This design comes from an exercise in tuning for small area, a short achievable clock period and few clock cycles per item on the open sky130 flow, not from production work.
Where RTL was checked, it was by simulation tests only, not by an equivalence proof against the original.
Not every run is shown, and edits may drop behaviour that the tests do not exercise.
No functional check of the RTL was part of run 20.

==> design/flow/config.mk <==
export PLATFORM = sky130hd
export DESIGN_NAME = GaussFilter
export DESIGN_NICKNAME = GaussFilter
export VERILOG_FILES = /design/flow/design.v
export SDC_FILE = /design/flow/constraint.sdc
export NUM_CORES = 4
export LEC_CHECK = 0
export CAP_MARGIN = 20
export CORE_MARGIN = 2
export CORE_UTILIZATION = 40
export PLACE_DENSITY = 0.6
export SLEW_MARGIN = 20
==> design/flow/constraint.sdc <==
create_clock -name core_clock -period 12.0 [get_ports {clk}]
set_input_delay 2.4000 -clock core_clock [delete_from_list [all_inputs] [get_ports {clk}]]
set_output_delay 2.4000 -clock core_clock [all_outputs]
set_load 0.01 [all_outputs]
==> design/flow/design.v <==
module GaussFilter #(parameter rows = 8, cols = 8, ksize = 3, data_width = 8) (
    input wire clk,
    input wire rst,
    input wire start,
    input wire [data_width*rows*cols-1:0] image_in,
    output wire [data_width*rows*cols-1:0] image_out,
    output reg image_out_valid,
    output reg done,
    input wire image_ready
);
    reg waiting;
    wire go = (start | waiting) & image_ready;
    always @(posedge clk or posedge rst) begin
        if (rst) begin
            waiting <= 1'b0;
            image_out_valid <= 1'b0;
            done <= 1'b0;
        end else begin
            waiting <= (start | waiting) & ~image_ready;
            image_out_valid <= go;
            done <= image_out_valid;
        end
    end
    wire sel = image_out_valid;
    function [7:0] px;
        input [511:0] img;
        input integer r, c;
        px = img[8*(8*r+c) +: 8];
    endfunction
    wire [7:0]  x   [0:3][0:7];
    wire [8:0]  pp  [0:3][0:7];
    wire [9:0]  v   [0:3][0:7];
    wire [10:0] q   [0:3][0:6];
    wire [11:0] h   [0:3][0:7];
    reg  [7:0]  top [0:3][0:7];
    genvar u, c;
    generate
        for (u = 0; u < 4; u = u + 1) begin : g_row
            for (c = 0; c < 8; c = c + 1) begin : g_col
                assign x[u][c] = sel ? px(image_in, 7-u, c) : px(image_in, u, c);
                if (u < 3) begin : g_pp
                    assign pp[u][c] = x[u][c] + x[u+1][c];
                end else begin : g_pp3
                    assign pp[u][c] = px(image_in, 3, c) + px(image_in, 4, c);
                end
                if (u == 0) begin : g_v0
                    assign v[u][c] = pp[0][c] + (sel ? {x[0][c], 1'b0} : pp[0][c]);
                end else begin : g_v
                    assign v[u][c] = pp[u-1][c] + pp[u][c];
                end
                if (c < 7) begin : g_q
                    assign q[u][c] = v[u][c] + v[u][c+1];
                end
                if (c == 0) begin : g_h0
                    assign h[u][c] = {q[u][0], 1'b0};
                end else if (c < 7) begin : g_h
                    assign h[u][c] = q[u][c-1] + q[u][c];
                end else begin : g_h7
                    assign h[u][c] = q[u][6] + {v[u][7], 1'b0};
                end
                always @(posedge clk) top[u][c] <= h[u][c][11:4];
                assign image_out[8*(8*u+c) +: 8] = top[u][c];
                assign image_out[8*(8*(7-u)+c) +: 8] = h[u][c][11:4];
            end
        end
    endgenerate
endmodule
==> design/flow/run.sh <==
#!/bin/bash
# synth_recipe.tcl (not shown) runs the flow's synth.tcl, then flattens the netlist and writes it again
# the make line also repeats each setting of config.mk as NAME=value (left out here)
make -C /OpenROAD-flow-scripts/flow DESIGN_CONFIG=/design/flow/config.mk WORK_HOME=/design/flow/orfs CLKGATE_MAP_FILE= SYNTH_SCRIPT=/design/flow/synth_recipe.tcl finish
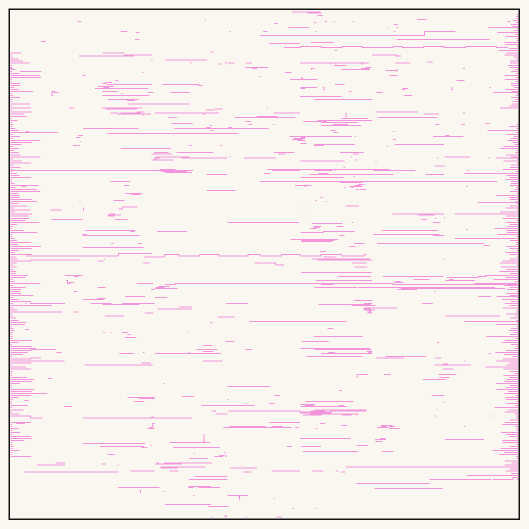
run_1/m3.png
Scale: 1.5 px per um.
806 nets have wire on it. The layer holds 5.7% of the routed length. The wires run mostly horizontal.
met3 Track Usage GR: 3.87%
WL final: 181 mm

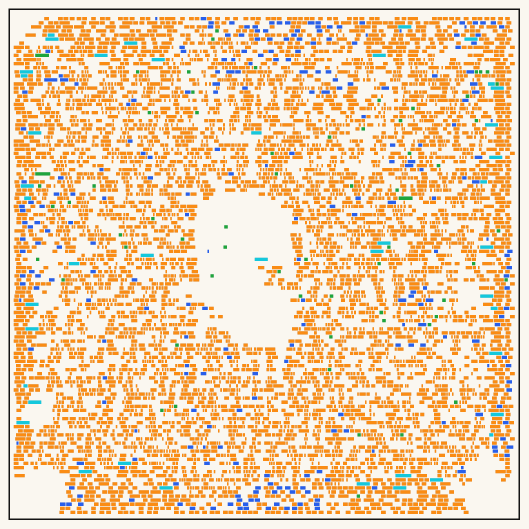
run_1/sizing.png
Scale: 1.5 px per um.
x1 and smaller: in orange, cells 6052, share 94%, most used clkdlybuf4s50_1. x6 and larger: in cyan, cells 42, share 0.65%, most used clkbuf_16. x3 and x4: in green, cells 64, share 1.0%, most used buf_4. x2: in blue, cells 258, share 4.0%, most used mux2_2.
Area growth, synth to finish: 30.4%
Non-CTS buffers: 1091
Worst Slack Setup Final: 0.301 ns

==> summary.txt, run 1 <==
* Clock root buffer: clkbuf_16
* FF+latch count at 259
* Inst Count DP at 7853
* Clock sinks at 259
* Signal inverters at 562
* Dpl cell area at 0.0574 sq mm
* M1 WL at 82.1 mm
* Hold endpoint: waiting$_DFF_PP0_
* Core box area at 0.111 sq mm
* Critical Path RT at 9.60 ns
* Multi-input combinational area share at 64.2%
* Clkbuf count at 38
* Clock transition at path regs at 0.06 ns
* Setup bufs post-CTS at 0
* Post-Synth XOR/XNOR Area at 12.9%
* Largest net degree at the start of global routing at 71
* Num CTS Buffers at 30
* Clk Latency, worst-skew pair at 0.60 ns
* CP endpoint kind: output port
* CTS tree: built
* CP endpoint: image_out[278]
* WP data arrival at 9.30 ns
* Vias at 42200
* Post-Synthesis Cells at 5320
* Routed Antenna Nets at 0
* First-pass GRT wire length at 260 mm
* Path type of the worst setup path: in2out
* Critical path startpoint: image_in[208]
* Crit path time final at 11.70 ns
* Layout Nets at 8072
* Most common cell after layout, fill and taps aside: clkdlybuf4s50_1
* Status: finished clean
* Drt pass-1 iters at 7
* Count leader, synth: ha_1
* Mux contribution to synthesized area at 4.64%
* #MultiIn Comb at 4453
* Die Y at 339 um
* Final Skew at 0.0141 ns
* Adder-cell share of the synthesized area at 35.4%
* Hold path depth at 2
* Yosys top cell area share at 27.4%
* Max Slew Vio Count at 0
* Sequential share of the synthesized area at 11.6%
* Clk tree area frac at 1.64%
* Final instance area at 0.0586 sq mm
* 1st-iter DRT viols at 2497
* Wire length on met2 at 84.4 mm
Testbench counts for the RTL of run 1, summed over its fixed seeds: cycles 120, frames 64.
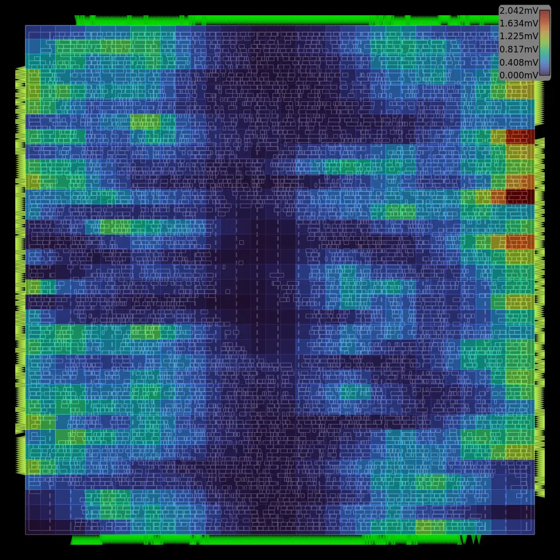
run_1/ir_map.png

[run 1: worst max-delay path, cell delays in order]
cell,delay (ns)
clkdlybuf4s50_1,0.56
inv_1,0.11
o21ai_0,0.27
ha_1,0.22
inv_1,0.07
fa_1,0.59
inv_1,0.11
fa_1,0.44
ha_1,0.23
fa_1,0.56
ha_1,0.37
a21o_1,0.19
a21oi_1,0.24
o21bai_1,0.10
a21oi_1,0.23
o21bai_1,0.12
maj3_1,0.40
xor2_1,0.20
ha_1,0.26
a2111oi_2,0.39
nor4b_1,0.10
buf_4,0.16
o21ai_0,0.20
o31a_1,0.22
clkdlybuf4s50_1,0.55
[run 1: logic make-up after synthesis]
kind of cell / Yosys count
AO/OA/AOI/OAI: 1429
adder cells (fa/ha/maj): 1167
AND/OR/NAND/NOR: 1010
XOR/XNOR: 660
buffers and inverters: 608
flip-flops: 259
multiplexers: 187
[run 1: registers in the layout, summed over array words and instances (netlist names)]
name and cells:
image_out_valid 1, top 256, waiting 1, done 1
==> run 2: changes to the inputs <==
==> design/flow/flow/run.sh (new file) <==
#!/bin/bash
set -e
export BUFFER_PORTS_ARGS="-buffer_cell sky130_fd_sc_hd__buf_1"
bash standard.sh > standard.log 2>&1
==> design/flow/standard.sh (new file) <==
#!/bin/bash
# synth_recipe.tcl (not shown) runs the flow's synth.tcl, then flattens the netlist and writes it again
# the make line also repeats each setting of config.mk as NAME=value (left out here)
make -C /OpenROAD-flow-scripts/flow DESIGN_CONFIG=/design/flow/config.mk WORK_HOME=/design/flow/orfs CLKGATE_MAP_FILE= SYNTH_SCRIPT=/design/flow/synth_recipe.tcl "${@:-finish}"
--- a/design/flow/config.mk
+++ b/design/flow/config.mk
@@ -7,6 +7,6 @@
 export LEC_CHECK = 0
 export CAP_MARGIN = 20
 export CORE_MARGIN = 2
-export CORE_UTILIZATION = 40
-export PLACE_DENSITY = 0.6
+export CORE_UTILIZATION = 55
+export PLACE_DENSITY = 0.7
 export SLEW_MARGIN = 20
removed: design/flow/run.sh
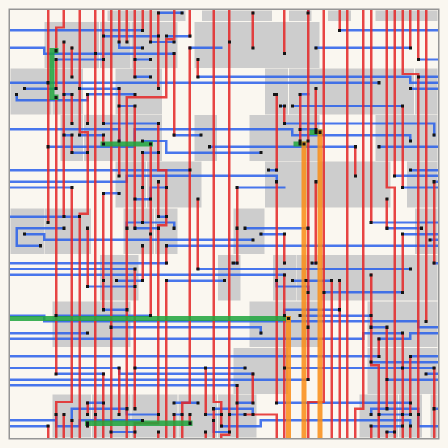
run_2/closeup.png
Region (205, 60) to (230, 85) um. Cells in gray, sequential cells in the stronger gray; small squares are vias.
M4: in orange. M1: in blue. M2: in red. M3: in green.
39 logic cells have their middle in the window. Sequential cells in the window: 0. Most frequent: inv_1 (5), ha_1 (5), fa_1 (4).

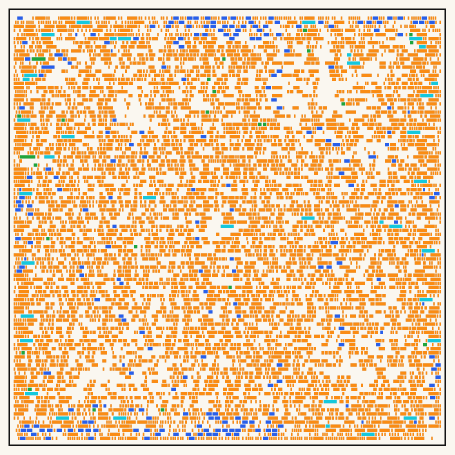
run_2/sizing.png
Scale: 1.5 px per um.
x1 and smaller: in orange, cells 6079, share 95%, most used buf_1. x2: in blue, cells 233, share 3.7%, most used mux2_2. x6 and larger: in cyan, cells 37, share 0.58%, most used clkbuf_16. x3 and x4: in green, cells 24, share 0.38%, most used buf_4.
Worst Slack Setup Final: 0.799 ns
Area growth, synth to finish: 13.6%

==> summary.txt, run 2 <==
* Sequential share of the synthesized area at 11.6%
* Clkbuf count at 36
* Vias at 42800
* Crit path time final at 11.20 ns
* Multi-input gate area at 0.0374 sq mm
* Top_reg_cell synth: dfxtp_1
* Clock sinks at 259
* Die Y at 290 um
* Core box area at 0.0807 sq mm
* Worst-Margin Slew at 1.11 ns
* Critical Path RT at 9.60 ns
* Hold path depth at 2
* CTS tree: built
* Post-Synthesis Cells at 5320
* Drt pass-1 iters at 6
* Setup bufs post-CTS at 0
* Dpl cell area at 0.0501 sq mm
* Routed Antenna Nets at 0
* Biggest register: top
* Signal inverters at 562
* Most common cell after layout, fill and taps aside: buf_1
* 1st-iter DRT viols at 2927
* Multi-input combinational area share at 73.4%
* Max reg flops at 256
* Path type of the worst setup path: in2out
* WP depth at 29
* FF+latch count at 259
* Clk Latency, worst-skew pair at 0.60 ns
* First-pass GRT wire length at 240 mm
* Number of fill cells in the layout at 7328
* Worst Path Buf+Inv at 6
* Crit path max-delay cell type: nor4b_1
* Clock transition at path regs at 0.06 ns
* Largest net degree at the start of global routing at 113
* Final instance area at 0.0510 sq mm
* Status: finished clean
* Clk tree area frac at 1.78%
* Layout cells sized above 1 at 4.61%
* WL final at 167 mm
* Final Skew at 0.0128 ns
* Crit path max-delay family: adder cells
* Inst Count DP at 7380
* Sequential share of cell area at 10.2%
* Num CTS Buffers at 29
* Non-CTS buffers at 1046
## run 2: routing by layer
metal  global-route usage (%)  wire [um]
met2                     61.8      74900
met1                     51.5      72800
met5                        0         27
met4                     13.4       6380
met3                     5.70      13000
## run 2: path summary, 6_finish.rpt
| path | startpoint | to | slack (ns) |
|---|---|---|---|
| worst max-delay path | image_in[200] | image_out[271] | 0.80 |
| worst min-delay path | waiting$_DFF_PP0_ | waiting$_DFF_PP0_ | 0.49 |
| worst max register to register | image_out_valid$_DFF_PP0_ | top[1][6]$_DFF_P_ | 4.13 |
| worst min register to register | waiting$_DFF_PP0_ | waiting$_DFF_PP0_ | 0.49 |
| max in group asynchronous | rst | image_out_valid$_DFF_PP0_ | 10.14 |
| min in group asynchronous | rst | image_out_valid$_DFF_PP0_ | 1.67 |
## run 2: cell families after synthesis
family / synth area share [%]
AOI/OAI and AO/OA: 19.8
xor gates and xnor gates: 12.9
adders and majority gates: 35.4
buffers and inverters: 5.09
DFF: 11.6
muxes: 4.64
and+or+nand+nor: 10.5
==> run 3: changes to the inputs <==
--- a/design/flow/design.v
+++ b/design/flow/design.v
@@ -39,24 +39,24 @@
             for (c = 0; c < 8; c = c + 1) begin : g_col
                 assign x[u][c] = sel ? px(image_in, 7-u, c) : px(image_in, u, c);
                 if (u < 3) begin : g_pp
-                    assign pp[u][c] = x[u][c] + x[u+1][c];
+                    rca #(8) a_pp (.a(x[u][c]), .b(x[u+1][c]), .s(pp[u][c]));
                 end else begin : g_pp3
-                    assign pp[u][c] = px(image_in, 3, c) + px(image_in, 4, c);
+                    rca #(8) a_pp (.a(px(image_in, 3, c)), .b(px(image_in, 4, c)), .s(pp[u][c]));
                 end
                 if (u == 0) begin : g_v0
-                    assign v[u][c] = pp[0][c] + (sel ? {x[0][c], 1'b0} : pp[0][c]);
+                    rca #(9) a_v (.a(pp[0][c]), .b(sel ? {x[0][c], 1'b0} : pp[0][c]), .s(v[u][c]));
                 end else begin : g_v
-                    assign v[u][c] = pp[u-1][c] + pp[u][c];
+                    rca #(9) a_v (.a(pp[u-1][c]), .b(pp[u][c]), .s(v[u][c]));
                 end
                 if (c < 7) begin : g_q
-                    assign q[u][c] = v[u][c] + v[u][c+1];
+                    rca #(10) a_q (.a(v[u][c]), .b(v[u][c+1]), .s(q[u][c]));
                 end
                 if (c == 0) begin : g_h0
                     assign h[u][c] = {q[u][0], 1'b0};
                 end else if (c < 7) begin : g_h
-                    assign h[u][c] = q[u][c-1] + q[u][c];
+                    rca #(11) a_h (.a(q[u][c-1]), .b(q[u][c]), .s(h[u][c]));
                 end else begin : g_h7
-                    assign h[u][c] = q[u][6] + {v[u][7], 1'b0};
+                    rca #(11) a_h (.a(q[u][6]), .b({v[u][7], 1'b0}), .s(h[u][c]));
                 end
                 always @(posedge clk) top[u][c] <= h[u][c][11:4];
                 assign image_out[8*(8*u+c) +: 8] = top[u][c];
@@ -65,3 +65,19 @@
         end
     endgenerate
 endmodule
+module rca #(parameter W = 8) (
+    input wire [W-1:0] a,
+    input wire [W-1:0] b,
+    output wire [W:0] s
+);
+    wire [W:0] cy;
+    assign cy[0] = 1'b0;
+    genvar i;
+    generate
+        for (i = 0; i < W; i = i + 1) begin : g_bit
+            assign s[i] = a[i] ^ b[i] ^ cy[i];
+            assign cy[i+1] = (a[i] & b[i]) | (cy[i] & (a[i] ^ b[i]));
+        end
+    endgenerate
+    assign s[W] = cy[W];
+endmodule
==> summary.txt, run 3 <==
* Status: stopped before the end
* Stopped at: I/O pin placement (3_2_place_iop)
* Error msg: [ERROR PPL-0024] Number of IO pins (1030) exceeds maximum number of available positions (900). Increase the die perimeter from 999.24um to 1400.80um.
* Post-synthesis register bit count at 259
* Die Y at 250 um
* Async SR Flop Fraction at 1.16%
* Synth area leaders: fa_1 54%, dfxtp_1 15%, inv_1 9.1%
* Mean Syn Cell Area at 11.7 sq um
* Top_reg_cell synth: dfxtp_1
* Mapped Area at 0.0332 sq mm
* Ys Warns at 3
* Largest area contributor in the netlist: fa_1
* Die X at 250 um
* Starting density of the core at 55.4%
* Synth top cells by count: 898 x fa_1, 802 x inv_1, 256 x dfxtp_1, 194 x ha_1, 140 x o21ai_0
* Count of cell types in the netlist at 27
* Post-synth EDFFs at 0
* Site row count at 90
* Yosys top cell area share at 54.1%
* Count leader, synth: fa_1
* Sequential share of the synthesized area at 15.6%
* Post-Synthesis Cells at 2829
Testbench counts for the RTL of run 3, summed over its fixed seeds: cycles 120, frames 64.
==> run 3: cell types whose count changed after synthesis, moves of 211 or more <==
cell	before	now
fa_1	177	898
xnor2_1	436	19
a21oi_1	521	21
xor2_1	222	11
nor2_1	283	29
ha_1	982	194
nand2_1	328	98
inv_1	561	802
==> run 3: kinds of logic after synthesis <==
logic type | after synthesis | synth area share, %
fa+ha+maj | 1092 | 61.4
flops | 259 | 15.6
buf+inv | 850 | 9.98
mux | 177 | 5.84
compound gates | 202 | 3.45
xor+xnor | 30 | 0.791
simple gates | 219 | 2.90
==> run 4: changes to the inputs <==
--- a/design/flow/config.mk
+++ b/design/flow/config.mk
@@ -9,4 +9,5 @@
 export CORE_MARGIN = 2
 export CORE_UTILIZATION = 55
 export PLACE_DENSITY = 0.7
+export SETUP_SLACK_MARGIN = 1.5
 export SLEW_MARGIN = 20
==> summary.txt, run 4 <==
* Async SR Flop Fraction at 1.16%
* Largest area contributor in the netlist: fa_1
* Synth area leaders: fa_1 54%, dfxtp_1 15%, inv_1 9.1%
* Sequential share of the synthesized area at 15.6%
* Status: stopped before the end
* Count leader, synth: fa_1
* Count of cell types in the netlist at 27
* Post-synthesis register bit count at 259
* Site row count at 90
* Post-Synthesis Cells at 2829
* Yosys top cell area share at 54.1%
* Starting density of the core at 55.4%
* Die Y at 250 um
* Error msg: [ERROR PPL-0024] Number of IO pins (1030) exceeds maximum number of available positions (900). Increase the die perimeter from 999.24um to 1400.80um.
* Mean Syn Cell Area at 11.7 sq um
* Ys Warns at 3
* Top_reg_cell synth: dfxtp_1
* Die X at 250 um
* Mapped Area at 0.0332 sq mm
* Stopped at: I/O pin placement (3_2_place_iop)
* Synth top cells by count: 898 x fa_1, 802 x inv_1, 256 x dfxtp_1, 194 x ha_1, 140 x o21ai_0
* Post-synth EDFFs at 0
## run 4: cell counts after synthesis
No cell type changed its count.
## run 4: cells by family after synthesis
family,count (synthesis),synth area share (%)
adder cells (fa/ha/maj),1092,61.4
buffers and inverters,850,9.98
flip-flops,259,15.6
AND/OR/NAND/NOR,219,2.90
AO/OA/AOI/OAI,202,3.45
multiplexers,177,5.84
XOR/XNOR,30,0.791
==> run 5: changes to the inputs <==
==> design/flow/config.mk (replaced) <==
export PLATFORM = sky130hd
export DESIGN_NAME = GaussFilter
export DESIGN_NICKNAME = GaussFilter
export VERILOG_FILES = /design/flow/design.v
export SDC_FILE = /design/flow/constraint.sdc
export NUM_CORES = 4
export LEC_CHECK = 0
export CAP_MARGIN = 20
export CORE_AREA = 4 4 356 356
export DIE_AREA = 0 0 360 360
export PLACE_DENSITY = 0.6
export SLEW_MARGIN = 20
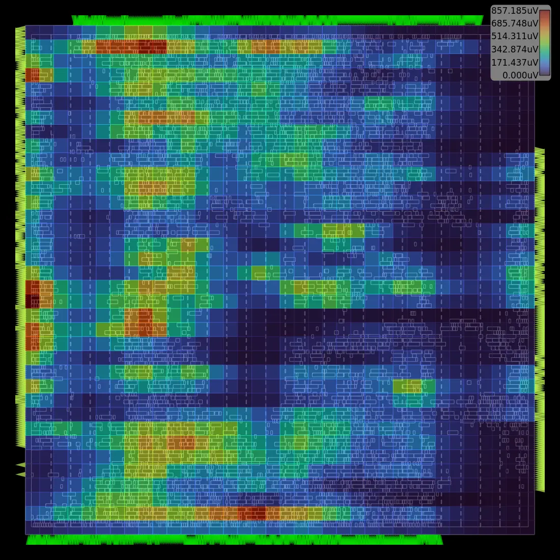
run_5/ir_map.png

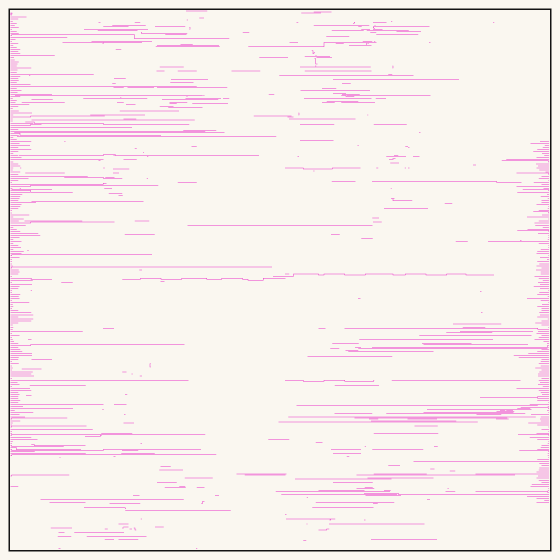
run_5/m3.png
Scale: 1.5 px per um.
The longest straight run is 173 um. The wires run mostly horizontal. The layer holds 8.2% of the routed length. 618 nets have wire on it. The layer carries 12700 um of wire.
vias: 25000
met3 Track Usage GR: 6.77%

==> summary.txt, run 5 <==
* Worst-path cell chain: buf_1 > mux2_2 > ha_1 > fa_1 > fa_2 > fa_1 > fa_2 > inv_1 > fa_1 > fa_1 > fa_1 > fa_1 > fa_1 > fa_1 > fa_1 > xor2_1 > ha_1 > o21bai_1 > fa_1 > buf_1
* Site row count at 128
* Clock sinks at 259
* Signal inverters at 802
* Inst Count DP at 5758
* Mean Syn Cell Area at 11.7 sq um
* Multi-input combinational area share at 58.8%
* Routed Antenna Nets at 0
* Worst-Margin Slew at 0.789 ns
* Status: finished clean
* Path type of the worst setup path: in2out
* Synth area leaders: fa_1 54%, dfxtp_1 15%, inv_1 9.1%
* Drt pass-1 iters at 5
* Crit path max-delay cell type: fa_2
* #MultiIn Comb at 1720
* Die X at 360 um
* Synth top cells by count: 898 x fa_1, 802 x inv_1, 256 x dfxtp_1, 194 x ha_1, 140 x o21ai_0
* Clock root buffer: clkbuf_16
* Final Skew at 0.0199 ns
* R2r endpoint: top[17][6]$_DFF_P_
* Number of fill cells in the layout at 12400
## run 5: cell counts after synthesis
Identical to the previous run, type by type.
## run 5: worst reg2reg max path, stage by stage (launching register included)
cell,delay (ns)
dfrtp_4,0.75
buf_12,0.31
buf_12,0.30
mux2_2,0.42
ha_1,0.22
fa_1,0.45
fa_2,0.39
fa_2,0.37
fa_2,0.40
fa_1,0.54
fa_1,0.46
fa_1,0.42
fa_1,0.40
inv_1,0.09
fa_1,0.42
buf_4,0.16
fa_1,0.42
fa_1,0.49
xor2_1,0.17
ha_1,0.17
o21bai_1,0.17
fa_1,0.49
buf_4,0.16
buf_4,0.11
## run 5: layer usage
metal | share of wire, % | global-route usage (%) | up-vias
met3 | 8.2 | 6.77 | 144
met4 | 1.8 | 4.11 | 32
met5 | 0.14 | 0 | -
met2 | 47 | 38.3 | 921
li1 | - | - | 11200
met1 | 43 | 32.0 | 12700
## run 5: logic make-up (layout without fill, tap and decap cells)
group	count (synthesis)	in the layout	synth area share, %
buf+inv	850	2240	9.98
flops	259	259	15.6
xor+xnor	30	30	0.791
mux	177	177	5.84
other cells	0	25	0
compound gates	202	202	3.45
fa+ha+maj	1092	1092	61.4
simple gates	219	219	2.90
==> run 6: changes to the inputs <==
--- a/design/flow/config.mk
+++ b/design/flow/config.mk
@@ -9,4 +9,5 @@
 export CORE_AREA = 4 4 356 356
 export DIE_AREA = 0 0 360 360
 export PLACE_DENSITY = 0.6
+export SETUP_SLACK_MARGIN = 1.5
 export SLEW_MARGIN = 20
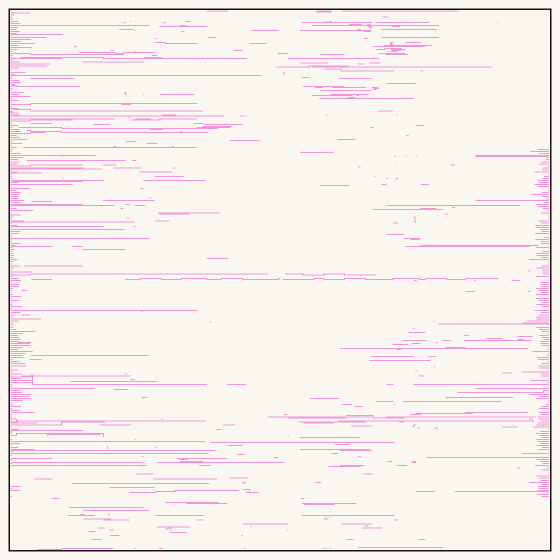
run_6/m3.png
Scale: 1.5 px per um.
The longest straight run is 166 um. The wires run mostly horizontal.

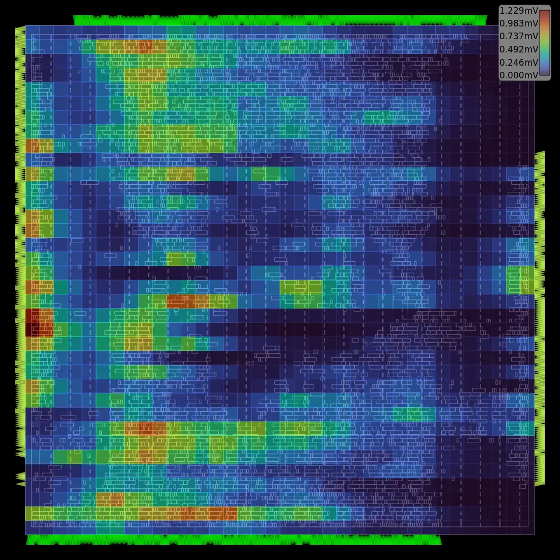
run_6/ir_map.png

==> summary.txt, run 6 <==
* Path type of the worst setup path: in2out
* Top_reg_cell synth: dfxtp_1
* Post-synth EDFFs at 0
* Multi-input combinational area share at 60.3%
* Synth Area in Compound Gates at 3.45%
* Largest net degree at the start of global routing at 71
* Non-CTS buffers at 1261
* Max Slew Vio Count at 0
* First-pass GRT wire length at 217 mm
* Worst-path cell chain: buf_1 > mux2_4 > ha_4 > fa_2 > fa_2 > fa_2 > fa_2 > fa_2 > fa_2 > inv_2 > o21ai_2 > fa_2 > buf_4 > fa_2 > fa_2 > fa_2 > xor2_2 > ha_4 > a21o_1 > ha_4 > a21o_1 > fa_2 > buf_2
* Clock root buffer: clkbuf_16
* #MultiIn Comb at 1720
* GRT Max-Usage Layer: met2
* Die X at 360 um
* Signal inverters at 802
* Drt pass-1 iters at 5
* Crit path max-delay family: adder cells
* WP data arrival at 9.24 ns
* Mux contribution to synthesized area at 5.84%
* Worst Path Buf+Inv at 4
* Count of cell types in the netlist at 27
* FF+latch count at 259
* Core box area at 0.122 sq mm
* Biggest register: top
* Area growth, synth to finish at 39.9%
* Simple-gate area share of the yosys netlist at 2.90%
* Mapped Area at 0.0332 sq mm
* Clock sinks at 259
* Adder-cell share of the synthesized area at 61.4%
* Largest family of logic cells by synthesized area: adder cells
* Met3 Track Usage GR at 6.48%
* Status: finished clean
* Site row count at 128
* Num CTS Buffers at 36
* Post-Synthesis Cells at 2829
* Routed Antenna Nets at 0
* Async SR Flop Fraction at 1.16%
* Max reg flops at 256
* Clk tree area frac at 2.80%
* Most common cell after layout, fill and taps aside: buf_1
* Synth top cells by count: 898 x fa_1, 802 x inv_1, 256 x dfxtp_1, 194 x ha_1, 140 x o21ai_0
* GR Util met2 at 39.2%
* CP endpoint kind: output port
* Post-Synth XOR/XNOR Area at 0.791%
* Final instance area at 0.0465 sq mm
* Ys Warns at 3
* CTS tree: built
* Vias at 25100
* WL final at 158 mm
* Starting density of the core at 27.2%
* Post-synthesis register bit count at 259
* Most used cell along the critical path: fa_2
run 6: stage by stage:
step / setup slack [ns] / utilization (%) / std cells
after floorplan: 1.02 / - / 2829
after global placement: 0.0865 / 33.4 / 5449
after detailed placement: 0.0325 / 33.4 / 5449
after CTS: 0.316 / 37.3 / 5680
after global routing: 0.116 / 38.0 / 5740
final: 0.355 / 38.0 / 5750
run 6: final timing paths:
check | startpoint | to | slack, ns | cells past startpoint
setup / recovery | image_in[88] | image_out[478] | 0.36 | 23
hold / removal | waiting$_DFF_PP0_ | waiting$_DFF_PP0_ | 0.49 | 2
setup reg to reg | image_out_valid$_DFF_PP0_ | top[19][6]$_DFF_P_ | 3.82 | 24
hold reg to reg | waiting$_DFF_PP0_ | waiting$_DFF_PP0_ | 0.49 | 2
max in group asynchronous | rst | image_out_valid$_DFF_PP0_ | 10.23 | 2
min in group asynchronous | rst | image_out_valid$_DFF_PP0_ | 1.62 | 2
run 6: layer usage:
metal  up-vias  routed length (um)  share of wire, %
li1      10900                   -                 -
met1     13000               67600                43
met2       937               74900                47
met3       186               11900               7.5
met4        36                3090               2.0
met5         -                 253              0.16
==> run 7: changes to the inputs <==
==> design/flow/flow/run.sh (replaced) <==
#!/bin/bash
# The standard layout with two changes:
#  1. synthesis maps the RTL's explicit full/half adders to the platform's
#     adder cells right after the coarse pass, before ABC restructures them
#     (otherwise ABC's re-encoding leaves an inverter on most adder pins);
#     everything else is synth_recipe.tcl / ORFS synth.tcl unchanged;
#  2. every I/O port gets the smallest buffer (buf_1) instead of a delay buffer.
set -euo pipefail
here=$(pwd)
python3 - "$FLOW_HOME/scripts/synth.tcl" "$here/synth_fa.tcl" <<'PY'
import sys
src = open(sys.argv[1]).read()
anchor = "  synth -flatten -run :fine {*}$synth_full_args\n"
assert src.count(anchor) == 1, "anchor not found in synth.tcl"
src = src.replace(anchor, anchor +
    "  techmap\n  opt -fast\n  extract_fa\n"
    "  techmap -map $::env(ADDER_MAP_FILE)\n  opt_clean\n")
open(sys.argv[2], "w").write(src)
PY
grep -q 'source $::env(SCRIPTS_DIR)/synth.tcl' synth_recipe.tcl
sed "s#source \$::env(SCRIPTS_DIR)/synth.tcl#source $here/synth_fa.tcl#" synth_recipe.tcl > synth_recipe_fa.tcl
grep -q "SYNTH_SCRIPT=$here/synth_recipe.tcl" standard.sh
sed "s#SYNTH_SCRIPT=$here/synth_recipe.tcl#SYNTH_SCRIPT=$here/synth_recipe_fa.tcl#" standard.sh > standard_fa.sh
export BUFFER_PORTS_ARGS="-buffer_cell sky130_fd_sc_hd__buf_1"
bash standard_fa.sh > standard.log 2>&1
==> design/flow/config.mk (replaced) <==
export PLATFORM = sky130hd
export DESIGN_NAME = GaussFilter
export DESIGN_NICKNAME = GaussFilter
export VERILOG_FILES = /design/flow/design.v
export SDC_FILE = /design/flow/constraint.sdc
export NUM_CORES = 4
export LEC_CHECK = 0
export CAP_MARGIN = 20
export CORE_AREA = 4 4 616 96
export CTS_BUF_LIST = sky130_fd_sc_hd__clkbuf_4
export DIE_AREA = 0 0 620 100
export PLACE_DENSITY = 0.75
export SLEW_MARGIN = 20
==> summary.txt, run 7 <==
* Status: stopped before the end
* Stopped at: global routing (5_1_grt)
* Error msg: [ERROR GRT-0116] Global routing finished with congestion. Check the congestion regions in the DRC Viewer.
* Starting density of the core at 57.8%
* Die Y at 100 um
* Dpl cell area at 0.0384 sq mm
* Inst Count DP at 4161
* Quantity of I/O buffers inserted on ports at 1029
* Post-Synthesis Cells at 2119
* Setup bufs post-CTS at 19
* Post-synth EDFFs at 0
* Top_reg_cell synth: dfxtp_1
* Synth top cells by count: 928 x fa_1, 256 x dfxtp_1, 180 x mux2_4, 172 x ha_1, 129 x inv_1
* Count of cell types in the netlist at 22
* Vias in the first global route at 29900
* Mean Syn Cell Area at 15.0 sq um
* Sequential share of the synthesized area at 16.4%
* Async SR Flop Fraction at 1.16%
* I/O pin cnt at 1030
* Placement Setup Slack at -0.843 ns
* Die X at 620 um
* Largest net degree at the start of global routing at 50
* # resized after CTS at 537
* Clock root buffer: clkbuf_4
* Site row count at 33
* Num CTS Buffers at 52
* Global route total overflow at 1
* H-Tree Depth at 2
* Post-synthesis register bit count at 259
* GRT Total Usage at 61.4%
* First-pass GRT wire length at 247 mm
* Mapped Area at 0.0317 sq mm
* Count leader, synth: fa_1
* Clock sinks at 259
* Largest area contributor in the netlist: fa_1
* Yosys top cell area share at 58.6%
* Synth area leaders: fa_1 59%, dfxtp_1 16%, mux2_4 8.5%
* Ys Warns at 3
==> run 7: changes by cell type after synthesis, sizes merged, moves of 11 or more <==
cell | previous run | this run
o21ai | 140 | 128
nand2 | 98 | 68
xnor2 | 19 | 0
buf | 36 | 92
ha | 194 | 172
a211oi | 0 | 24
inv | 802 | 129
a21oi | 21 | 4
fa | 898 | 928
xor2 | 11 | 0
mux2 | 134 | 192
mux2i | 43 | 0
a211o | 24 | 0
a21o | 12 | 0
==> run 7: kinds of logic after synthesis <==
| kind of cell | after synthesis | share of synthesized area [%] |
|---|---|---|
| adders and majority gates | 1100 | 65.3 |
| muxes | 192 | 8.94 |
| AOI/OAI and AO/OA | 156 | 2.65 |
| and+or+nand+nor | 179 | 2.50 |
| buffers and inverters | 233 | 4.17 |
| DFF | 259 | 16.4 |
==> run 7: metal layers <==
layer | global-route usage [%] | overflow
met1 | 74.3 | 0
met2 | 62.7 | 0
met3 | 65.9 | 0
met4 | 19.1 | 0
met5 | 52.7 | 1
==> run 8: changes to the inputs <==
==> design/flow/config.mk (replaced) <==
export PLATFORM = sky130hd
export DESIGN_NAME = GaussFilter
export DESIGN_NICKNAME = GaussFilter
export VERILOG_FILES = /design/flow/design.v
export SDC_FILE = /design/flow/constraint.sdc
export NUM_CORES = 4
export LEC_CHECK = 0
export CAP_MARGIN = 20
export CORE_AREA = 4 4 356 356
export DIE_AREA = 0 0 360 360
export PLACE_DENSITY = 0.6
export SLEW_MARGIN = 20
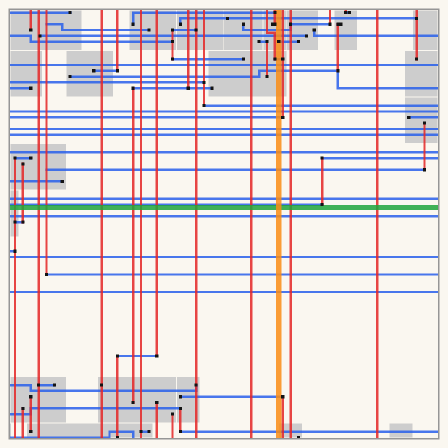
run_8/closeup.png
Region (258, 78) to (283, 103) um. Cells in gray, sequential cells in the stronger gray; small squares are vias.
M1: in blue. M4: in orange. M3: in green. M2: in red.
12 logic cells have their middle in the window. Sequential cells in the window: 0. Most frequent: buf_4 (4), inv_1 (2), ha_1 (2).

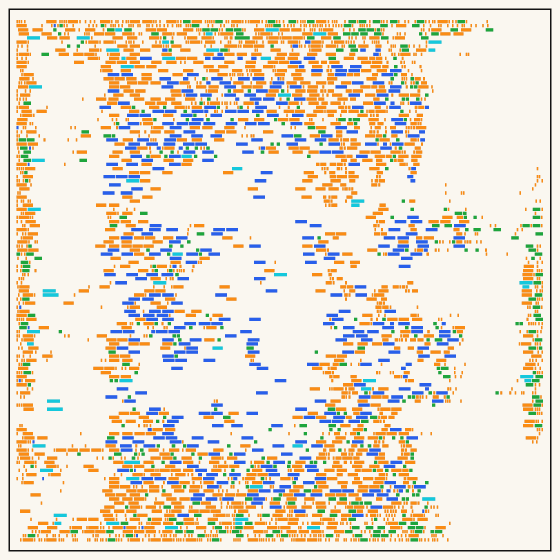
run_8/sizing.png
Scale: 1.5 px per um.
x6 and larger: in cyan, cells 55, share 1.6%, most used clkbuf_16. x2: in blue, cells 445, share 13%, most used fa_2. x1 and smaller: in orange, cells 2421, share 72%, most used buf_1. x3 and x4: in green, cells 424, share 13%, most used buf_4.

==> summary.txt, run 8 <==
* Status: finished clean
* CP endpoint kind: output port
* Clk tree area frac at 2.83%
* Dpl cell area at 0.0385 sq mm
* CTS tree: built
* CP endpoint: image_out[438]
* Die Y at 360 um
* Hold endpoint: waiting$_DFF_PP0_
* RR Startpoint: image_out_valid$_DFF_PP0_
* Most common cell after layout, fill and taps aside: buf_1
* Count of cell types in the netlist at 22
* Critical Path RT at 9.60 ns
* Max reg flops at 256
* I/O pin cnt at 1030
* Crit path time final at 11.87 ns
* GRT Total Usage at 23.6%
* Synth top cells by count: 928 x fa_1, 256 x dfxtp_1, 180 x mux2_4, 172 x ha_1, 129 x inv_1
* Ys Warns at 3
* Hold_sp: waiting$_DFF_PP0_
* Most used cell along the critical path: fa_1
* Placement Setup Slack at -0.633 ns
* Signal inverters at 129
* Biggest register: top
* Final instance area at 0.0410 sq mm
* Worst-Margin Slew at 0.837 ns
* R2r endpoint: top[31][6]$_DFF_P_
* #MultiIn Comb at 1627
* FF+latch count at 259
* Max Slew Vio Count at 0
* Crit path max-delay family: adder cells
[run 8: cell counts after synthesis]
Identical to the previous run, type by type.
[run 8: routing by layer]
layer	track usage (%)	share of wire [%]	vias up
met1	32.6	43	11700
met4	3.80	1.7	30
met3	6.16	8.0	139
met5	0	0.12	-
li1	-	-	9277
met2	38.0	47	899
[run 8: worst reg2reg max path: stages, from the launching register on]
cell and delay, ns:
dfrtp_4 0.92, buf_12 0.36, buf_4 0.29, mux2_4 0.32, ha_1 0.20, fa_2 0.60, fa_2 0.49, fa_1 0.46
fa_1 0.43, fa_1 0.43, fa_1 0.46, fa_1 0.48, fa_2 0.55, fa_1 0.49, fa_1 0.41, fa_1 0.42
fa_1 0.40, fa_1 0.51, buf_4 0.16
[run 8: cell families (layout without fill, tap and decap cells)]
kind of cell               Yosys count  in the layout  share of synthesized area, %
muxes                              192            192                          8.94
adders and majority gates         1100           1100                          65.3
and+or+nand+nor                    179            179                          2.50
AOI/OAI and AO/OA                  156            156                          2.65
other                                0             16                             0
DFF                                259            259                          16.4
buffers and inverters              233           1459                          4.17
==> run 9: changes to the inputs <==
--- a/design/flow/flow/run.sh
+++ b/design/flow/flow/run.sh
@@ -4,17 +4,20 @@
 #     adder cells right after the coarse pass, before ABC restructures them
 #     (otherwise ABC's re-encoding leaves an inverter on most adder pins);
 #     everything else is synth_recipe.tcl / ORFS synth.tcl unchanged;
+#     2-input multiplexers are mapped to mux2_1 at the same point, so ABC
+#     does not turn the input-select muxes into wide, upsized cells;
 #  2. every I/O port gets the smallest buffer (buf_1) instead of a delay buffer.
 set -euo pipefail
 here=$(pwd)
-python3 - "$FLOW_HOME/scripts/synth.tcl" "$here/synth_fa.tcl" <<'PY'
+python3 - "$FLOW_HOME/scripts/synth.tcl" "$here/synth_fa.tcl" "$here/flow/mux_map.v" <<'PY'
 import sys
 src = open(sys.argv[1]).read()
 anchor = "  synth -flatten -run :fine {*}$synth_full_args\n"
 assert src.count(anchor) == 1, "anchor not found in synth.tcl"
 src = src.replace(anchor, anchor +
     "  techmap\n  opt -fast\n  extract_fa\n"
-    "  techmap -map $::env(ADDER_MAP_FILE)\n  opt_clean\n")
+    "  techmap -map $::env(ADDER_MAP_FILE)\n"
+    "  techmap -map " + sys.argv[3] + "\n  opt_clean\n")
 open(sys.argv[2], "w").write(src)
 PY
 grep -q 'source $::env(SCRIPTS_DIR)/synth.tcl' synth_recipe.tcl
==> design/flow/flow/mux_map.v (new file) <==
module \$_MUX_ (A, B, S, Y);
    input A, B, S;
    output Y;
    sky130_fd_sc_hd__mux2_1 _TECHMAP_REPLACE_ (.A0(A), .A1(B), .S(S), .X(Y));
endmodule
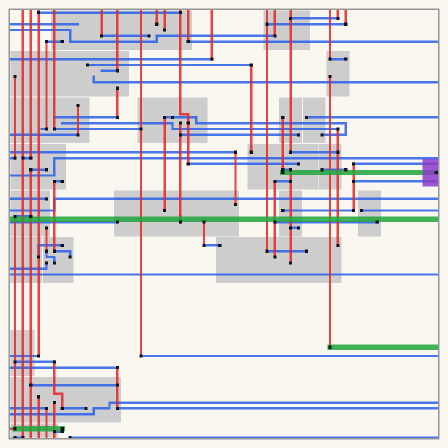
run_9/closeup.png
Region (258, 78) to (283, 103) um. Cells in gray, sequential cells in the stronger gray; small squares are vias.
M2: in red. M3: in green. M1: in blue. M5: in purple.
Sequential cells in the window: 0. 19 logic cells have their middle in the window. Most frequent: buf_1 (6), fa_1 (3), fa_2 (3).

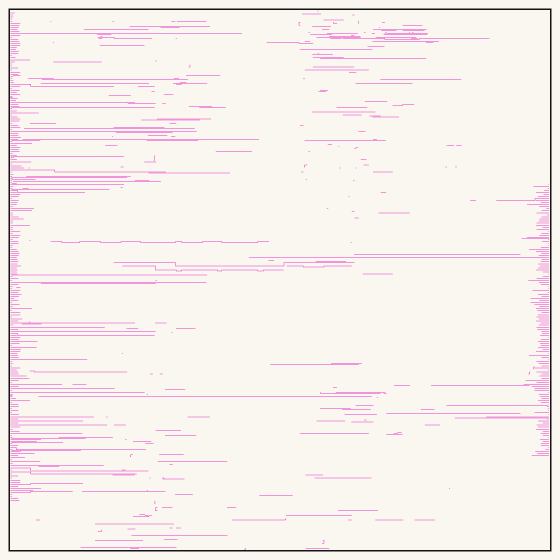
run_9/m3.png
Scale: 1.5 px per um.
The wires run mostly horizontal. The layer holds 6.6% of the routed length. The layer carries 9640 um of wire. The longest straight run is 222 um.

==> summary.txt, run 9 <==
* Starting density of the core at 25.3%
* Sequential share of cell area at 12.8%
* Worst reg-to-reg path cell count at 21
* Biggest register: top
* Post-synthesis register bit count at 259
* 1st-iter DRT viols at 1004
* Finished Layout Cells at 4816
* Status: finished clean
* H-Tree Depth at 2
* RR Startpoint: image_out_valid$_DFF_PP0_
* Core box area at 0.122 sq mm
* Count of cell types in the netlist at 17
* #MultiIn Comb at 1571
* Clk tree area frac at 2.90%
* Mapped Area at 0.0309 sq mm
* Inst Count DP at 4721
* R2r setup slk at 3.75 ns
* Hold endpoint: waiting$_DFF_PP0_
* Drt pass-1 iters at 5
* CTS tree: built
* Site row count at 128
* Critical Path RT at 9.60 ns
* Hold_sp: waiting$_DFF_PP0_
* Dpl cell area at 0.0382 sq mm
* Met3 WL post-DR at 9.64 mm
* Crit path time final at 11.88 ns
* Synth top cells by count: 928 x fa_1, 328 x mux2_1, 256 x dfxtp_1, 172 x ha_1, 60 x buf_4
* Vias at 20900
* Sequential share of the synthesized area at 16.8%
* Die Y at 360 um
* I/O pin cnt at 1030
* Post-Synthesis Cells at 1884
* Yosys top cell area share at 60.1%
* Most used cell along the critical path: fa_1
* Synth area leaders: fa_1 60%, dfxtp_1 17%, mux2_1 12%
* GRT Total Usage at 22.5%
* Worst Slack Setup Final at 0.119 ns
* Max reg flops at 256
* CP endpoint: image_out[366]
* Most common cell after layout, fill and taps aside: buf_1
* Worst Path Buf+Inv at 3
* Met3 Track Usage GR at 5.52%
* Worst-path cell chain: buf_1 > mux2_2 > ha_1 > fa_1 > fa_1 > fa_2 > buf_4 > fa_2 > fa_1 > ha_1 > nor3_1 > a211oi_2 > fa_1 > fa_1 > fa_1 > fa_1 > fa_1 > fa_2 > fa_2 > clkbuf_2
* Mean Syn Cell Area at 16.4 sq um
* Final core occ at 33.3%
* GR Util met2 at 36.5%
* Max Slew Vio Count at 0
* Multi-input combinational area share at 64.9%
* Ys Warns at 3
==> run 9: cell count changes in the layout (fill, tap and decap cells not counted), sizes merged, moves of 11 or more <==
cell and delta:
mux2 +136, diode +11, inv -124, o21ai -128, nand2 -64
==> run 9: timing repair <==
| action | CTS | global route |
|---|---|---|
| resized for setup | 297 | 161 |
| setup buffers | 6 | 1 |
| pin swaps | 46 | 50 |
| setup endpoints to repair | 57 | 40 |
==> run 9: worst reg2reg max path, cell delays in order (launching register included) <==
cell and delay [ns]:
dfrtp_4 0.63, buf_12 0.30, buf_12 0.22, mux2_1 0.40, ha_1 0.24, fa_2 0.42
buf_4 0.16, fa_1 0.53, buf_4 0.17, fa_1 0.44, fa_1 0.43, fa_1 0.45
fa_2 0.40, fa_2 0.39, fa_2 0.40, fa_1 0.53, fa_1 0.48, fa_1 0.39
fa_1 0.39, fa_2 0.61, buf_4 0.13, buf_4 0.09
==> run 9: logic make-up (layout without fill, tap and decap cells) <==
logic type	Yosys count	after routing	synth area share [%]
and+or+nand+nor	107	107	1.65
adders and majority gates	1100	1100	67.1
DFF	259	259	16.8
buffers and inverters	61	1334	1.47
other	1	35	0.0121
muxes	328	328	11.9
AOI/OAI and AO/OA	28	28	1.04
==> run 10: changes to the inputs <==
--- a/design/flow/config.mk
+++ b/design/flow/config.mk
@@ -8,5 +8,6 @@
 export CAP_MARGIN = 20
 export CORE_AREA = 4 4 356 356
 export DIE_AREA = 0 0 360 360
+export GPL_TIMING_DRIVEN = 0
 export PLACE_DENSITY = 0.6
 export SLEW_MARGIN = 20
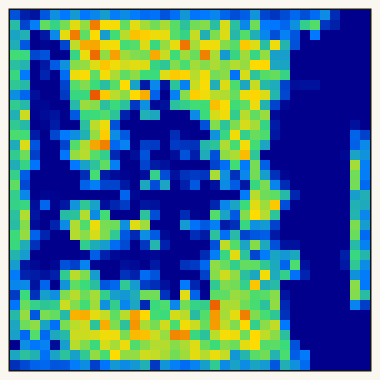
run_10/util_map.png
Scale: 1 px per um. 36 x 36 tiles, from dark blue (low) to red (high), 0 to 100% covered.
The fullest tile reaches 90%. 3.6% of the tiles are over 75% full. The mean over all tiles is 29%. 31% of the tiles are nearly empty. The densest ninth of the die: top center.

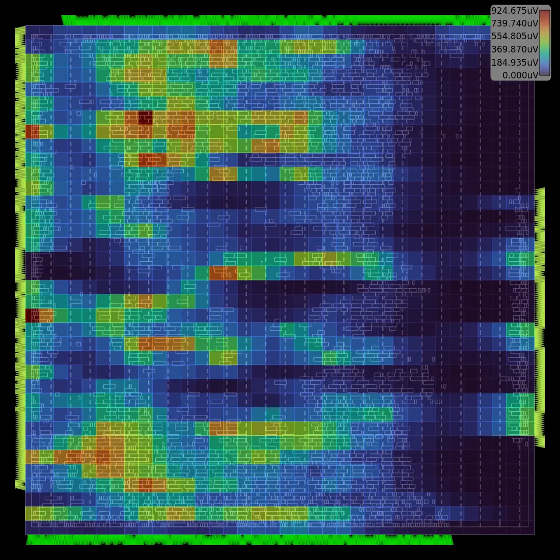
run_10/ir_map.png

==> summary.txt, run 10 <==
* R2r endpoint: top[3][6]$_DFF_P_
* Final core occ at 32.3%
* Adder-cell share of the synthesized area at 67.1%
* Hold_sp: waiting$_DFF_PP0_
* Yosys top cell area share at 60.1%
* RR Startpoint: image_out_valid$_DFF_PP0_
* Hold endpoint: waiting$_DFF_PP0_
* Largest net degree at the start of global routing at 55
* Met3 Track Usage GR at 4.85%
* Die Y at 360 um
* Clock sinks at 259
* I/O pin cnt at 1030
* Clock root buffer: clkbuf_16
* #MultiIn Comb at 1571
* Top_reg_cell synth: dfxtp_1
* Status: finished clean
* Inst Count DP at 4552
* Synth top cells by count: 928 x fa_1, 328 x mux2_1, 256 x dfxtp_1, 172 x ha_1, 60 x buf_4
* Layout cells sized above 1 at 21.5%
* CTS tree: built
* Area growth, synth to finish at 28.0%
* Synth Area in Compound Gates at 1.04%
* Signal inverters at 1
* Finished Layout Cells at 4653
* Post-Synthesis Cells at 1884
* Most common cell after layout, fill and taps aside: buf_1
* Post-Synth XOR/XNOR Area at 0%
* H-Tree Depth at 2
* FF+latch count at 259
run 10: cell counts after synthesis:
Identical to the previous run, type by type.
run 10: what timing repair did:
action | CTS | global route
endpoints found under the hold margin | 0 | 0
resized for setup | 316 | 163
endpoints found under the setup margin | 72 | 55
pin swaps | 42 | 55
setup buffers | 7 | 9
run 10: worst max-delay path, cell delays in order:
cell,delay (ns)
buf_1,0.10
mux2_2,0.34
ha_1,0.25
fa_2,0.37
fa_1,0.42
fa_2,0.44
fa_2,0.38
fa_1,0.43
fa_1,0.44
fa_1,0.54
fa_1,0.72
fa_2,0.57
fa_1,0.46
fa_1,0.39
fa_1,0.39
fa_2,0.62
buf_1,0.17
==> run 11: changes to the inputs <==
--- a/design/flow/config.mk
+++ b/design/flow/config.mk
@@ -9,5 +9,5 @@
 export CORE_AREA = 4 4 356 356
 export DIE_AREA = 0 0 360 360
 export GPL_TIMING_DRIVEN = 0
-export PLACE_DENSITY = 0.6
+export PLACE_DENSITY = 0.8
 export SLEW_MARGIN = 20
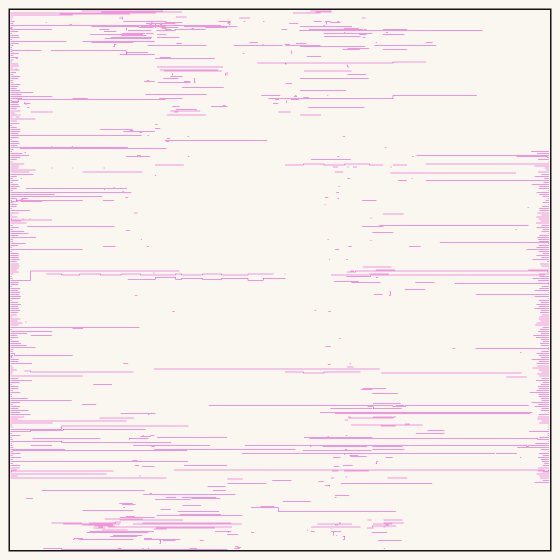
run_11/m3.png
Scale: 1.5 px per um.
The wires run mostly horizontal. 680 nets have wire on it.

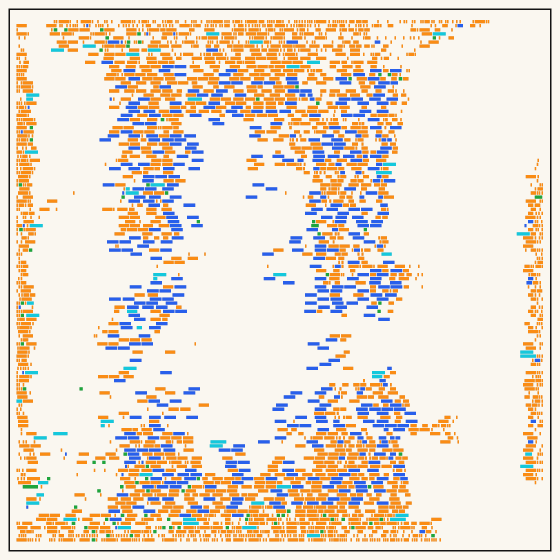
run_11/sizing.png
Scale: 1.5 px per um.
x1 and smaller: in orange, cells 2378, share 79%, most used buf_1. x2: in blue, cells 489, share 16%, most used fa_2. x6 and larger: in cyan, cells 57, share 1.9%, most used clkbuf_16. x3 and x4: in green, cells 87, share 2.9%, most used buf_4.

==> summary.txt, run 11 <==
* Status: finished clean
* Number of fill cells in the layout at 12100
* GR Util met2 at 36.2%
* Crit path max-delay cell type: fa_2
* WP data arrival at 9.48 ns
* Post-synthesis register bit count at 259
* Count of cell types in the netlist at 17
* Count leader, synth: fa_1
* Worst-Margin Slew at 0.586 ns
* Biggest register: top
* WL final at 150 mm
* Die Y at 360 um
* Final Skew at 0.0335 ns
* H-Tree Depth at 2
* Signal inverters at 1
* Async SR Flop Fraction at 1.16%
* Crit path time final at 11.88 ns
* Clkbuf count at 46
* Crit path max-delay family: adder cells
* Top sig layer: met5
* Largest net degree at the start of global routing at 61
* Top_reg_cell synth: dfxtp_1
* Ys Warns at 3
* Max reg flops at 256
* Placement Setup Slack at -0.979 ns
* GR Util met1 at 32.0%
* CTS tree: built
* Post-Synthesis Cells at 1884
* GRT Max-Usage Layer: met2
* Layout cells sized above 1 at 21.0%
* Largest area contributor in the netlist: fa_1
* Post-synth EDFFs at 0
* Clk Latency, worst-skew pair at 0.62 ns
[run 11: cell types whose count changed in the layout (fill, tap and decap cells not counted), moves of 3 or more]
cell	before	now
buf_4	74	83
ha_2	1	5
clkbuf_2	1	7
buf_1	1020	1012
clkbuf_1	6	9
fa_2	438	416
ha_1	171	167
fa_1	490	512
[run 11: worst paths after layout]
check	cells after the start	startpoint	to
max	20	image_in[440]	image_out[510]
min	2	waiting$_DFF_PP0_	waiting$_DFF_PP0_
max reg2reg	22	image_out_valid$_DFF_PP0_	top[5][6]$_DFF_P_
min reg2reg	2	waiting$_DFF_PP0_	waiting$_DFF_PP0_
max in group asynchronous	2	rst	image_out_valid$_DFF_PP0_
min in group asynchronous	2	rst	image_out_valid$_DFF_PP0_
[run 11: logic make-up after synthesis]
kind of cell             Yosys count  share of synthesized area [%]
other                              1                         0.0121
multiplexers                     328                           11.9
AND/OR/NAND/NOR                  107                           1.65
AO/OA/AOI/OAI                     28                           1.04
adder cells (fa/ha/maj)         1100                           67.1
buffers and inverters             61                           1.47
flip-flops                       259                           16.8
[run 11: repair_timing]
action | CTS | global route
buffers inserted | 11 | 13
pin swaps | 50 | 37
gates cloned | 0 | 0
resized for setup | 313 | 157
setup endpoints to repair | 77 | 55
==> run 12: changes to the inputs <==
==> design/flow/config.mk (replaced) <==
export PLATFORM = sky130hd
export DESIGN_NAME = GaussFilter
export DESIGN_NICKNAME = GaussFilter
export VERILOG_FILES = /design/flow/design.v
export SDC_FILE = /design/flow/constraint.sdc
export NUM_CORES = 4
export LEC_CHECK = 0
export CAP_MARGIN = 5
export CORE_AREA = 4 4 356 356
export DIE_AREA = 0 0 360 360
export GPL_TIMING_DRIVEN = 0
export PLACE_DENSITY = 0.6
export SLEW_MARGIN = 5
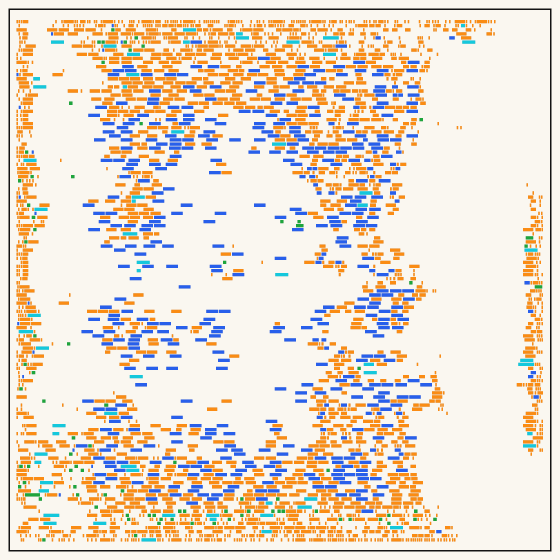
run_12/sizing.png
Scale: 1.5 px per um.
x3 and x4: in green, cells 85, share 2.8%, most used buf_4. x6 and larger: in cyan, cells 61, share 2.0%, most used clkbuf_16. x1 and smaller: in orange, cells 2368, share 79%, most used buf_1. x2: in blue, cells 493, share 16%, most used fa_2.
final instance area: 0.0396 sq mm
Area growth, synth to finish: 28.2%
Non-CTS buffers: 1112
Worst Slack Setup Final: 0.0864 ns

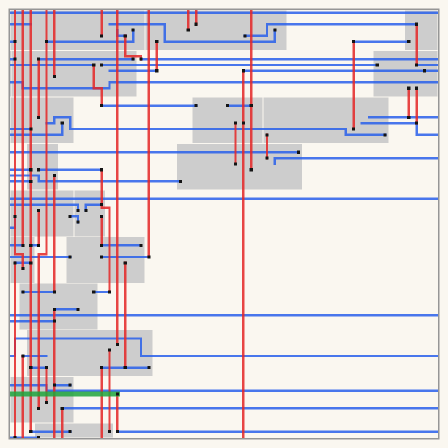
run_12/closeup.png
Region (258, 78) to (283, 103) um. Cells in gray, sequential cells in the stronger gray; small squares are vias.
M1: in blue. M3: in green. M2: in red.
Sequential cells in the window: 0. Most frequent: fa_1 (5). 15 logic cells have their middle in the window.

==> summary.txt, run 12 <==
* Site row count at 128
* Finished Layout Cells at 4653
* Global route total overflow at 0
* Vias in the first global route at 23800
* Mapped Area at 0.0309 sq mm
* Vias at 20500
* Largest net degree at the start of global routing at 61
* Dpl cell area at 0.0370 sq mm
* Hold_sp: waiting$_DFF_PP0_
* M1 WL at 64.0 mm
* Yosys top cell area share at 60.1%
* Top sig layer: met5
* Largest area contributor in the netlist: fa_1
* Worst-Margin Slew at 0.562 ns
* Count leader, synth: fa_1
* Layout Nets at 4596
* Layout cells sized above 1 at 21.3%
* Post-synth EDFFs at 0
* 1st-iter DRT viols at 1112
* First-pass GRT wire length at 196 mm
* Synth Area in Compound Gates at 1.04%
* Critical Path RT at 9.60 ns
* Mux contribution to synthesized area at 11.9%
* Core box area at 0.122 sq mm
* H-Tree Depth at 2
* CTS tree: built
* Quantity of I/O buffers inserted on ports at 1029
* Async SR Flop Fraction at 1.16%
* Starting density of the core at 25.3%
* GRT Total Usage at 22.2%
* GR Util met2 at 35.9%
* Status: finished clean
* Worst-path cell chain: buf_1 > mux2_2 > ha_1 > fa_2 > fa_2 > fa_2 > fa_2 > fa_2 > fa_2 > fa_2 > fa_1 > fa_1 > fa_1 > fa_1 > fa_2 > fa_2 > clkbuf_2
* Crit path max-delay family: adder cells
* Post-Synthesis Cells at 1884
* Inst Count DP at 4551
* Number of fill cells in the layout at 12300
* Post-Synth XOR/XNOR Area at 0%
* Crit path max-delay cell type: fa_2
* Path type of the worst setup path: in2out
* WL final at 145 mm
* Critical path startpoint: image_in[160]
* Num CTS Buffers at 35
* Synth top cells by count: 928 x fa_1, 328 x mux2_1, 256 x dfxtp_1, 172 x ha_1, 60 x buf_4
* GR Util met1 at 30.9%
* Met3 WL post-DR at 9.65 mm
* Die X at 360 um
-- run 12: final timing paths --
| check | slack [ns] | cells past startpoint | to |
|---|---|---|---|
| max | 0.09 | 17 | image_out[294] |
| min | 0.51 | 2 | waiting$_DFF_PP0_ |
| max reg2reg | 3.36 | 20 | top[20][6]$_DFF_P_ |
| min reg2reg | 0.51 | 2 | waiting$_DFF_PP0_ |
| max in group asynchronous | 10.21 | 2 | image_out_valid$_DFF_PP0_ |
| min in group asynchronous | 1.64 | 2 | image_out_valid$_DFF_PP0_ |
-- run 12: area by class of cell --
class	instances	area [sq um]	share of cell area, %
diodes	21	52.6	0.133
plain buffers	60	450	1.14
clock buffers	44	980	2.47
clock inverters	20	268	0.676
inverters	1	3.75	0.00947
multi-input cells	1571	26400	66.7
flip-flops and latches	259	5200	13.1
well taps	1625	2030	5.13
repair buffers	1052	4190	10.6
==> run 13: changes to the inputs <==
==> design/flow/config.mk (replaced) <==
export PLATFORM = sky130hd
export DESIGN_NAME = GaussFilter
export DESIGN_NICKNAME = GaussFilter
export VERILOG_FILES = /design/flow/design.v
export SDC_FILE = /design/flow/constraint.sdc
export NUM_CORES = 4
export LEC_CHECK = 0
export CAP_MARGIN = 20
export CORE_AREA = 4 4 348 348
export CTS_BUF_LIST = sky130_fd_sc_hd__clkbuf_8
export DIE_AREA = 0 0 352 352
export GPL_TIMING_DRIVEN = 0
export PLACE_DENSITY = 0.6
export SLEW_MARGIN = 20
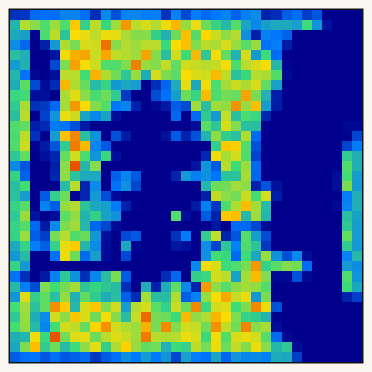
run_13/util_map.png
Scale: 1 px per um. 35 x 35 tiles, from dark blue (low) to red (high), 0 to 100% covered.
The fullest tile reaches 91%. 4.6% of the tiles are over 75% full. The mean over all tiles is 30%. 33% of the tiles are nearly empty.

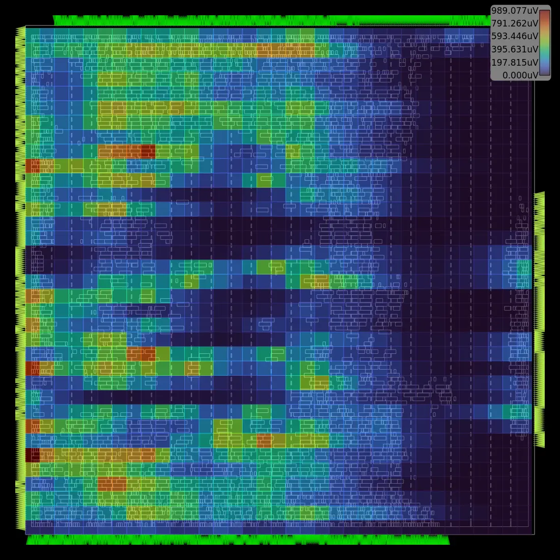
run_13/ir_map.png

==> summary.txt, run 13 <==
* Top sig layer: met5
* Async SR Flop Fraction at 1.16%
* Vias in the first global route at 24100
* Largest net degree at the start of global routing at 60
* Largest family of logic cells by synthesized area: adder cells
* Worst Slack Setup Final at 0.130 ns
* Layout Nets at 4604
* Mux contribution to synthesized area at 11.9%
* Clock transition at path regs at 0.05 ns
* Adder-cell share of the synthesized area at 67.1%
* Placement Setup Slack at -0.881 ns
* GRT Total Usage at 22.7%
* Count of cell types in the netlist at 17
* WP data arrival at 9.47 ns
* Core box area at 0.117 sq mm
* Ys Warns at 3
* GR Util met1 at 32.0%
* Setup bufs post-CTS at 6
* Met3 WL post-DR at 9.21 mm
* Non-Clock Buffer Area Fraction at 11.8%
* Worst-path cell chain: buf_1 > mux2_1 > ha_1 > fa_1 > fa_1 > fa_1 > fa_1 > fa_1 > ha_1 > a21oi_1 > nand2_1 > fa_1 > fa_1 > fa_1 > fa_1 > fa_1 > fa_1 > fa_1 > buf_1
* Sequential share of cell area at 13.3%
* Clk tree area frac at 2.33%
* FF+latch count at 259
* CP endpoint kind: output port
* Tap Count at 1524
* Top_reg_cell synth: dfxtp_1
* Worst Path Buf+Inv at 2
* Critical Path RT at 9.60 ns
* Signal inverters at 1
* Site row count at 125
* Crit path max-delay family: adder cells
* Clk Latency, worst-skew pair at 0.67 ns
* Post-synth EDFFs at 0
* Status: finished clean
* Met3 Track Usage GR at 4.51%
* Post-synthesis register bit count at 259
* Biggest register: top
* Yosys top cell area share at 60.1%
* Clock root buffer: clkbuf_8
* Quantity of I/O buffers inserted on ports at 1029
* Synth area leaders: fa_1 60%, dfxtp_1 17%, mux2_1 12%
* Crit path time final at 11.87 ns
* Wire length on met2 at 66.1 mm
* Max Slew Vio Count at 0
* Num CTS Buffers at 47
run 13: metrics by stage:
stage                     instances  utilization, %  hold slack [ns]
final                          4568            33.5            0.489
after global routing           4551            33.4            0.529
after CTS                      4540            33.0            0.499
after detailed placement       4451            31.6            0.487
after global placement         4444            31.4            0.469
after floorplan                1891               -            0.450
run 13: worst paths after layout:
kind                                                start  slack [ns]  cells after the start                         to
worst max-delay path                        image_in[440]        0.13                     19             image_out[382]
worst min-delay path                    waiting$_DFF_PP0_        0.49                      2          waiting$_DFF_PP0_
worst max register to register  image_out_valid$_DFF_PP0_        3.42                     22          top[4][6]$_DFF_P_
worst min register to register          waiting$_DFF_PP0_        0.49                      2          waiting$_DFF_PP0_
max in group asynchronous                             rst       10.30                      2  image_out_valid$_DFF_PP0_
min in group asynchronous                             rst        1.55                      2  image_out_valid$_DFF_PP0_
==> run 14: a larger rewrite; changed files in full <==
==> design/flow/design.v <==
module GaussFilter #(parameter rows = 8, cols = 8, ksize = 3, data_width = 8) (
    input wire clk,
    input wire rst,
    input wire start,
    input wire [data_width*rows*cols-1:0] image_in,
    output wire [data_width*rows*cols-1:0] image_out,
    output reg image_out_valid,
    output reg done,
    input wire image_ready
);
    reg waiting;
    wire go = (start | waiting) & image_ready;
    always @(posedge clk or posedge rst) begin
        if (rst) begin
            waiting <= 1'b0;
            image_out_valid <= 1'b0;
            done <= 1'b0;
        end else begin
            waiting <= (start | waiting) & ~image_ready;
            image_out_valid <= go;
            done <= image_out_valid;
        end
    end
    wire sel = image_out_valid;
    function [7:0] px;
        input [511:0] img;
        input integer r, c;
        px = img[8*(8*r+c) +: 8];
    endfunction
    wire [7:0]  x   [0:3][0:7];
    wire [8:0]  pp  [0:3][0:7];
    wire [9:0]  v   [0:3][0:7];
    wire [10:0] q   [0:3][0:6];
    wire [7:0]  o   [0:3][0:7];
    reg  [7:0]  top [0:3][0:7];
    genvar u, c;
    generate
        for (u = 0; u < 4; u = u + 1) begin : g_row
            for (c = 0; c < 8; c = c + 1) begin : g_col
                assign x[u][c] = sel ? px(image_in, 7-u, c) : px(image_in, u, c);
                if (u < 3) begin : g_pp
                    rca #(8) a_pp (.a(x[u][c]), .b(x[u+1][c]), .s(pp[u][c]));
                end else begin : g_pp3
                    rca #(8) a_pp (.a(px(image_in, 3, c)), .b(px(image_in, 4, c)), .s(pp[u][c]));
                end
                if (u == 0) begin : g_v0
                    rca #(9) a_v (.a(pp[0][c]), .b(sel ? {x[0][c], 1'b0} : pp[0][c]), .s(v[u][c]));
                end else begin : g_v
                    rca #(9) a_v (.a(pp[u-1][c]), .b(pp[u][c]), .s(v[u][c]));
                end
                if (c < 7) begin : g_q
                    rca #(10) a_q (.a(v[u][c]), .b(v[u][c+1]), .s(q[u][c]));
                end
                if (c == 0) begin : g_h0
                    assign o[u][c] = q[u][0][10:3];
                end else if (c < 7) begin : g_h
                    rca_hi #(11, 4) a_h (.a(q[u][c-1]), .b(q[u][c]), .s(o[u][c]));
                end else begin : g_h7
                    rca_hi #(10, 3) a_h (.a(q[u][6][10:1]), .b(v[u][7]), .s(o[u][c]));
                end
                always @(posedge clk) top[u][c] <= o[u][c];
                assign image_out[8*(8*u+c) +: 8] = top[u][c];
                assign image_out[8*(8*(7-u)+c) +: 8] = o[u][c];
            end
        end
    endgenerate
endmodule
module rca #(parameter W = 8) (
    input wire [W-1:0] a,
    input wire [W-1:0] b,
    output wire [W:0] s
);
    wire [W:0] cy;
    genvar i;
    generate
        for (i = 0; i < W; i = i + 1) begin : g_bit
            if (i == 0) begin : g_h
                ha_bit u_ha (.a(a[i]), .b(b[i]), .s(s[i]), .co(cy[i+1]));
            end else begin : g_f
                fa_bit u_fa (.a(a[i]), .b(b[i]), .ci(cy[i]), .s(s[i]), .co(cy[i+1]));
            end
        end
    endgenerate
    assign s[W] = cy[W];
endmodule
module rca_hi #(parameter W = 11, L = 4) (
    input wire [W-1:0] a,
    input wire [W-1:0] b,
    output wire [W:L] s
);
    wire [W:0] cy;
    genvar i;
    generate
        for (i = 0; i < W; i = i + 1) begin : g_bit
            if (i == 0) begin : g_c0
                assign cy[1] = a[0] & b[0];
            end else if (i < L) begin : g_c
                assign cy[i+1] = (a[i] & b[i]) | (cy[i] & (a[i] | b[i]));
            end else begin : g_f
                fa_bit u_fa (.a(a[i]), .b(b[i]), .ci(cy[i]), .s(s[i]), .co(cy[i+1]));
            end
        end
    endgenerate
    assign s[W] = cy[W];
endmodule
module fa_bit (
    input wire a,
    input wire b,
    input wire ci,
    output wire s,
    output wire co
);
    assign s = a ^ b ^ ci;
    assign co = (a & b) | (ci & (a ^ b));
endmodule
module ha_bit (
    input wire a,
    input wire b,
    output wire s,
    output wire co
);
    assign s = a ^ b;
    assign co = a & b;
endmodule
==> design/flow/flow/run.sh <==
#!/bin/bash
# The standard layout with these changes:
#  1. synthesis (synth_recipe.tcl / ORFS synth.tcl otherwise unchanged):
#     - the RTL's one-bit adders (fa_bit, ha_bit) are mapped to the platform's
#       adder cells first, with the ripple carry on the fast CIN pin;
#     - after the coarse pass, any other full/half adders are extracted and
#       mapped, and 2-input multiplexers are mapped to mux2_1, before ABC;
#  2. every I/O port gets the smallest buffer (buf_1) instead of a delay buffer.
set -euo pipefail
here=$(pwd)
python3 - "$FLOW_HOME/scripts/synth.tcl" "$here/synth_fa.tcl" "$here/flow/mux_map.v" "$here/flow/cell_map.v" <<'PY'
import sys
src = open(sys.argv[1]).read()
anchor = "  synth -flatten -run :fine {*}$synth_full_args\n"
assert src.count(anchor) == 1, "anchor not found in synth.tcl"
src = src.replace(anchor, anchor +
    "  techmap\n  opt -fast\n  extract_fa\n"
    "  techmap -map $::env(ADDER_MAP_FILE)\n"
    "  techmap -map " + sys.argv[3] + "\n  opt_clean\n")
anchor = "hierarchy -check -top $::env(DESIGN_NAME)\n"
assert src.count(anchor) == 1, "hierarchy anchor not found in synth.tcl"
src = src.replace(anchor, anchor + "techmap -map " + sys.argv[4] + "\n")
open(sys.argv[2], "w").write(src)
PY
grep -q 'source $::env(SCRIPTS_DIR)/synth.tcl' synth_recipe.tcl
sed "s#source \$::env(SCRIPTS_DIR)/synth.tcl#source $here/synth_fa.tcl#" synth_recipe.tcl > synth_recipe_fa.tcl
grep -q "SYNTH_SCRIPT=$here/synth_recipe.tcl" standard.sh
sed "s#SYNTH_SCRIPT=$here/synth_recipe.tcl#SYNTH_SCRIPT=$here/synth_recipe_fa.tcl#" standard.sh > standard_fa.sh
export BUFFER_PORTS_ARGS="-buffer_cell sky130_fd_sc_hd__buf_1"
bash standard_fa.sh > standard.log 2>&1
==> design/flow/flow/cell_map.v <==
// Maps the RTL's one-bit adders to the platform's adder cells, with the
// ripple carry on the full adder's fast carry input.
(* techmap_celltype = "fa_bit" *)
module _map_fa_bit (a, b, ci, s, co);
    input a, b, ci;
    output s, co;
    sky130_fd_sc_hd__fa_1 _TECHMAP_REPLACE_ (.A(a), .B(b), .CIN(ci), .SUM(s), .COUT(co));
endmodule

(* techmap_celltype = "ha_bit" *)
module _map_ha_bit (a, b, s, co);
    input a, b;
    output s, co;
    sky130_fd_sc_hd__ha_1 _TECHMAP_REPLACE_ (.A(a), .B(b), .SUM(s), .COUT(co));
endmodule
==> design/flow/config.mk <==
export PLATFORM = sky130hd
export DESIGN_NAME = GaussFilter
export DESIGN_NICKNAME = GaussFilter
export VERILOG_FILES = /design/flow/design.v
export SDC_FILE = /design/flow/constraint.sdc
export NUM_CORES = 4
export LEC_CHECK = 0
export CAP_MARGIN = 20
export CORE_AREA = 4 4 348 348
export CTS_BUF_LIST = sky130_fd_sc_hd__clkbuf_4
export DIE_AREA = 0 0 352 352
export GPL_TIMING_DRIVEN = 0
export PLACE_DENSITY = 0.6
export SLEW_MARGIN = 20
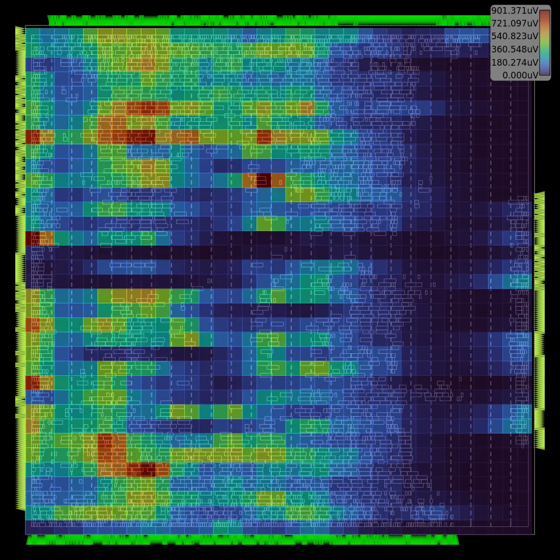
run_14/ir_map.png

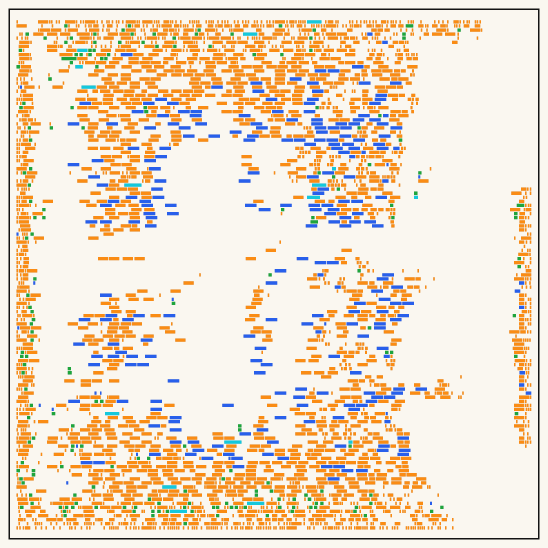
run_14/sizing.png
Scale: 1.5 px per um.
x6 and larger: in cyan, cells 16, share 0.52%, most used buf_16. x1 and smaller: in orange, cells 2603, share 85%, most used buf_1. x3 and x4: in green, cells 191, share 6.2%, most used clkbuf_4. x2: in blue, cells 265, share 8.6%, most used fa_2.
Worst Slack Setup Final: 0.129 ns
Non-CTS buffers: 1122
final instance area: 0.0383 sq mm
Area growth, synth to finish: 25.9%

==> summary.txt, run 14 <==
* Yosys top cell area share at 61.1%
* Max reg flops at 256
* Met3 WL post-DR at 12.4 mm
* Clk Latency, worst-skew pair at 1.01 ns
* Sequential share of the synthesized area at 17.1%
* Most common cell after layout, fill and taps aside: buf_1
* Simple-gate area share of the yosys netlist at 0.926%
* CTS tree: built
* Routed Antenna Nets at 0
* Status: finished clean
* Starting density of the core at 26.0%
* Largest net degree at the start of global routing at 59
* Final Skew at 0.0710 ns
* GRT Total Usage at 22.9%
* Core box area at 0.117 sq mm
* GRT Max-Usage Layer: met2
* Synth top cells by count: 928 x fa_1, 328 x mux2_1, 256 x dfxtp_1, 92 x ha_1, 60 x buf_4
* Setup bufs post-CTS at 8
* Crit path time final at 11.87 ns
* Critical Path RT at 9.60 ns
* WL final at 143 mm
* Crit path max-delay cell type: fa_2
* CP endpoint: image_out[310]
* Mapped Area at 0.0304 sq mm
* Hold endpoint: waiting$_DFF_PP0_
* Post-Synth XOR/XNOR Area at 0%
* Crit path max-delay family: adder cells
* Count of cell types in the netlist at 27
* Post-synth EDFFs at 0
* Worst reg-to-reg path cell count at 21
* WP data arrival at 9.47 ns
* Clock sinks at 259
* H-Tree Depth at 3
* First-pass GRT wire length at 194 mm
* Worst-path cell chain: buf_1 > mux2_1 > ha_1 > fa_1 > fa_2 > fa_2 > fa_1 > fa_2 > o211ai_1 > o31ai_1 > a211o_1 > fa_1 > fa_1 > fa_1 > fa_1 > fa_1 > fa_1 > fa_2 > buf_1
* # resized after CTS at 153
* GR Util met1 at 31.1%
* R2r endpoint: top[25][6]$_DFF_P_
* Dpl cell area at 0.0364 sq mm
* Vias in the first global route at 24300
* Number of fill cells in the layout at 11700
* Post-synthesis register bit count at 259
* Largest area contributor in the netlist: fa_1
* Num CTS Buffers at 77
* Met3 Track Usage GR at 6.57%
* Mean Syn Cell Area at 16.2 sq um
* Synth area leaders: fa_1 61%, dfxtp_1 17%, mux2_1 12%
* Post-Synthesis Cells at 1879
* Max Slew Vio Count at 0
Testbench counts for the RTL of run 14, summed over its fixed seeds: cycles 120, frames 64.
run 14: cell count changes after synthesis, moves of 12 or more:
| cell | change |
|---|---|
| ha_1 | -80 |
| nor3_1 | -35 |
| o31ai_1 | +12 |
| a211o_1 | +12 |
| nor2_1 | -12 |
| a21oi_1 | +35 |
| o21ai_0 | +28 |
| a211oi_2 | -24 |
| a31oi_1 | +16 |
| o211ai_1 | +13 |
| nand3_1 | -16 |
run 14: per-stage QoR:
stage	hold slack [ns]	setup slack, ns	TNS (ns)	instances
after floorplan	0.450	0.287	0	1886
after global placement	0.462	-2.21	-165.10	4439
after detailed placement	0.487	-0.819	-13.20	4446
after CTS	0.505	0.00157	0	4588
after global routing	0.546	-0.00280	-0.00280	4608
final	0.496	0.129	0	4624
run 14: area by class of cell:
type	instances	area (sq um)	area share, %
clock inverters	24	129	0.337
repair buffers	1059	4360	11.4
multi-input cells	1556	25300	66.2
flip-flops and latches	259	5200	13.6
diodes	25	62.6	0.164
clock buffers	106	796	2.08
inverters	8	30.0	0.0785
well taps	1524	1910	4.98
plain buffers	63	465	1.22
run 14: worst min-delay path: stages, from the launching register on:
cell and delay [ns]:
dfrtp_1 0.33, nor2_1 0.05, nor2_1 0.08
==> run 15: changes to the inputs <==
--- a/design/flow/config.mk
+++ b/design/flow/config.mk
@@ -7,7 +7,7 @@
 export LEC_CHECK = 0
 export CAP_MARGIN = 20
 export CORE_AREA = 4 4 348 348
-export CTS_BUF_LIST = sky130_fd_sc_hd__clkbuf_4
+export CTS_BUF_LIST = sky130_fd_sc_hd__clkbuf_8
 export DIE_AREA = 0 0 352 352
 export GPL_TIMING_DRIVEN = 0
 export PLACE_DENSITY = 0.6
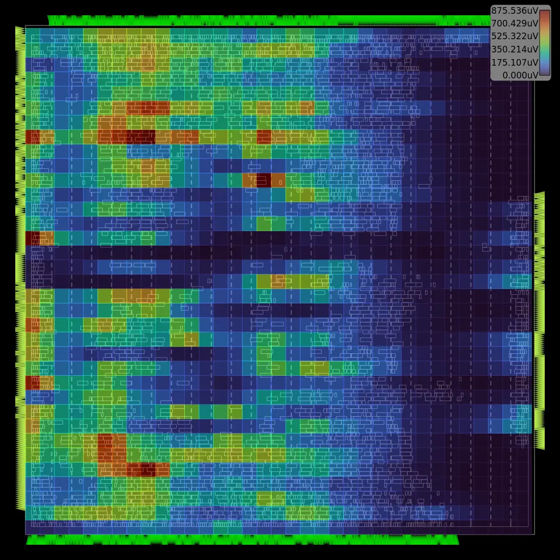
run_15/ir_map.png

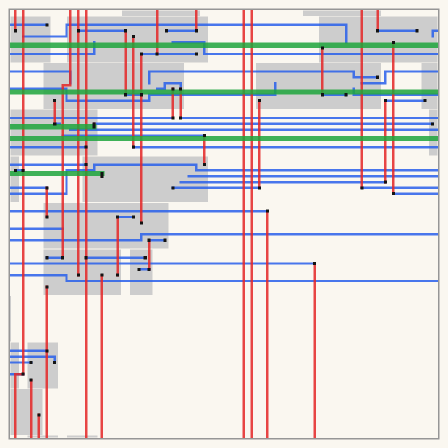
run_15/closeup.png
Region (252, 76) to (277, 101) um. Cells in gray, sequential cells in the stronger gray; small squares are vias.
M1: in blue. M2: in red. M3: in green.
10 logic cells have their middle in the window. Sequential cells in the window: 0. Most frequent: fa_2 (4), fa_1 (3).

==> summary.txt, run 15 <==
* Post-Synthesis Cells at 1879
* Clock sinks at 259
* Layout Nets at 4525
* CTS tree: built
* GRT Total Usage at 22.6%
* I/O pin cnt at 1030
* Core box area at 0.117 sq mm
* 1st-iter DRT viols at 1315
* Vias at 20600
* Global route total overflow at 0
* Num CTS Buffers at 49
* CP max stage delay at 0.62 ns
* WP data arrival at 9.49 ns
* Adder-cell share of the synthesized area at 65.0%
* Worst-path cell chain: buf_1 > mux2_1 > ha_1 > fa_1 > fa_1 > fa_1 > fa_1 > fa_1 > o211ai_1 > o31ai_1 > a211o_1 > fa_1 > fa_1 > fa_1 > fa_1 > fa_1 > fa_1 > fa_1 > buf_1
* Max Slew Vio Count at 0
* Routed Antenna Nets at 0
* Multi-input combinational area share at 66.4%
* Non-CTS buffers at 1115
* Final Skew at 0.0511 ns
* Setup bufs post-CTS at 6
* Largest family of logic cells by synthesized area: adder cells
* Largest net degree at the start of global routing at 59
* Post-Synth XOR/XNOR Area at 0%
* Hold_sp: waiting$_DFF_PP0_
* RR Startpoint: image_out_valid$_DFF_PP0_
* #MultiIn Comb at 1556
* Crit path max-delay family: adder cells
* Critical Path RT at 9.60 ns
* Crit path max-delay cell type: fa_1
* Mux contribution to synthesized area at 12.2%
* Hold path depth at 2
* Status: finished clean
* Post-synthesis register bit count at 259
* Count of cell types in the netlist at 27
* Top cell category: multi-input combinational cells
* Quantity of I/O buffers inserted on ports at 1029
* Dpl cell area at 0.0364 sq mm
==> run 15: cell types whose count changed in the layout (fill, tap and decap cells not counted), moves of 3 or more <==
cell,before,now
buf_4,78,75
bufbuf_16,4,1
clkbuf_4,106,0
clkbuf_8,0,55
clkinv_1,9,0
clkinvlp_4,1,5
diode_2,25,20
fa_1,699,706
fa_2,229,222
inv_1,8,22
inv_6,3,0
==> run 15: per-stage QoR <==
stage	instances	setup TNS (ns)	util, %	hold WS, ns
final	4568	0	32.6	0.494
after global routing	4552	-0.00288	32.6	0.542
after CTS	4539	0	32.3	0.502
after detailed placement	4446	-13.20	31.1	0.487
after global placement	4439	-165.10	31.0	0.462
after floorplan	1886	0	-	0.450
==> run 15: layer usage <==
metal / routed length, um / vias up / share of wire [%] / GRT usage (%)
li1: - / 8594 / - / -
met1: 61000 / 10900 / 43 / 31.1
met2: 65900 / 895 / 47 / 36.4
met3: 11700 / 132 / 8.3 / 5.97
met4: 2320 / 22 / 1.6 / 3.84
met5: 143 / - / 0.10 / 0
==> run 16: changes to the inputs <==
--- a/design/flow/flow/run.sh
+++ b/design/flow/flow/run.sh
@@ -5,7 +5,8 @@
 #       adder cells first, with the ripple carry on the fast CIN pin;
 #     - after the coarse pass, any other full/half adders are extracted and
 #       mapped, and 2-input multiplexers are mapped to mux2_1, before ABC;
-#  2. every I/O port gets the smallest buffer (buf_1) instead of a delay buffer.
+#  2. every I/O port gets the smallest buffer (buf_1) instead of a delay buffer;
+#  3. I/O pins may be placed one track apart.
 set -euo pipefail
 here=$(pwd)
 python3 - "$FLOW_HOME/scripts/synth.tcl" "$here/synth_fa.tcl" "$here/flow/mux_map.v" "$here/flow/cell_map.v" <<'PY'
@@ -27,4 +28,7 @@
 grep -q "SYNTH_SCRIPT=$here/synth_recipe.tcl" standard.sh
 sed "s#SYNTH_SCRIPT=$here/synth_recipe.tcl#SYNTH_SCRIPT=$here/synth_recipe_fa.tcl#" standard.sh > standard_fa.sh
 export BUFFER_PORTS_ARGS="-buffer_cell sky130_fd_sc_hd__buf_1"
+# I/O pins may sit one routing track apart (ORFS default: two), so the pin
+# count no longer sets the die size.
+export PLACE_PINS_ARGS="-min_distance 1 -min_distance_in_tracks"
 bash standard_fa.sh > standard.log 2>&1
--- a/design/flow/config.mk
+++ b/design/flow/config.mk
@@ -6,9 +6,9 @@
 export NUM_CORES = 4
 export LEC_CHECK = 0
 export CAP_MARGIN = 20
-export CORE_AREA = 4 4 348 348
+export CORE_AREA = 4 4 228 228
 export CTS_BUF_LIST = sky130_fd_sc_hd__clkbuf_8
-export DIE_AREA = 0 0 352 352
+export DIE_AREA = 0 0 232 232
 export GPL_TIMING_DRIVEN = 0
-export PLACE_DENSITY = 0.6
+export PLACE_DENSITY = 0.78
 export SLEW_MARGIN = 20
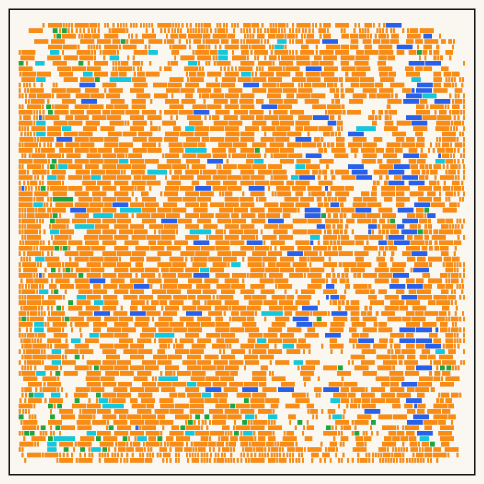
run_16/sizing.png
Scale: 2 px per um.
x3 and x4: in green, cells 70, share 2.3%, most used buf_4. x1 and smaller: in orange, cells 2760, share 92%, most used buf_1. x6 and larger: in cyan, cells 76, share 2.5%, most used clkbuf_8. x2: in blue, cells 108, share 3.6%, most used fa_2.
Area growth, synth to finish: 21.2%
final instance area: 0.0368 sq mm
Worst Slack Setup Final: 0.0961 ns
Non-CTS buffers: 1105

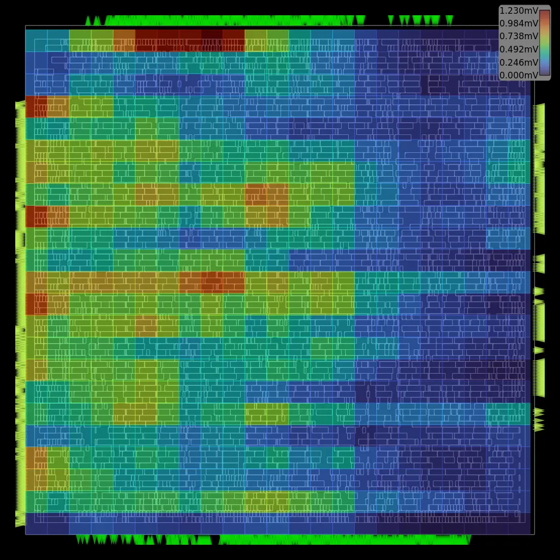
run_16/ir_map.png

==> summary.txt, run 16 <==
* Status: finished clean
* Worst-path cell chain: buf_1 > mux2_1 > ha_1 > fa_2 > fa_2 > fa_2 > fa_1 > fa_1 > mux2_1 > fa_1 > fa_1 > fa_1 > fa_1 > fa_1 > fa_1 > fa_1 > fa_1 > buf_1
* Max Slew Vio Count at 0
* Synth top cells by count: 928 x fa_1, 328 x mux2_1, 256 x dfxtp_1, 92 x ha_1, 60 x buf_4
* Drt pass-1 iters at 6
* Top_reg_cell synth: dfxtp_1
* CTS tree: built
* Vias at 21700
* WL final at 110 mm
* Synth Area in Compound Gates at 3.15%
* Count leader, synth: fa_1
* Clock root buffer: clkbuf_8
* Largest area contributor in the netlist: fa_1
* Most common cell after layout, fill and taps aside: buf_1
* Multi-input combinational area share at 67.7%
* Post-synth EDFFs at 0
* WP data arrival at 9.50 ns
* Finished Layout Cells at 3728
* Crit path time final at 11.90 ns
* #MultiIn Comb at 1556
* M1 WL at 38.0 mm
* Placement Setup Slack at -0.344 ns
* Clk tree area frac at 3.10%
* Final core occ at 74.8%
* Signal inverters at 8
* Crit path max-delay family: adder cells
* Post-synthesis register bit count at 259
* Final Skew at 0.0584 ns
* Top sig layer: met5
* Ys Warns at 3
* Met3 Track Usage GR at 13.2%
* Quantity of I/O buffers inserted on ports at 1029
* Simple-gate area share of the yosys netlist at 0.926%
* Routed Antenna Nets at 0
* Async SR Flop Fraction at 1.16%
* Num CTS Buffers at 47
* Global route total overflow at 0
* Sequential share of cell area at 14.1%
* Most used cell along the critical path: fa_1
* GR Util met1 at 50.0%
* Largest net degree at the start of global routing at 66
==> run 16: cell families after synthesis <==
| kind of cell | count (synthesis) |
|---|---|
| buf+inv | 71 |
| fa+ha+maj | 1023 |
| flops | 259 |
| mux | 328 |
| simple gates | 49 |
| other cells | 1 |
| compound gates | 148 |
==> run 16: repair_timing <==
| action | 4_1_cts | 5_1_grt |
|---|---|---|
| hold buffers | 0 | 0 |
| gates cloned | 0 | 0 |
| gates resized for setup | 38 | 55 |
| buffers inserted | 3 | 4 |
| pin swaps | 3 | 13 |
| endpoints found under the setup margin | 14 | 24 |
| endpoints found under the hold margin | 0 | 0 |
==> run 16: path summary, 6_finish.rpt <==
kind	start	end	slack, ns	cells past startpoint
worst max register to register	image_out_valid$_DFF_PP0_	top[5][6]$_DFF_P_	3.25	21
worst min-delay path	waiting$_DFF_PP0_	waiting$_DFF_PP0_	0.52	2
max in group asynchronous	rst	image_out_valid$_DFF_PP0_	10.24	2
worst max-delay path	image_in[400]	image_out[470]	0.1	18
min in group asynchronous	rst	done$_DFF_PP0_	1.60	2
worst min register to register	waiting$_DFF_PP0_	waiting$_DFF_PP0_	0.52	2
==> run 17: changes to the inputs <==
--- a/design/flow/config.mk
+++ b/design/flow/config.mk
@@ -6,9 +6,9 @@
 export NUM_CORES = 4
 export LEC_CHECK = 0
 export CAP_MARGIN = 20
-export CORE_AREA = 4 4 228 228
+export CORE_AREA = 4 4 246 246
 export CTS_BUF_LIST = sky130_fd_sc_hd__clkbuf_8
-export DIE_AREA = 0 0 232 232
+export DIE_AREA = 0 0 250 250
 export GPL_TIMING_DRIVEN = 0
-export PLACE_DENSITY = 0.78
+export PLACE_DENSITY = 0.7
 export SLEW_MARGIN = 20
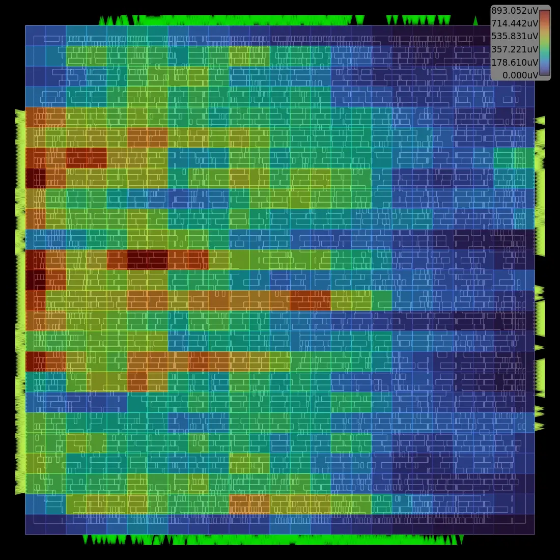
run_17/ir_map.png

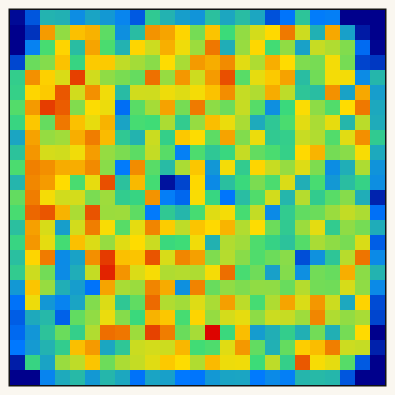
run_17/util_map.png
Scale: 1.5 px per um. 25 x 25 tiles, from dark blue (low) to red (high), 0 to 100% covered.
2.1% of the tiles are nearly empty. The fullest tile reaches 100%. 22% of the tiles are over 75% full. The mean over all tiles is 57%.

==> summary.txt, run 17 <==
* Status: finished clean
* Final core occ at 63.6%
* Inst Count DP at 3686
* Path type of the worst setup path: in2out
* Worst-path cell chain: buf_1 > mux2_1 > ha_1 > fa_2 > fa_2 > fa_2 > fa_1 > fa_1 > mux2_1 > fa_1 > fa_1 > fa_1 > fa_1 > fa_1 > fa_1 > fa_1 > fa_1 > buf_4 > buf_1
* Post-CTS Hold Buffers at 0
* Met3 WL post-DR at 10.4 mm
* Worst Path Buf+Inv at 3
* Quantity of I/O buffers inserted on ports at 1029
* Clock sinks at 259
* Top sig layer: met5
* H-Tree Depth at 2
* Hold_sp: waiting$_DFF_PP0_
* Post-Synthesis Cells at 1879
* Hold WS at 0.492 ns
* Starting density of the core at 52.6%
* GRT Max-Usage Layer: met2
* Max Slew Vio Count at 0
* Site row count at 88
* CP endpoint: image_out[479]
* Mapped Area at 0.0304 sq mm
* Layout Nets at 4513
* WP data arrival at 9.47 ns
* Wire length on met2 at 50.3 mm
* Most used cell along the critical path: fa_1
* Routed Antenna Nets at 0
* Hold path depth at 2
* 1st-iter DRT viols at 1340
* R2r setup slk at 3.44 ns
* Drt pass-1 iters at 23
* Vias at 21200
* Area growth, synth to finish at 20.9%
* Die Y at 250 um
* Worst reg-to-reg path cell count at 19
* GRT Total Usage at 35.0%
* GR Util met1 at 45.3%
==> run 17: cell types whose count changed in the layout (fill, tap and decap cells not counted), moves of 2 or more <==
cell,previous run,this run
fa_1,842,827
clkinv_2,6,9
clkinvlp_4,2,0
diode_2,50,36
buf_4,67,64
bufinv_16,7,2
fa_2,86,101
clkbuf_8,60,58
==> run 17: final cells by class <==
class	count	share of cell area, %
Multi-Input combinational cell	1556	67.9
Sequential cell	259	14.2
Inverter	8	0.0817
Antenna cell	36	0.245
Clock buffer	58	2.17
Timing Repair Buffer	1040	11.1
Tap cell	765	2.60
Buffer	63	1.27
Clock inverter	23	0.456
==> run 17: what timing repair did <==
action	in CTS	in global routing
pin swaps	1	6
setup endpoints to repair	11	30
setup buffers	2	3
gates resized for setup	33	73
==> run 17: cells by family after synthesis <==
family                   after synthesis  share of synthesized area [%]
buffers and inverters                 71                           1.63
multiplexers                         328                           12.2
other                                  1                         0.0123
flip-flops                           259                           17.1
AND/OR/NAND/NOR                       49                          0.926
AO/OA/AOI/OAI                        148                           3.15
adder cells (fa/ha/maj)             1023                           65.0
==> run 18: changes to the inputs <==
--- a/design/flow/config.mk
+++ b/design/flow/config.mk
@@ -7,7 +7,9 @@
 export LEC_CHECK = 0
 export CAP_MARGIN = 20
 export CORE_AREA = 4 4 246 246
-export CTS_BUF_LIST = sky130_fd_sc_hd__clkbuf_8
+export CTS_BUF_LIST = sky130_fd_sc_hd__clkbuf_16
+export CTS_CLUSTER_DIAMETER = 60
+export CTS_CLUSTER_SIZE = 20
 export DIE_AREA = 0 0 250 250
 export GPL_TIMING_DRIVEN = 0
 export PLACE_DENSITY = 0.7
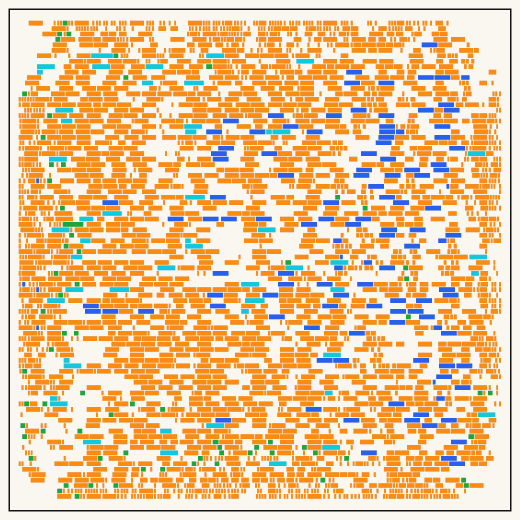
run_18/sizing.png
Scale: 2 px per um.
x2: in blue, cells 121, share 4.1%, most used fa_2. x1 and smaller: in orange, cells 2738, share 92%, most used buf_1. x6 and larger: in cyan, cells 51, share 1.7%, most used clkbuf_16. x3 and x4: in green, cells 71, share 2.4%, most used buf_4.

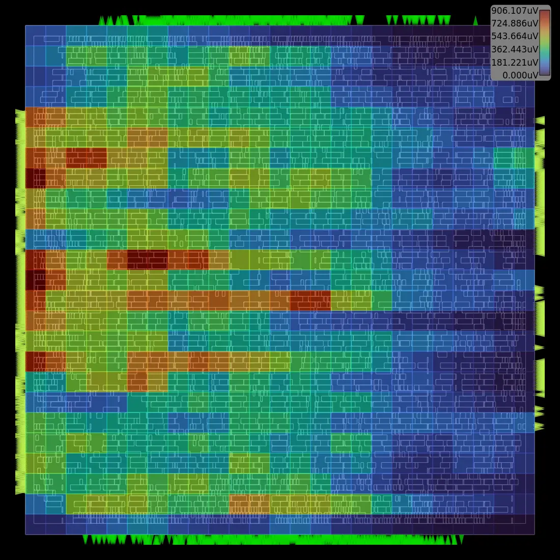
run_18/ir_map.png

==> summary.txt, run 18 <==
* Worst-Margin Slew at 0.543 ns
* WL final at 109 mm
* Clk tree area frac at 2.71%
* Status: finished clean
* I/O pin cnt at 1030
* Site row count at 88
* Worst Slack Setup Final at 0.159 ns
* Clock sinks at 259
* Max Slew Vio Count at 0
* Vias in the first global route at 24500
* CP max stage delay at 0.67 ns
* Worst-path cell chain: buf_1 > mux2_1 > ha_1 > fa_1 > fa_1 > fa_1 > fa_2 > fa_1 > o211ai_1 > o31ai_1 > a211o_1 > fa_1 > fa_1 > fa_1 > fa_1 > fa_1 > fa_1 > fa_1 > buf_1
* Mean Syn Cell Area at 16.2 sq um
* Number of fill cells in the layout at 4492
* Top cell category: multi-input combinational cells
* Sequential share of cell area at 14.1%
* Area growth, synth to finish at 21.2%
* Clk Latency, worst-skew pair at 0.61 ns
* Global route total overflow at 0
* First-pass GRT wire length at 158 mm
* Inst Count DP at 3686
* Signal inverters at 8
* Post-Synthesis Cells at 1879
* Non-CTS buffers at 1104
* Sequential share of the synthesized area at 17.1%
* Largest net degree at the start of global routing at 63
* Critical Path RT at 9.60 ns
==> run 18: cell counts after synthesis <==
Identical to the previous run, type by type.
==> run 18: worst paths after layout <==
kind	endpoint	slack, ns	depth (start not counted)
setup / recovery	image_out[366]	0.16	19
hold / removal	waiting$_DFF_PP0_	0.52	2
setup reg to reg	top[25][6]$_DFF_P_	3.47	18
hold reg to reg	waiting$_DFF_PP0_	0.52	2
max in group asynchronous	image_out_valid$_DFF_PP0_	10.26	2
min in group asynchronous	done$_DFF_PP0_	1.60	2
==> run 18: timing repair <==
item                       CTS  global route
setup buffers                2             4
gates resized for setup     33            78
pin swaps                    1             8
setup endpoints to repair   11            30
==> run 18: layer usage <==
metal  GRT usage (%)  routed length, um  vias to the layer above
li1                -                  -                     8546
met1            45.4              41800                    11000
met2            53.1              50000                     1188
met3            9.30               9430                      305
met4            20.2               7920                        8
met5               0                 56                        -
==> run 18: logic make-up after synthesis <==
kind of cell	count (synthesis)	synth area share (%)
DFF	259	17.1
other	1	0.0123
AOI/OAI and AO/OA	148	3.15
adders and majority gates	1023	65.0
buffers and inverters	71	1.63
and+or+nand+nor	49	0.926
muxes	328	12.2
==> run 19: changes to the inputs <==
--- a/design/flow/design.v
+++ b/design/flow/design.v
@@ -95,7 +95,7 @@
             if (i == 0) begin : g_c0
                 assign cy[1] = a[0] & b[0];
             end else if (i < L) begin : g_c
-                assign cy[i+1] = (a[i] & b[i]) | (cy[i] & (a[i] | b[i]));
+                maj_bit u_mj (.a(a[i]), .b(b[i]), .ci(cy[i]), .co(cy[i+1]));
             end else begin : g_f
                 fa_bit u_fa (.a(a[i]), .b(b[i]), .ci(cy[i]), .s(s[i]), .co(cy[i+1]));
             end
@@ -113,6 +113,14 @@
     assign s = a ^ b ^ ci;
     assign co = (a & b) | (ci & (a ^ b));
 endmodule
+module maj_bit (
+    input wire a,
+    input wire b,
+    input wire ci,
+    output wire co
+);
+    assign co = (a & b) | (ci & (a | b));
+endmodule
 module ha_bit (
     input wire a,
     input wire b,
--- a/design/flow/flow/run.sh
+++ b/design/flow/flow/run.sh
@@ -1,10 +1,11 @@
 #!/bin/bash
 # The standard layout with these changes:
 #  1. synthesis (synth_recipe.tcl / ORFS synth.tcl otherwise unchanged):
-#     - the RTL's one-bit adders (fa_bit, ha_bit) are mapped to the platform's
+#     - the RTL's one-bit adders (fa_bit, ha_bit, maj_bit) are mapped to the platform's
 #       adder cells first, with the ripple carry on the fast CIN pin;
 #     - after the coarse pass, any other full/half adders are extracted and
-#       mapped, and 2-input multiplexers are mapped to mux2_1, before ABC;
+#       mapped, and 2-input multiplexers are mapped to a22o_1 (AND-OR) cells with a
+#       shared inverted select, before ABC;
 #  2. every I/O port gets the smallest buffer (buf_1) instead of a delay buffer;
 #  3. I/O pins may be placed one track apart.
 set -euo pipefail
--- a/design/flow/flow/cell_map.v
+++ b/design/flow/flow/cell_map.v
@@ -13,3 +13,10 @@
     output s, co;
     sky130_fd_sc_hd__ha_1 _TECHMAP_REPLACE_ (.A(a), .B(b), .SUM(s), .COUT(co));
 endmodule
+
+(* techmap_celltype = "maj_bit" *)
+module _map_maj_bit (a, b, ci, co);
+    input a, b, ci;
+    output co;
+    sky130_fd_sc_hd__maj3_1 _TECHMAP_REPLACE_ (.A(a), .B(b), .C(ci), .X(co));
+endmodule
==> design/flow/flow/mux_map.v (replaced) <==
// 2-input multiplexer as an AND-OR cell with a shared inverted select
// (the $_NOT_ cells of the same select are merged into one by opt).
module \$_MUX_ (A, B, S, Y);
    input A, B, S;
    output Y;
    wire Sn;
    \$_NOT_ u_inv (.A(S), .Y(Sn));
    sky130_fd_sc_hd__a22o_1 _TECHMAP_REPLACE_ (.A1(B), .A2(S), .B1(A), .B2(Sn), .X(Y));
endmodule
==> design/flow/config.mk (replaced) <==
export PLATFORM = sky130hd
export DESIGN_NAME = GaussFilter
export DESIGN_NICKNAME = GaussFilter
export VERILOG_FILES = /design/flow/design.v
export SDC_FILE = /design/flow/constraint.sdc
export NUM_CORES = 4
export LEC_CHECK = 0
export CAP_MARGIN = 20
export CORE_AREA = 4 4 266 266
export CTS_BUF_LIST = sky130_fd_sc_hd__clkbuf_8
export DIE_AREA = 0 0 270 270
export GPL_TIMING_DRIVEN = 0
export PLACE_DENSITY = 0.65
export SLEW_MARGIN = 20
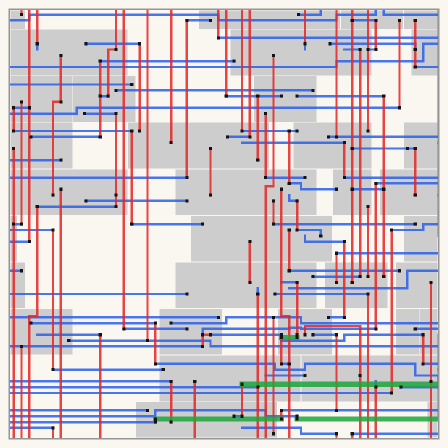
run_19/closeup.png
Region (190, 55) to (215, 80) um. Cells in gray, sequential cells in the stronger gray; small squares are vias.
M2: in red. M1: in blue. M3: in green.
Sequential cells in the window: 0. 19 logic cells have their middle in the window. Most frequent: fa_2 (10), maj3_1 (4), ha_1 (2).

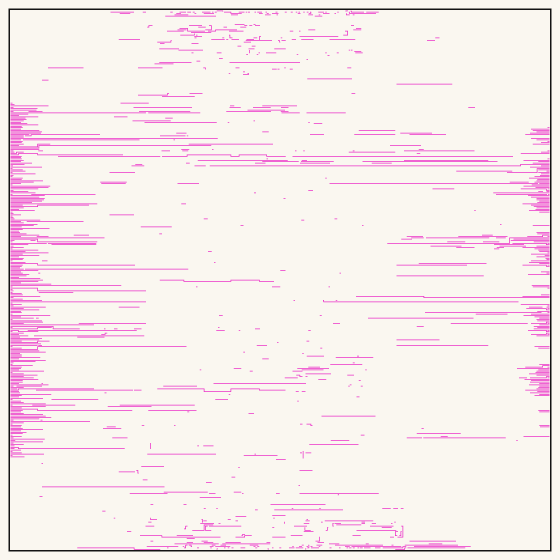
run_19/m3.png
Scale: 2 px per um.
The longest straight run is 155 um. 729 nets have wire on it. The layer holds 7.9% of the routed length.

==> summary.txt, run 19 <==
* Status: finished clean
* Async SR Flop Fraction at 1.16%
* Top cell category: multi-input combinational cells
* Synth Area in Compound Gates at 9.88%
* R2r endpoint: top[21][6]$_DFF_P_
* Clk Latency, worst-skew pair at 0.66 ns
* Non-CTS buffers at 1096
* Mean Syn Cell Area at 16.4 sq um
* #MultiIn Comb at 1466
* Signal inverters at 2
* WL final at 114 mm
* WP data arrival at 9.34 ns
* Layout Nets at 4409
* Multi-input gate area at 0.0256 sq mm
* Starting density of the core at 43.3%
* Adder-cell share of the synthesized area at 70.2%
* Worst-path cell chain: buf_16 > buf_16 > inv_12 > buf_16 > a22o_1 > ha_2 > fa_2 > fa_2 > fa_2 > fa_1 > fa_1 > fa_1 > fa_2 > fa_2 > fa_2 > fa_2 > fa_2 > fa_2 > fa_2 > buf_1
* Post-Synth XOR/XNOR Area at 0%
* Top_reg_cell synth: dfxtp_1
* CP max stage delay at 0.66 ns
* Count of cell types in the netlist at 12
* Post-CTS Hold Buffers at 0
* Hold WS at 0.505 ns
* Multi-input combinational area share at 67.9%
* First-pass GRT wire length at 166 mm
* Biggest register: top
* Largest family of logic cells by synthesized area: adder cells
* CP endpoint: image_out[366]
* Mux contribution to synthesized area at 0%
* Critical Path RT at 9.60 ns
* Clock root buffer: clkbuf_8
* Global route total overflow at 0
* Area occupied by registers at 0.00520 sq mm
* Hold path depth at 1
* Path type of the worst setup path: reg2out
* Num CTS Buffers at 48
Testbench counts for the RTL of run 19, summed over its fixed seeds: cycles 120, frames 64.
run 19: changes by cell type after synthesis, sizes merged, moves of 12 or more:
| cell | previous run | this run |
|---|---|---|
| nor3 | 12 | 0 |
| and2 | 0 | 28 |
| a211o | 12 | 0 |
| maj3 | 3 | 80 |
| a31oi | 16 | 0 |
| a22o | 0 | 328 |
| a21oi | 39 | 0 |
| o21ai | 28 | 0 |
| nor2 | 14 | 0 |
| o31ai | 12 | 0 |
| o211ai | 13 | 0 |
| mux2 | 328 | 0 |
run 19: routing by layer:
| metal | vias up | global-route usage (%) | wire, um |
|---|---|---|---|
| met5 | - | 0.921 | 145 |
| met4 | 8 | 18.3 | 8070 |
| met3 | 336 | 8.16 | 9010 |
| met2 | 1193 | 47.9 | 52600 |
| met1 | 10800 | 40.5 | 44500 |
| li1 | 8406 | - | - |
run 19: critical path, delay by kind of cell (launching register included):
family | cells | cell delay [ns]
adders and majority gates | 14 | 5.96
buffers and inverters | 5 | 1.53
DFF | 1 | 0.66
AOI/OAI and AO/OA | 1 | 0.31
==> run 20: too many edits to list; what changed since run 19 <==
design/flow/design.v: 132 -> 2781 lines; modules unchanged: 0
  GaussFilter: edited, 67 -> 2781 lines
  removed: rca, rca_hi, fa_bit, maj_bit, ha_bit
==> design/flow/flow/run.sh (replaced) <==
#!/bin/bash
# The standard layout with two changes:
#  1. synthesis maps the RTL's explicit full/half adders to the platform's
#     adder cells right after the coarse pass, before ABC restructures them
#     (otherwise ABC's re-encoding leaves an inverter on most adder pins);
#     everything else is synth_recipe.tcl / ORFS synth.tcl unchanged;
#  2. every I/O port gets the smallest buffer (buf_1) instead of a delay buffer.
set -euo pipefail
here=$(pwd)
python3 - "$FLOW_HOME/scripts/synth.tcl" "$here/synth_fa.tcl" <<'PY'
import sys
src = open(sys.argv[1]).read()
anchor = "  synth -flatten -run :fine {*}$synth_full_args\n"
assert src.count(anchor) == 1, "anchor not found in synth.tcl"
src = src.replace(anchor, anchor +
    "  techmap\n  opt -fast\n  extract_fa\n"
    "  techmap -map $::env(ADDER_MAP_FILE)\n  opt_clean\n")
open(sys.argv[2], "w").write(src)
PY
grep -q 'source $::env(SCRIPTS_DIR)/synth.tcl' synth_recipe.tcl
sed "s#source \$::env(SCRIPTS_DIR)/synth.tcl#source $here/synth_fa.tcl#" synth_recipe.tcl > synth_recipe_fa.tcl
grep -q "SYNTH_SCRIPT=$here/synth_recipe.tcl" standard.sh
sed "s#SYNTH_SCRIPT=$here/synth_recipe.tcl#SYNTH_SCRIPT=$here/synth_recipe_fa.tcl#" standard.sh > standard_fa.sh
export BUFFER_PORTS_ARGS="-buffer_cell sky130_fd_sc_hd__buf_1"
bash standard_fa.sh > standard.log 2>&1
==> design/flow/config.mk (replaced) <==
export PLATFORM = sky130hd
export DESIGN_NAME = GaussFilter
export DESIGN_NICKNAME = GaussFilter
export VERILOG_FILES = /design/flow/design.v
export SDC_FILE = /design/flow/constraint.sdc
export NUM_CORES = 4
export LEC_CHECK = 0
export CAP_MARGIN = 20
export CORE_AREA = 4 4 356 356
export DIE_AREA = 0 0 360 360
export PLACE_DENSITY = 0.6
export SLEW_MARGIN = 20
removed: design/flow/flow/cell_map.v
removed: design/flow/flow/mux_map.v
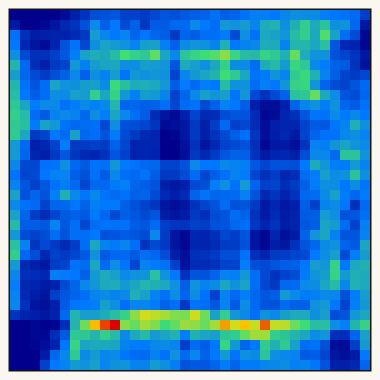
run_20/route_heat.png
Scale: 1 px per um. 36 x 36 tiles, from dark blue (low) to red (high), scaled to the fullest tile. Values are wire area over tile area, all layers added.
3.1% of the tiles are nearly empty. The mean over all tiles is 0.22. The fullest tile reaches 0.93. The emptiest ninth of the die: center.

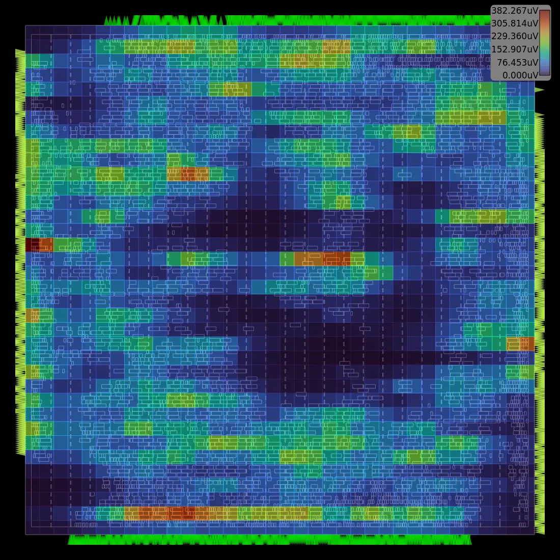
run_20/ir_map.png

==> summary.txt, run 20 <==
* Setup TNS at 0 ns
* Post-synth EDFFs at 0
* Async SR Flop Fraction at 1.16%
* Clock transition at path regs at 0.06 ns
* Final instance area at 0.0485 sq mm
* Clock sinks at 259
* Die Y at 360 um
* Mapped Area at 0.0414 sq mm
* CP endpoint kind: output port
* Largest area contributor in the netlist: fa_1
* Clock root buffer: clkbuf_16
* Starting density of the core at 33.8%
* Inst Count DP at 5609
* Status: finished clean
* Post-Synthesis Cells at 2977
* Crit path max-delay family: adder cells
* Top_reg_cell synth: dfxtp_1
* Largest net degree at the start of global routing at 139
* Global route total overflow at 0
* Multi-input gate area at 0.0355 sq mm
* Hold path depth at 2
* Drt pass-1 iters at 5
* CP max stage delay at 0.81 ns
* Hold endpoint: waiting$_DFF_PP0_
* I/O pin cnt at 1030
* Post-CTS Hold Buffers at 0
* Final core occ at 39.6%
* WP depth at 15
* Layout cells sized above 1 at 7.22%
* Worst-path cell chain: buf_1 > mux2i_1 > inv_1 > fa_1 > fa_1 > fa_1 > fa_1 > fa_1 > ha_1 > nand2_1 > o31ai_2 > a21boi_1 > o21ai_1 > fa_1 > buf_1
* Crit path max-delay cell type: fa_1
* Simple-gate area share of the yosys netlist at 5.29%
* Yosys top cell area share at 63.3%
* Finished Layout Cells at 5675
* Area growth, synth to finish at 17.2%
-- run 20: cell families (layout without fill, tap and decap cells) --
group	Yosys count	after routing
AOI/OAI and AO/OA	254	254
xor gates and xnor gates	100	100
adders and majority gates	1504	1504
buffers and inverters	165	1235
DFF	259	259
muxes	203	203
other	0	3
and+or+nand+nor	492	492
-- run 20: per-layer routing --
layer	track usage (%)	wire length, um	vias to the layer above
met3	8.03	14600	216
met5	0.980	267	-
li1	-	-	11800
met4	6.34	4440	10
met1	33.8	67600	15300
met2	46.2	86600	1149
-- run 20: layout make-up --
cell class / count / share of cell area [%]
well taps: 1625 / 4.19
repair buffers: 1058 / 8.46
multi-input cells: 2553 / 73.2
clock buffers: 49 / 2.13
diodes: 3 / 0.0155
flip-flops and latches: 259 / 10.7
clock inverters: 13 / 0.356
inverters: 115 / 0.890
-- run 20: worst max path at each step --
stage                        startpoint              to  slack, ns
final                     image_in[336]  image_out[350]       1.47
after global routing      image_in[336]  image_out[350]       1.26
after CTS                 image_in[360]  image_out[374]       1.42
after detailed placement  image_in[360]  image_out[374]       1.44
after global placement    image_in[360]  image_out[374]       1.53
after floorplan            image_in[40]  image_out[502]       2.78

==> screenshots <==
Close-up of the layout.
Plate I
Region (175, 50) to (200, 75) um. Cells in gray, sequential cells in the stronger gray; small squares are vias.
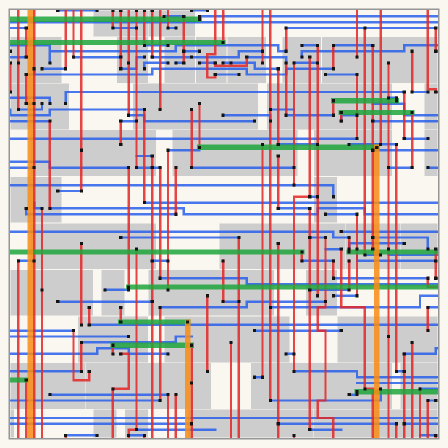
Plate II
Region (258, 78) to (283, 103) um. Cells in gray, sequential cells in the stronger gray; small squares are vias.
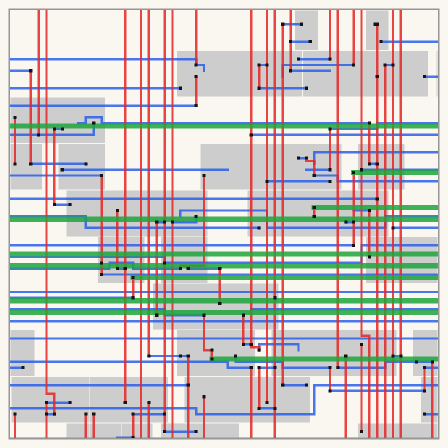
Plate III
Region (162, 46) to (187, 71) um. Cells in gray, sequential cells in the stronger gray; small squares are vias.
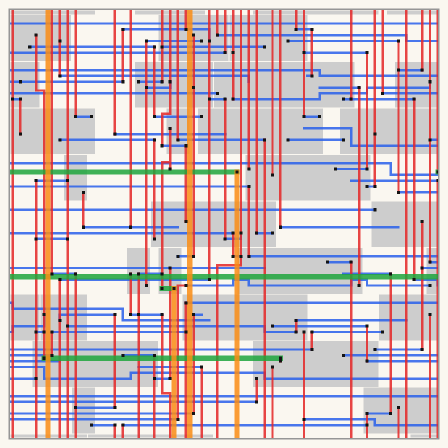
Plate IV
Region (258, 78) to (283, 103) um. Cells in gray, sequential cells in the stronger gray; small squares are vias.
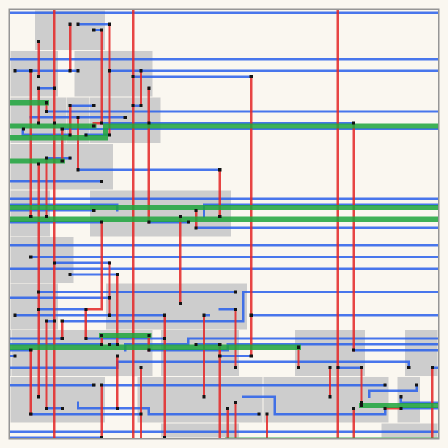
Plate V
Region (258, 78) to (283, 103) um. Cells in gray, sequential cells in the stronger gray; small squares are vias.
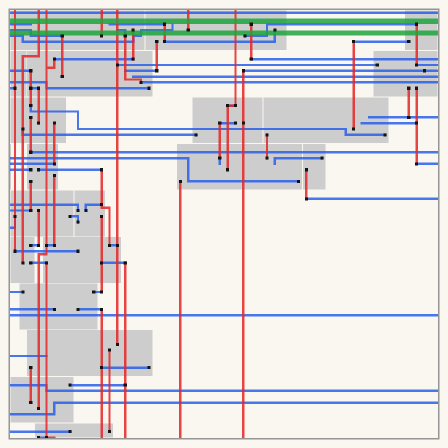
Plate VI
Region (258, 78) to (283, 103) um. Cells in gray, sequential cells in the stronger gray; small squares are vias.
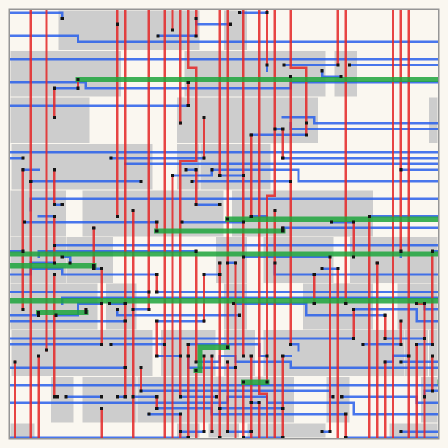
| picture | from |
|---|---|
| Plate VI | run 6 |
| Plate IV | run 11 |
| Plate V | run 10 |
| Plate I | run 18 |
| Plate II | run 5 |
| Plate III | run 16 |

Key to Plate II:
M1: in blue. M2: in red. M3: in green.
Most frequent: fa_2 (5), fa_1 (5), buf_4 (5). Sequential cells in the window: 0. 20 logic cells have their middle in the window.

## port drivers added, routing unchanged
In the flow no input, the clock included, has a driving cell. The finished layouts below were timed again as built, in two steps.
Step 1 (the two cells are an assumption about what drives the block):
set clk [get_ports {clk}]
set_driving_cell -lib_cell sky130_fd_sc_hd__clkbuf_16 $clk
set_driving_cell -lib_cell sky130_fd_sc_hd__buf_2 [delete_from_list [all_inputs] $clk]
Step 2 moves the port delays by t, midway between the first and last clock arrival at a register: inputs arrive t later, outputs are due t later. That takes back most of the time a late clock gives input paths.
Three values: ideal ports, drivers, drivers and shift; two values: the first two.
| run | t (ns) | slack for setup (ns) | hold WS [ns] |
|---|---|---|---|
| run 1 | 0.681 | 0.301 / 0.227 / 0.227 | 0.487 / 0.487 / 0.487 |
| run 2 | 0.665 | 0.799 / 0.750 / 0.750 | 0.489 / 0.489 / 0.489 |
| run 5 | 0.676 | 0.132 / 0.090 / 0.090 | 0.486 / 0.486 / 0.486 |
| run 6 | 0.677 | 0.355 / 0.335 / 0.335 | 0.488 / 0.488 / 0.488 |
| run 8 | 0.657 | 0.130 / 0.081 / 0.081 | 0.496 / 0.496 / 0.496 |
| run 9 | 0.664 | 0.119 / 0.092 / 0.092 | 0.493 / 0.493 / 0.493 |
| run 10 | 0.664 | 0.127 / 0.099 / 0.099 | 0.501 / 0.501 / 0.501 |
| run 11 | 0.676 | 0.117 / 0.087 / 0.087 | 0.484 / 0.484 / 0.484 |
| run 12 | 0.668 | 0.086 / 0.058 / 0.058 | 0.507 / 0.507 / 0.507 |
| run 13 | 0.732 | 0.130 / 0.089 / 0.089 | 0.489 / 0.489 / 0.489 |
| run 14 | 1.016 | 0.129 / 0.105 / 0.105 | 0.496 / 0.496 / 0.496 |
| run 15 | 0.771 | 0.113 / 0.091 / 0.091 | 0.494 / 0.494 / 0.494 |
| run 16 | 0.693 | 0.096 / 0.069 / 0.069 | 0.516 / 0.516 / 0.516 |
| run 17 | 0.695 | 0.128 / 0.099 / 0.099 | 0.492 / 0.492 / 0.492 |
| run 18 | 0.657 | 0.159 / 0.129 / 0.129 | 0.520 / 0.520 / 0.520 |
| run 19 | 0.697 | 0.262 / 0.205 / 0.462 | 0.505 / 0.505 / 0.505 |
| run 20 | 0.661 | 1.475 / 1.451 / 1.451 | 0.491 / 0.491 / 0.491 |
After both steps setup and hold are still met in every run listed. The setup slack of run 1, which loses most, moves by -0.074 ns with the drivers and by -0.074 ns with both steps.
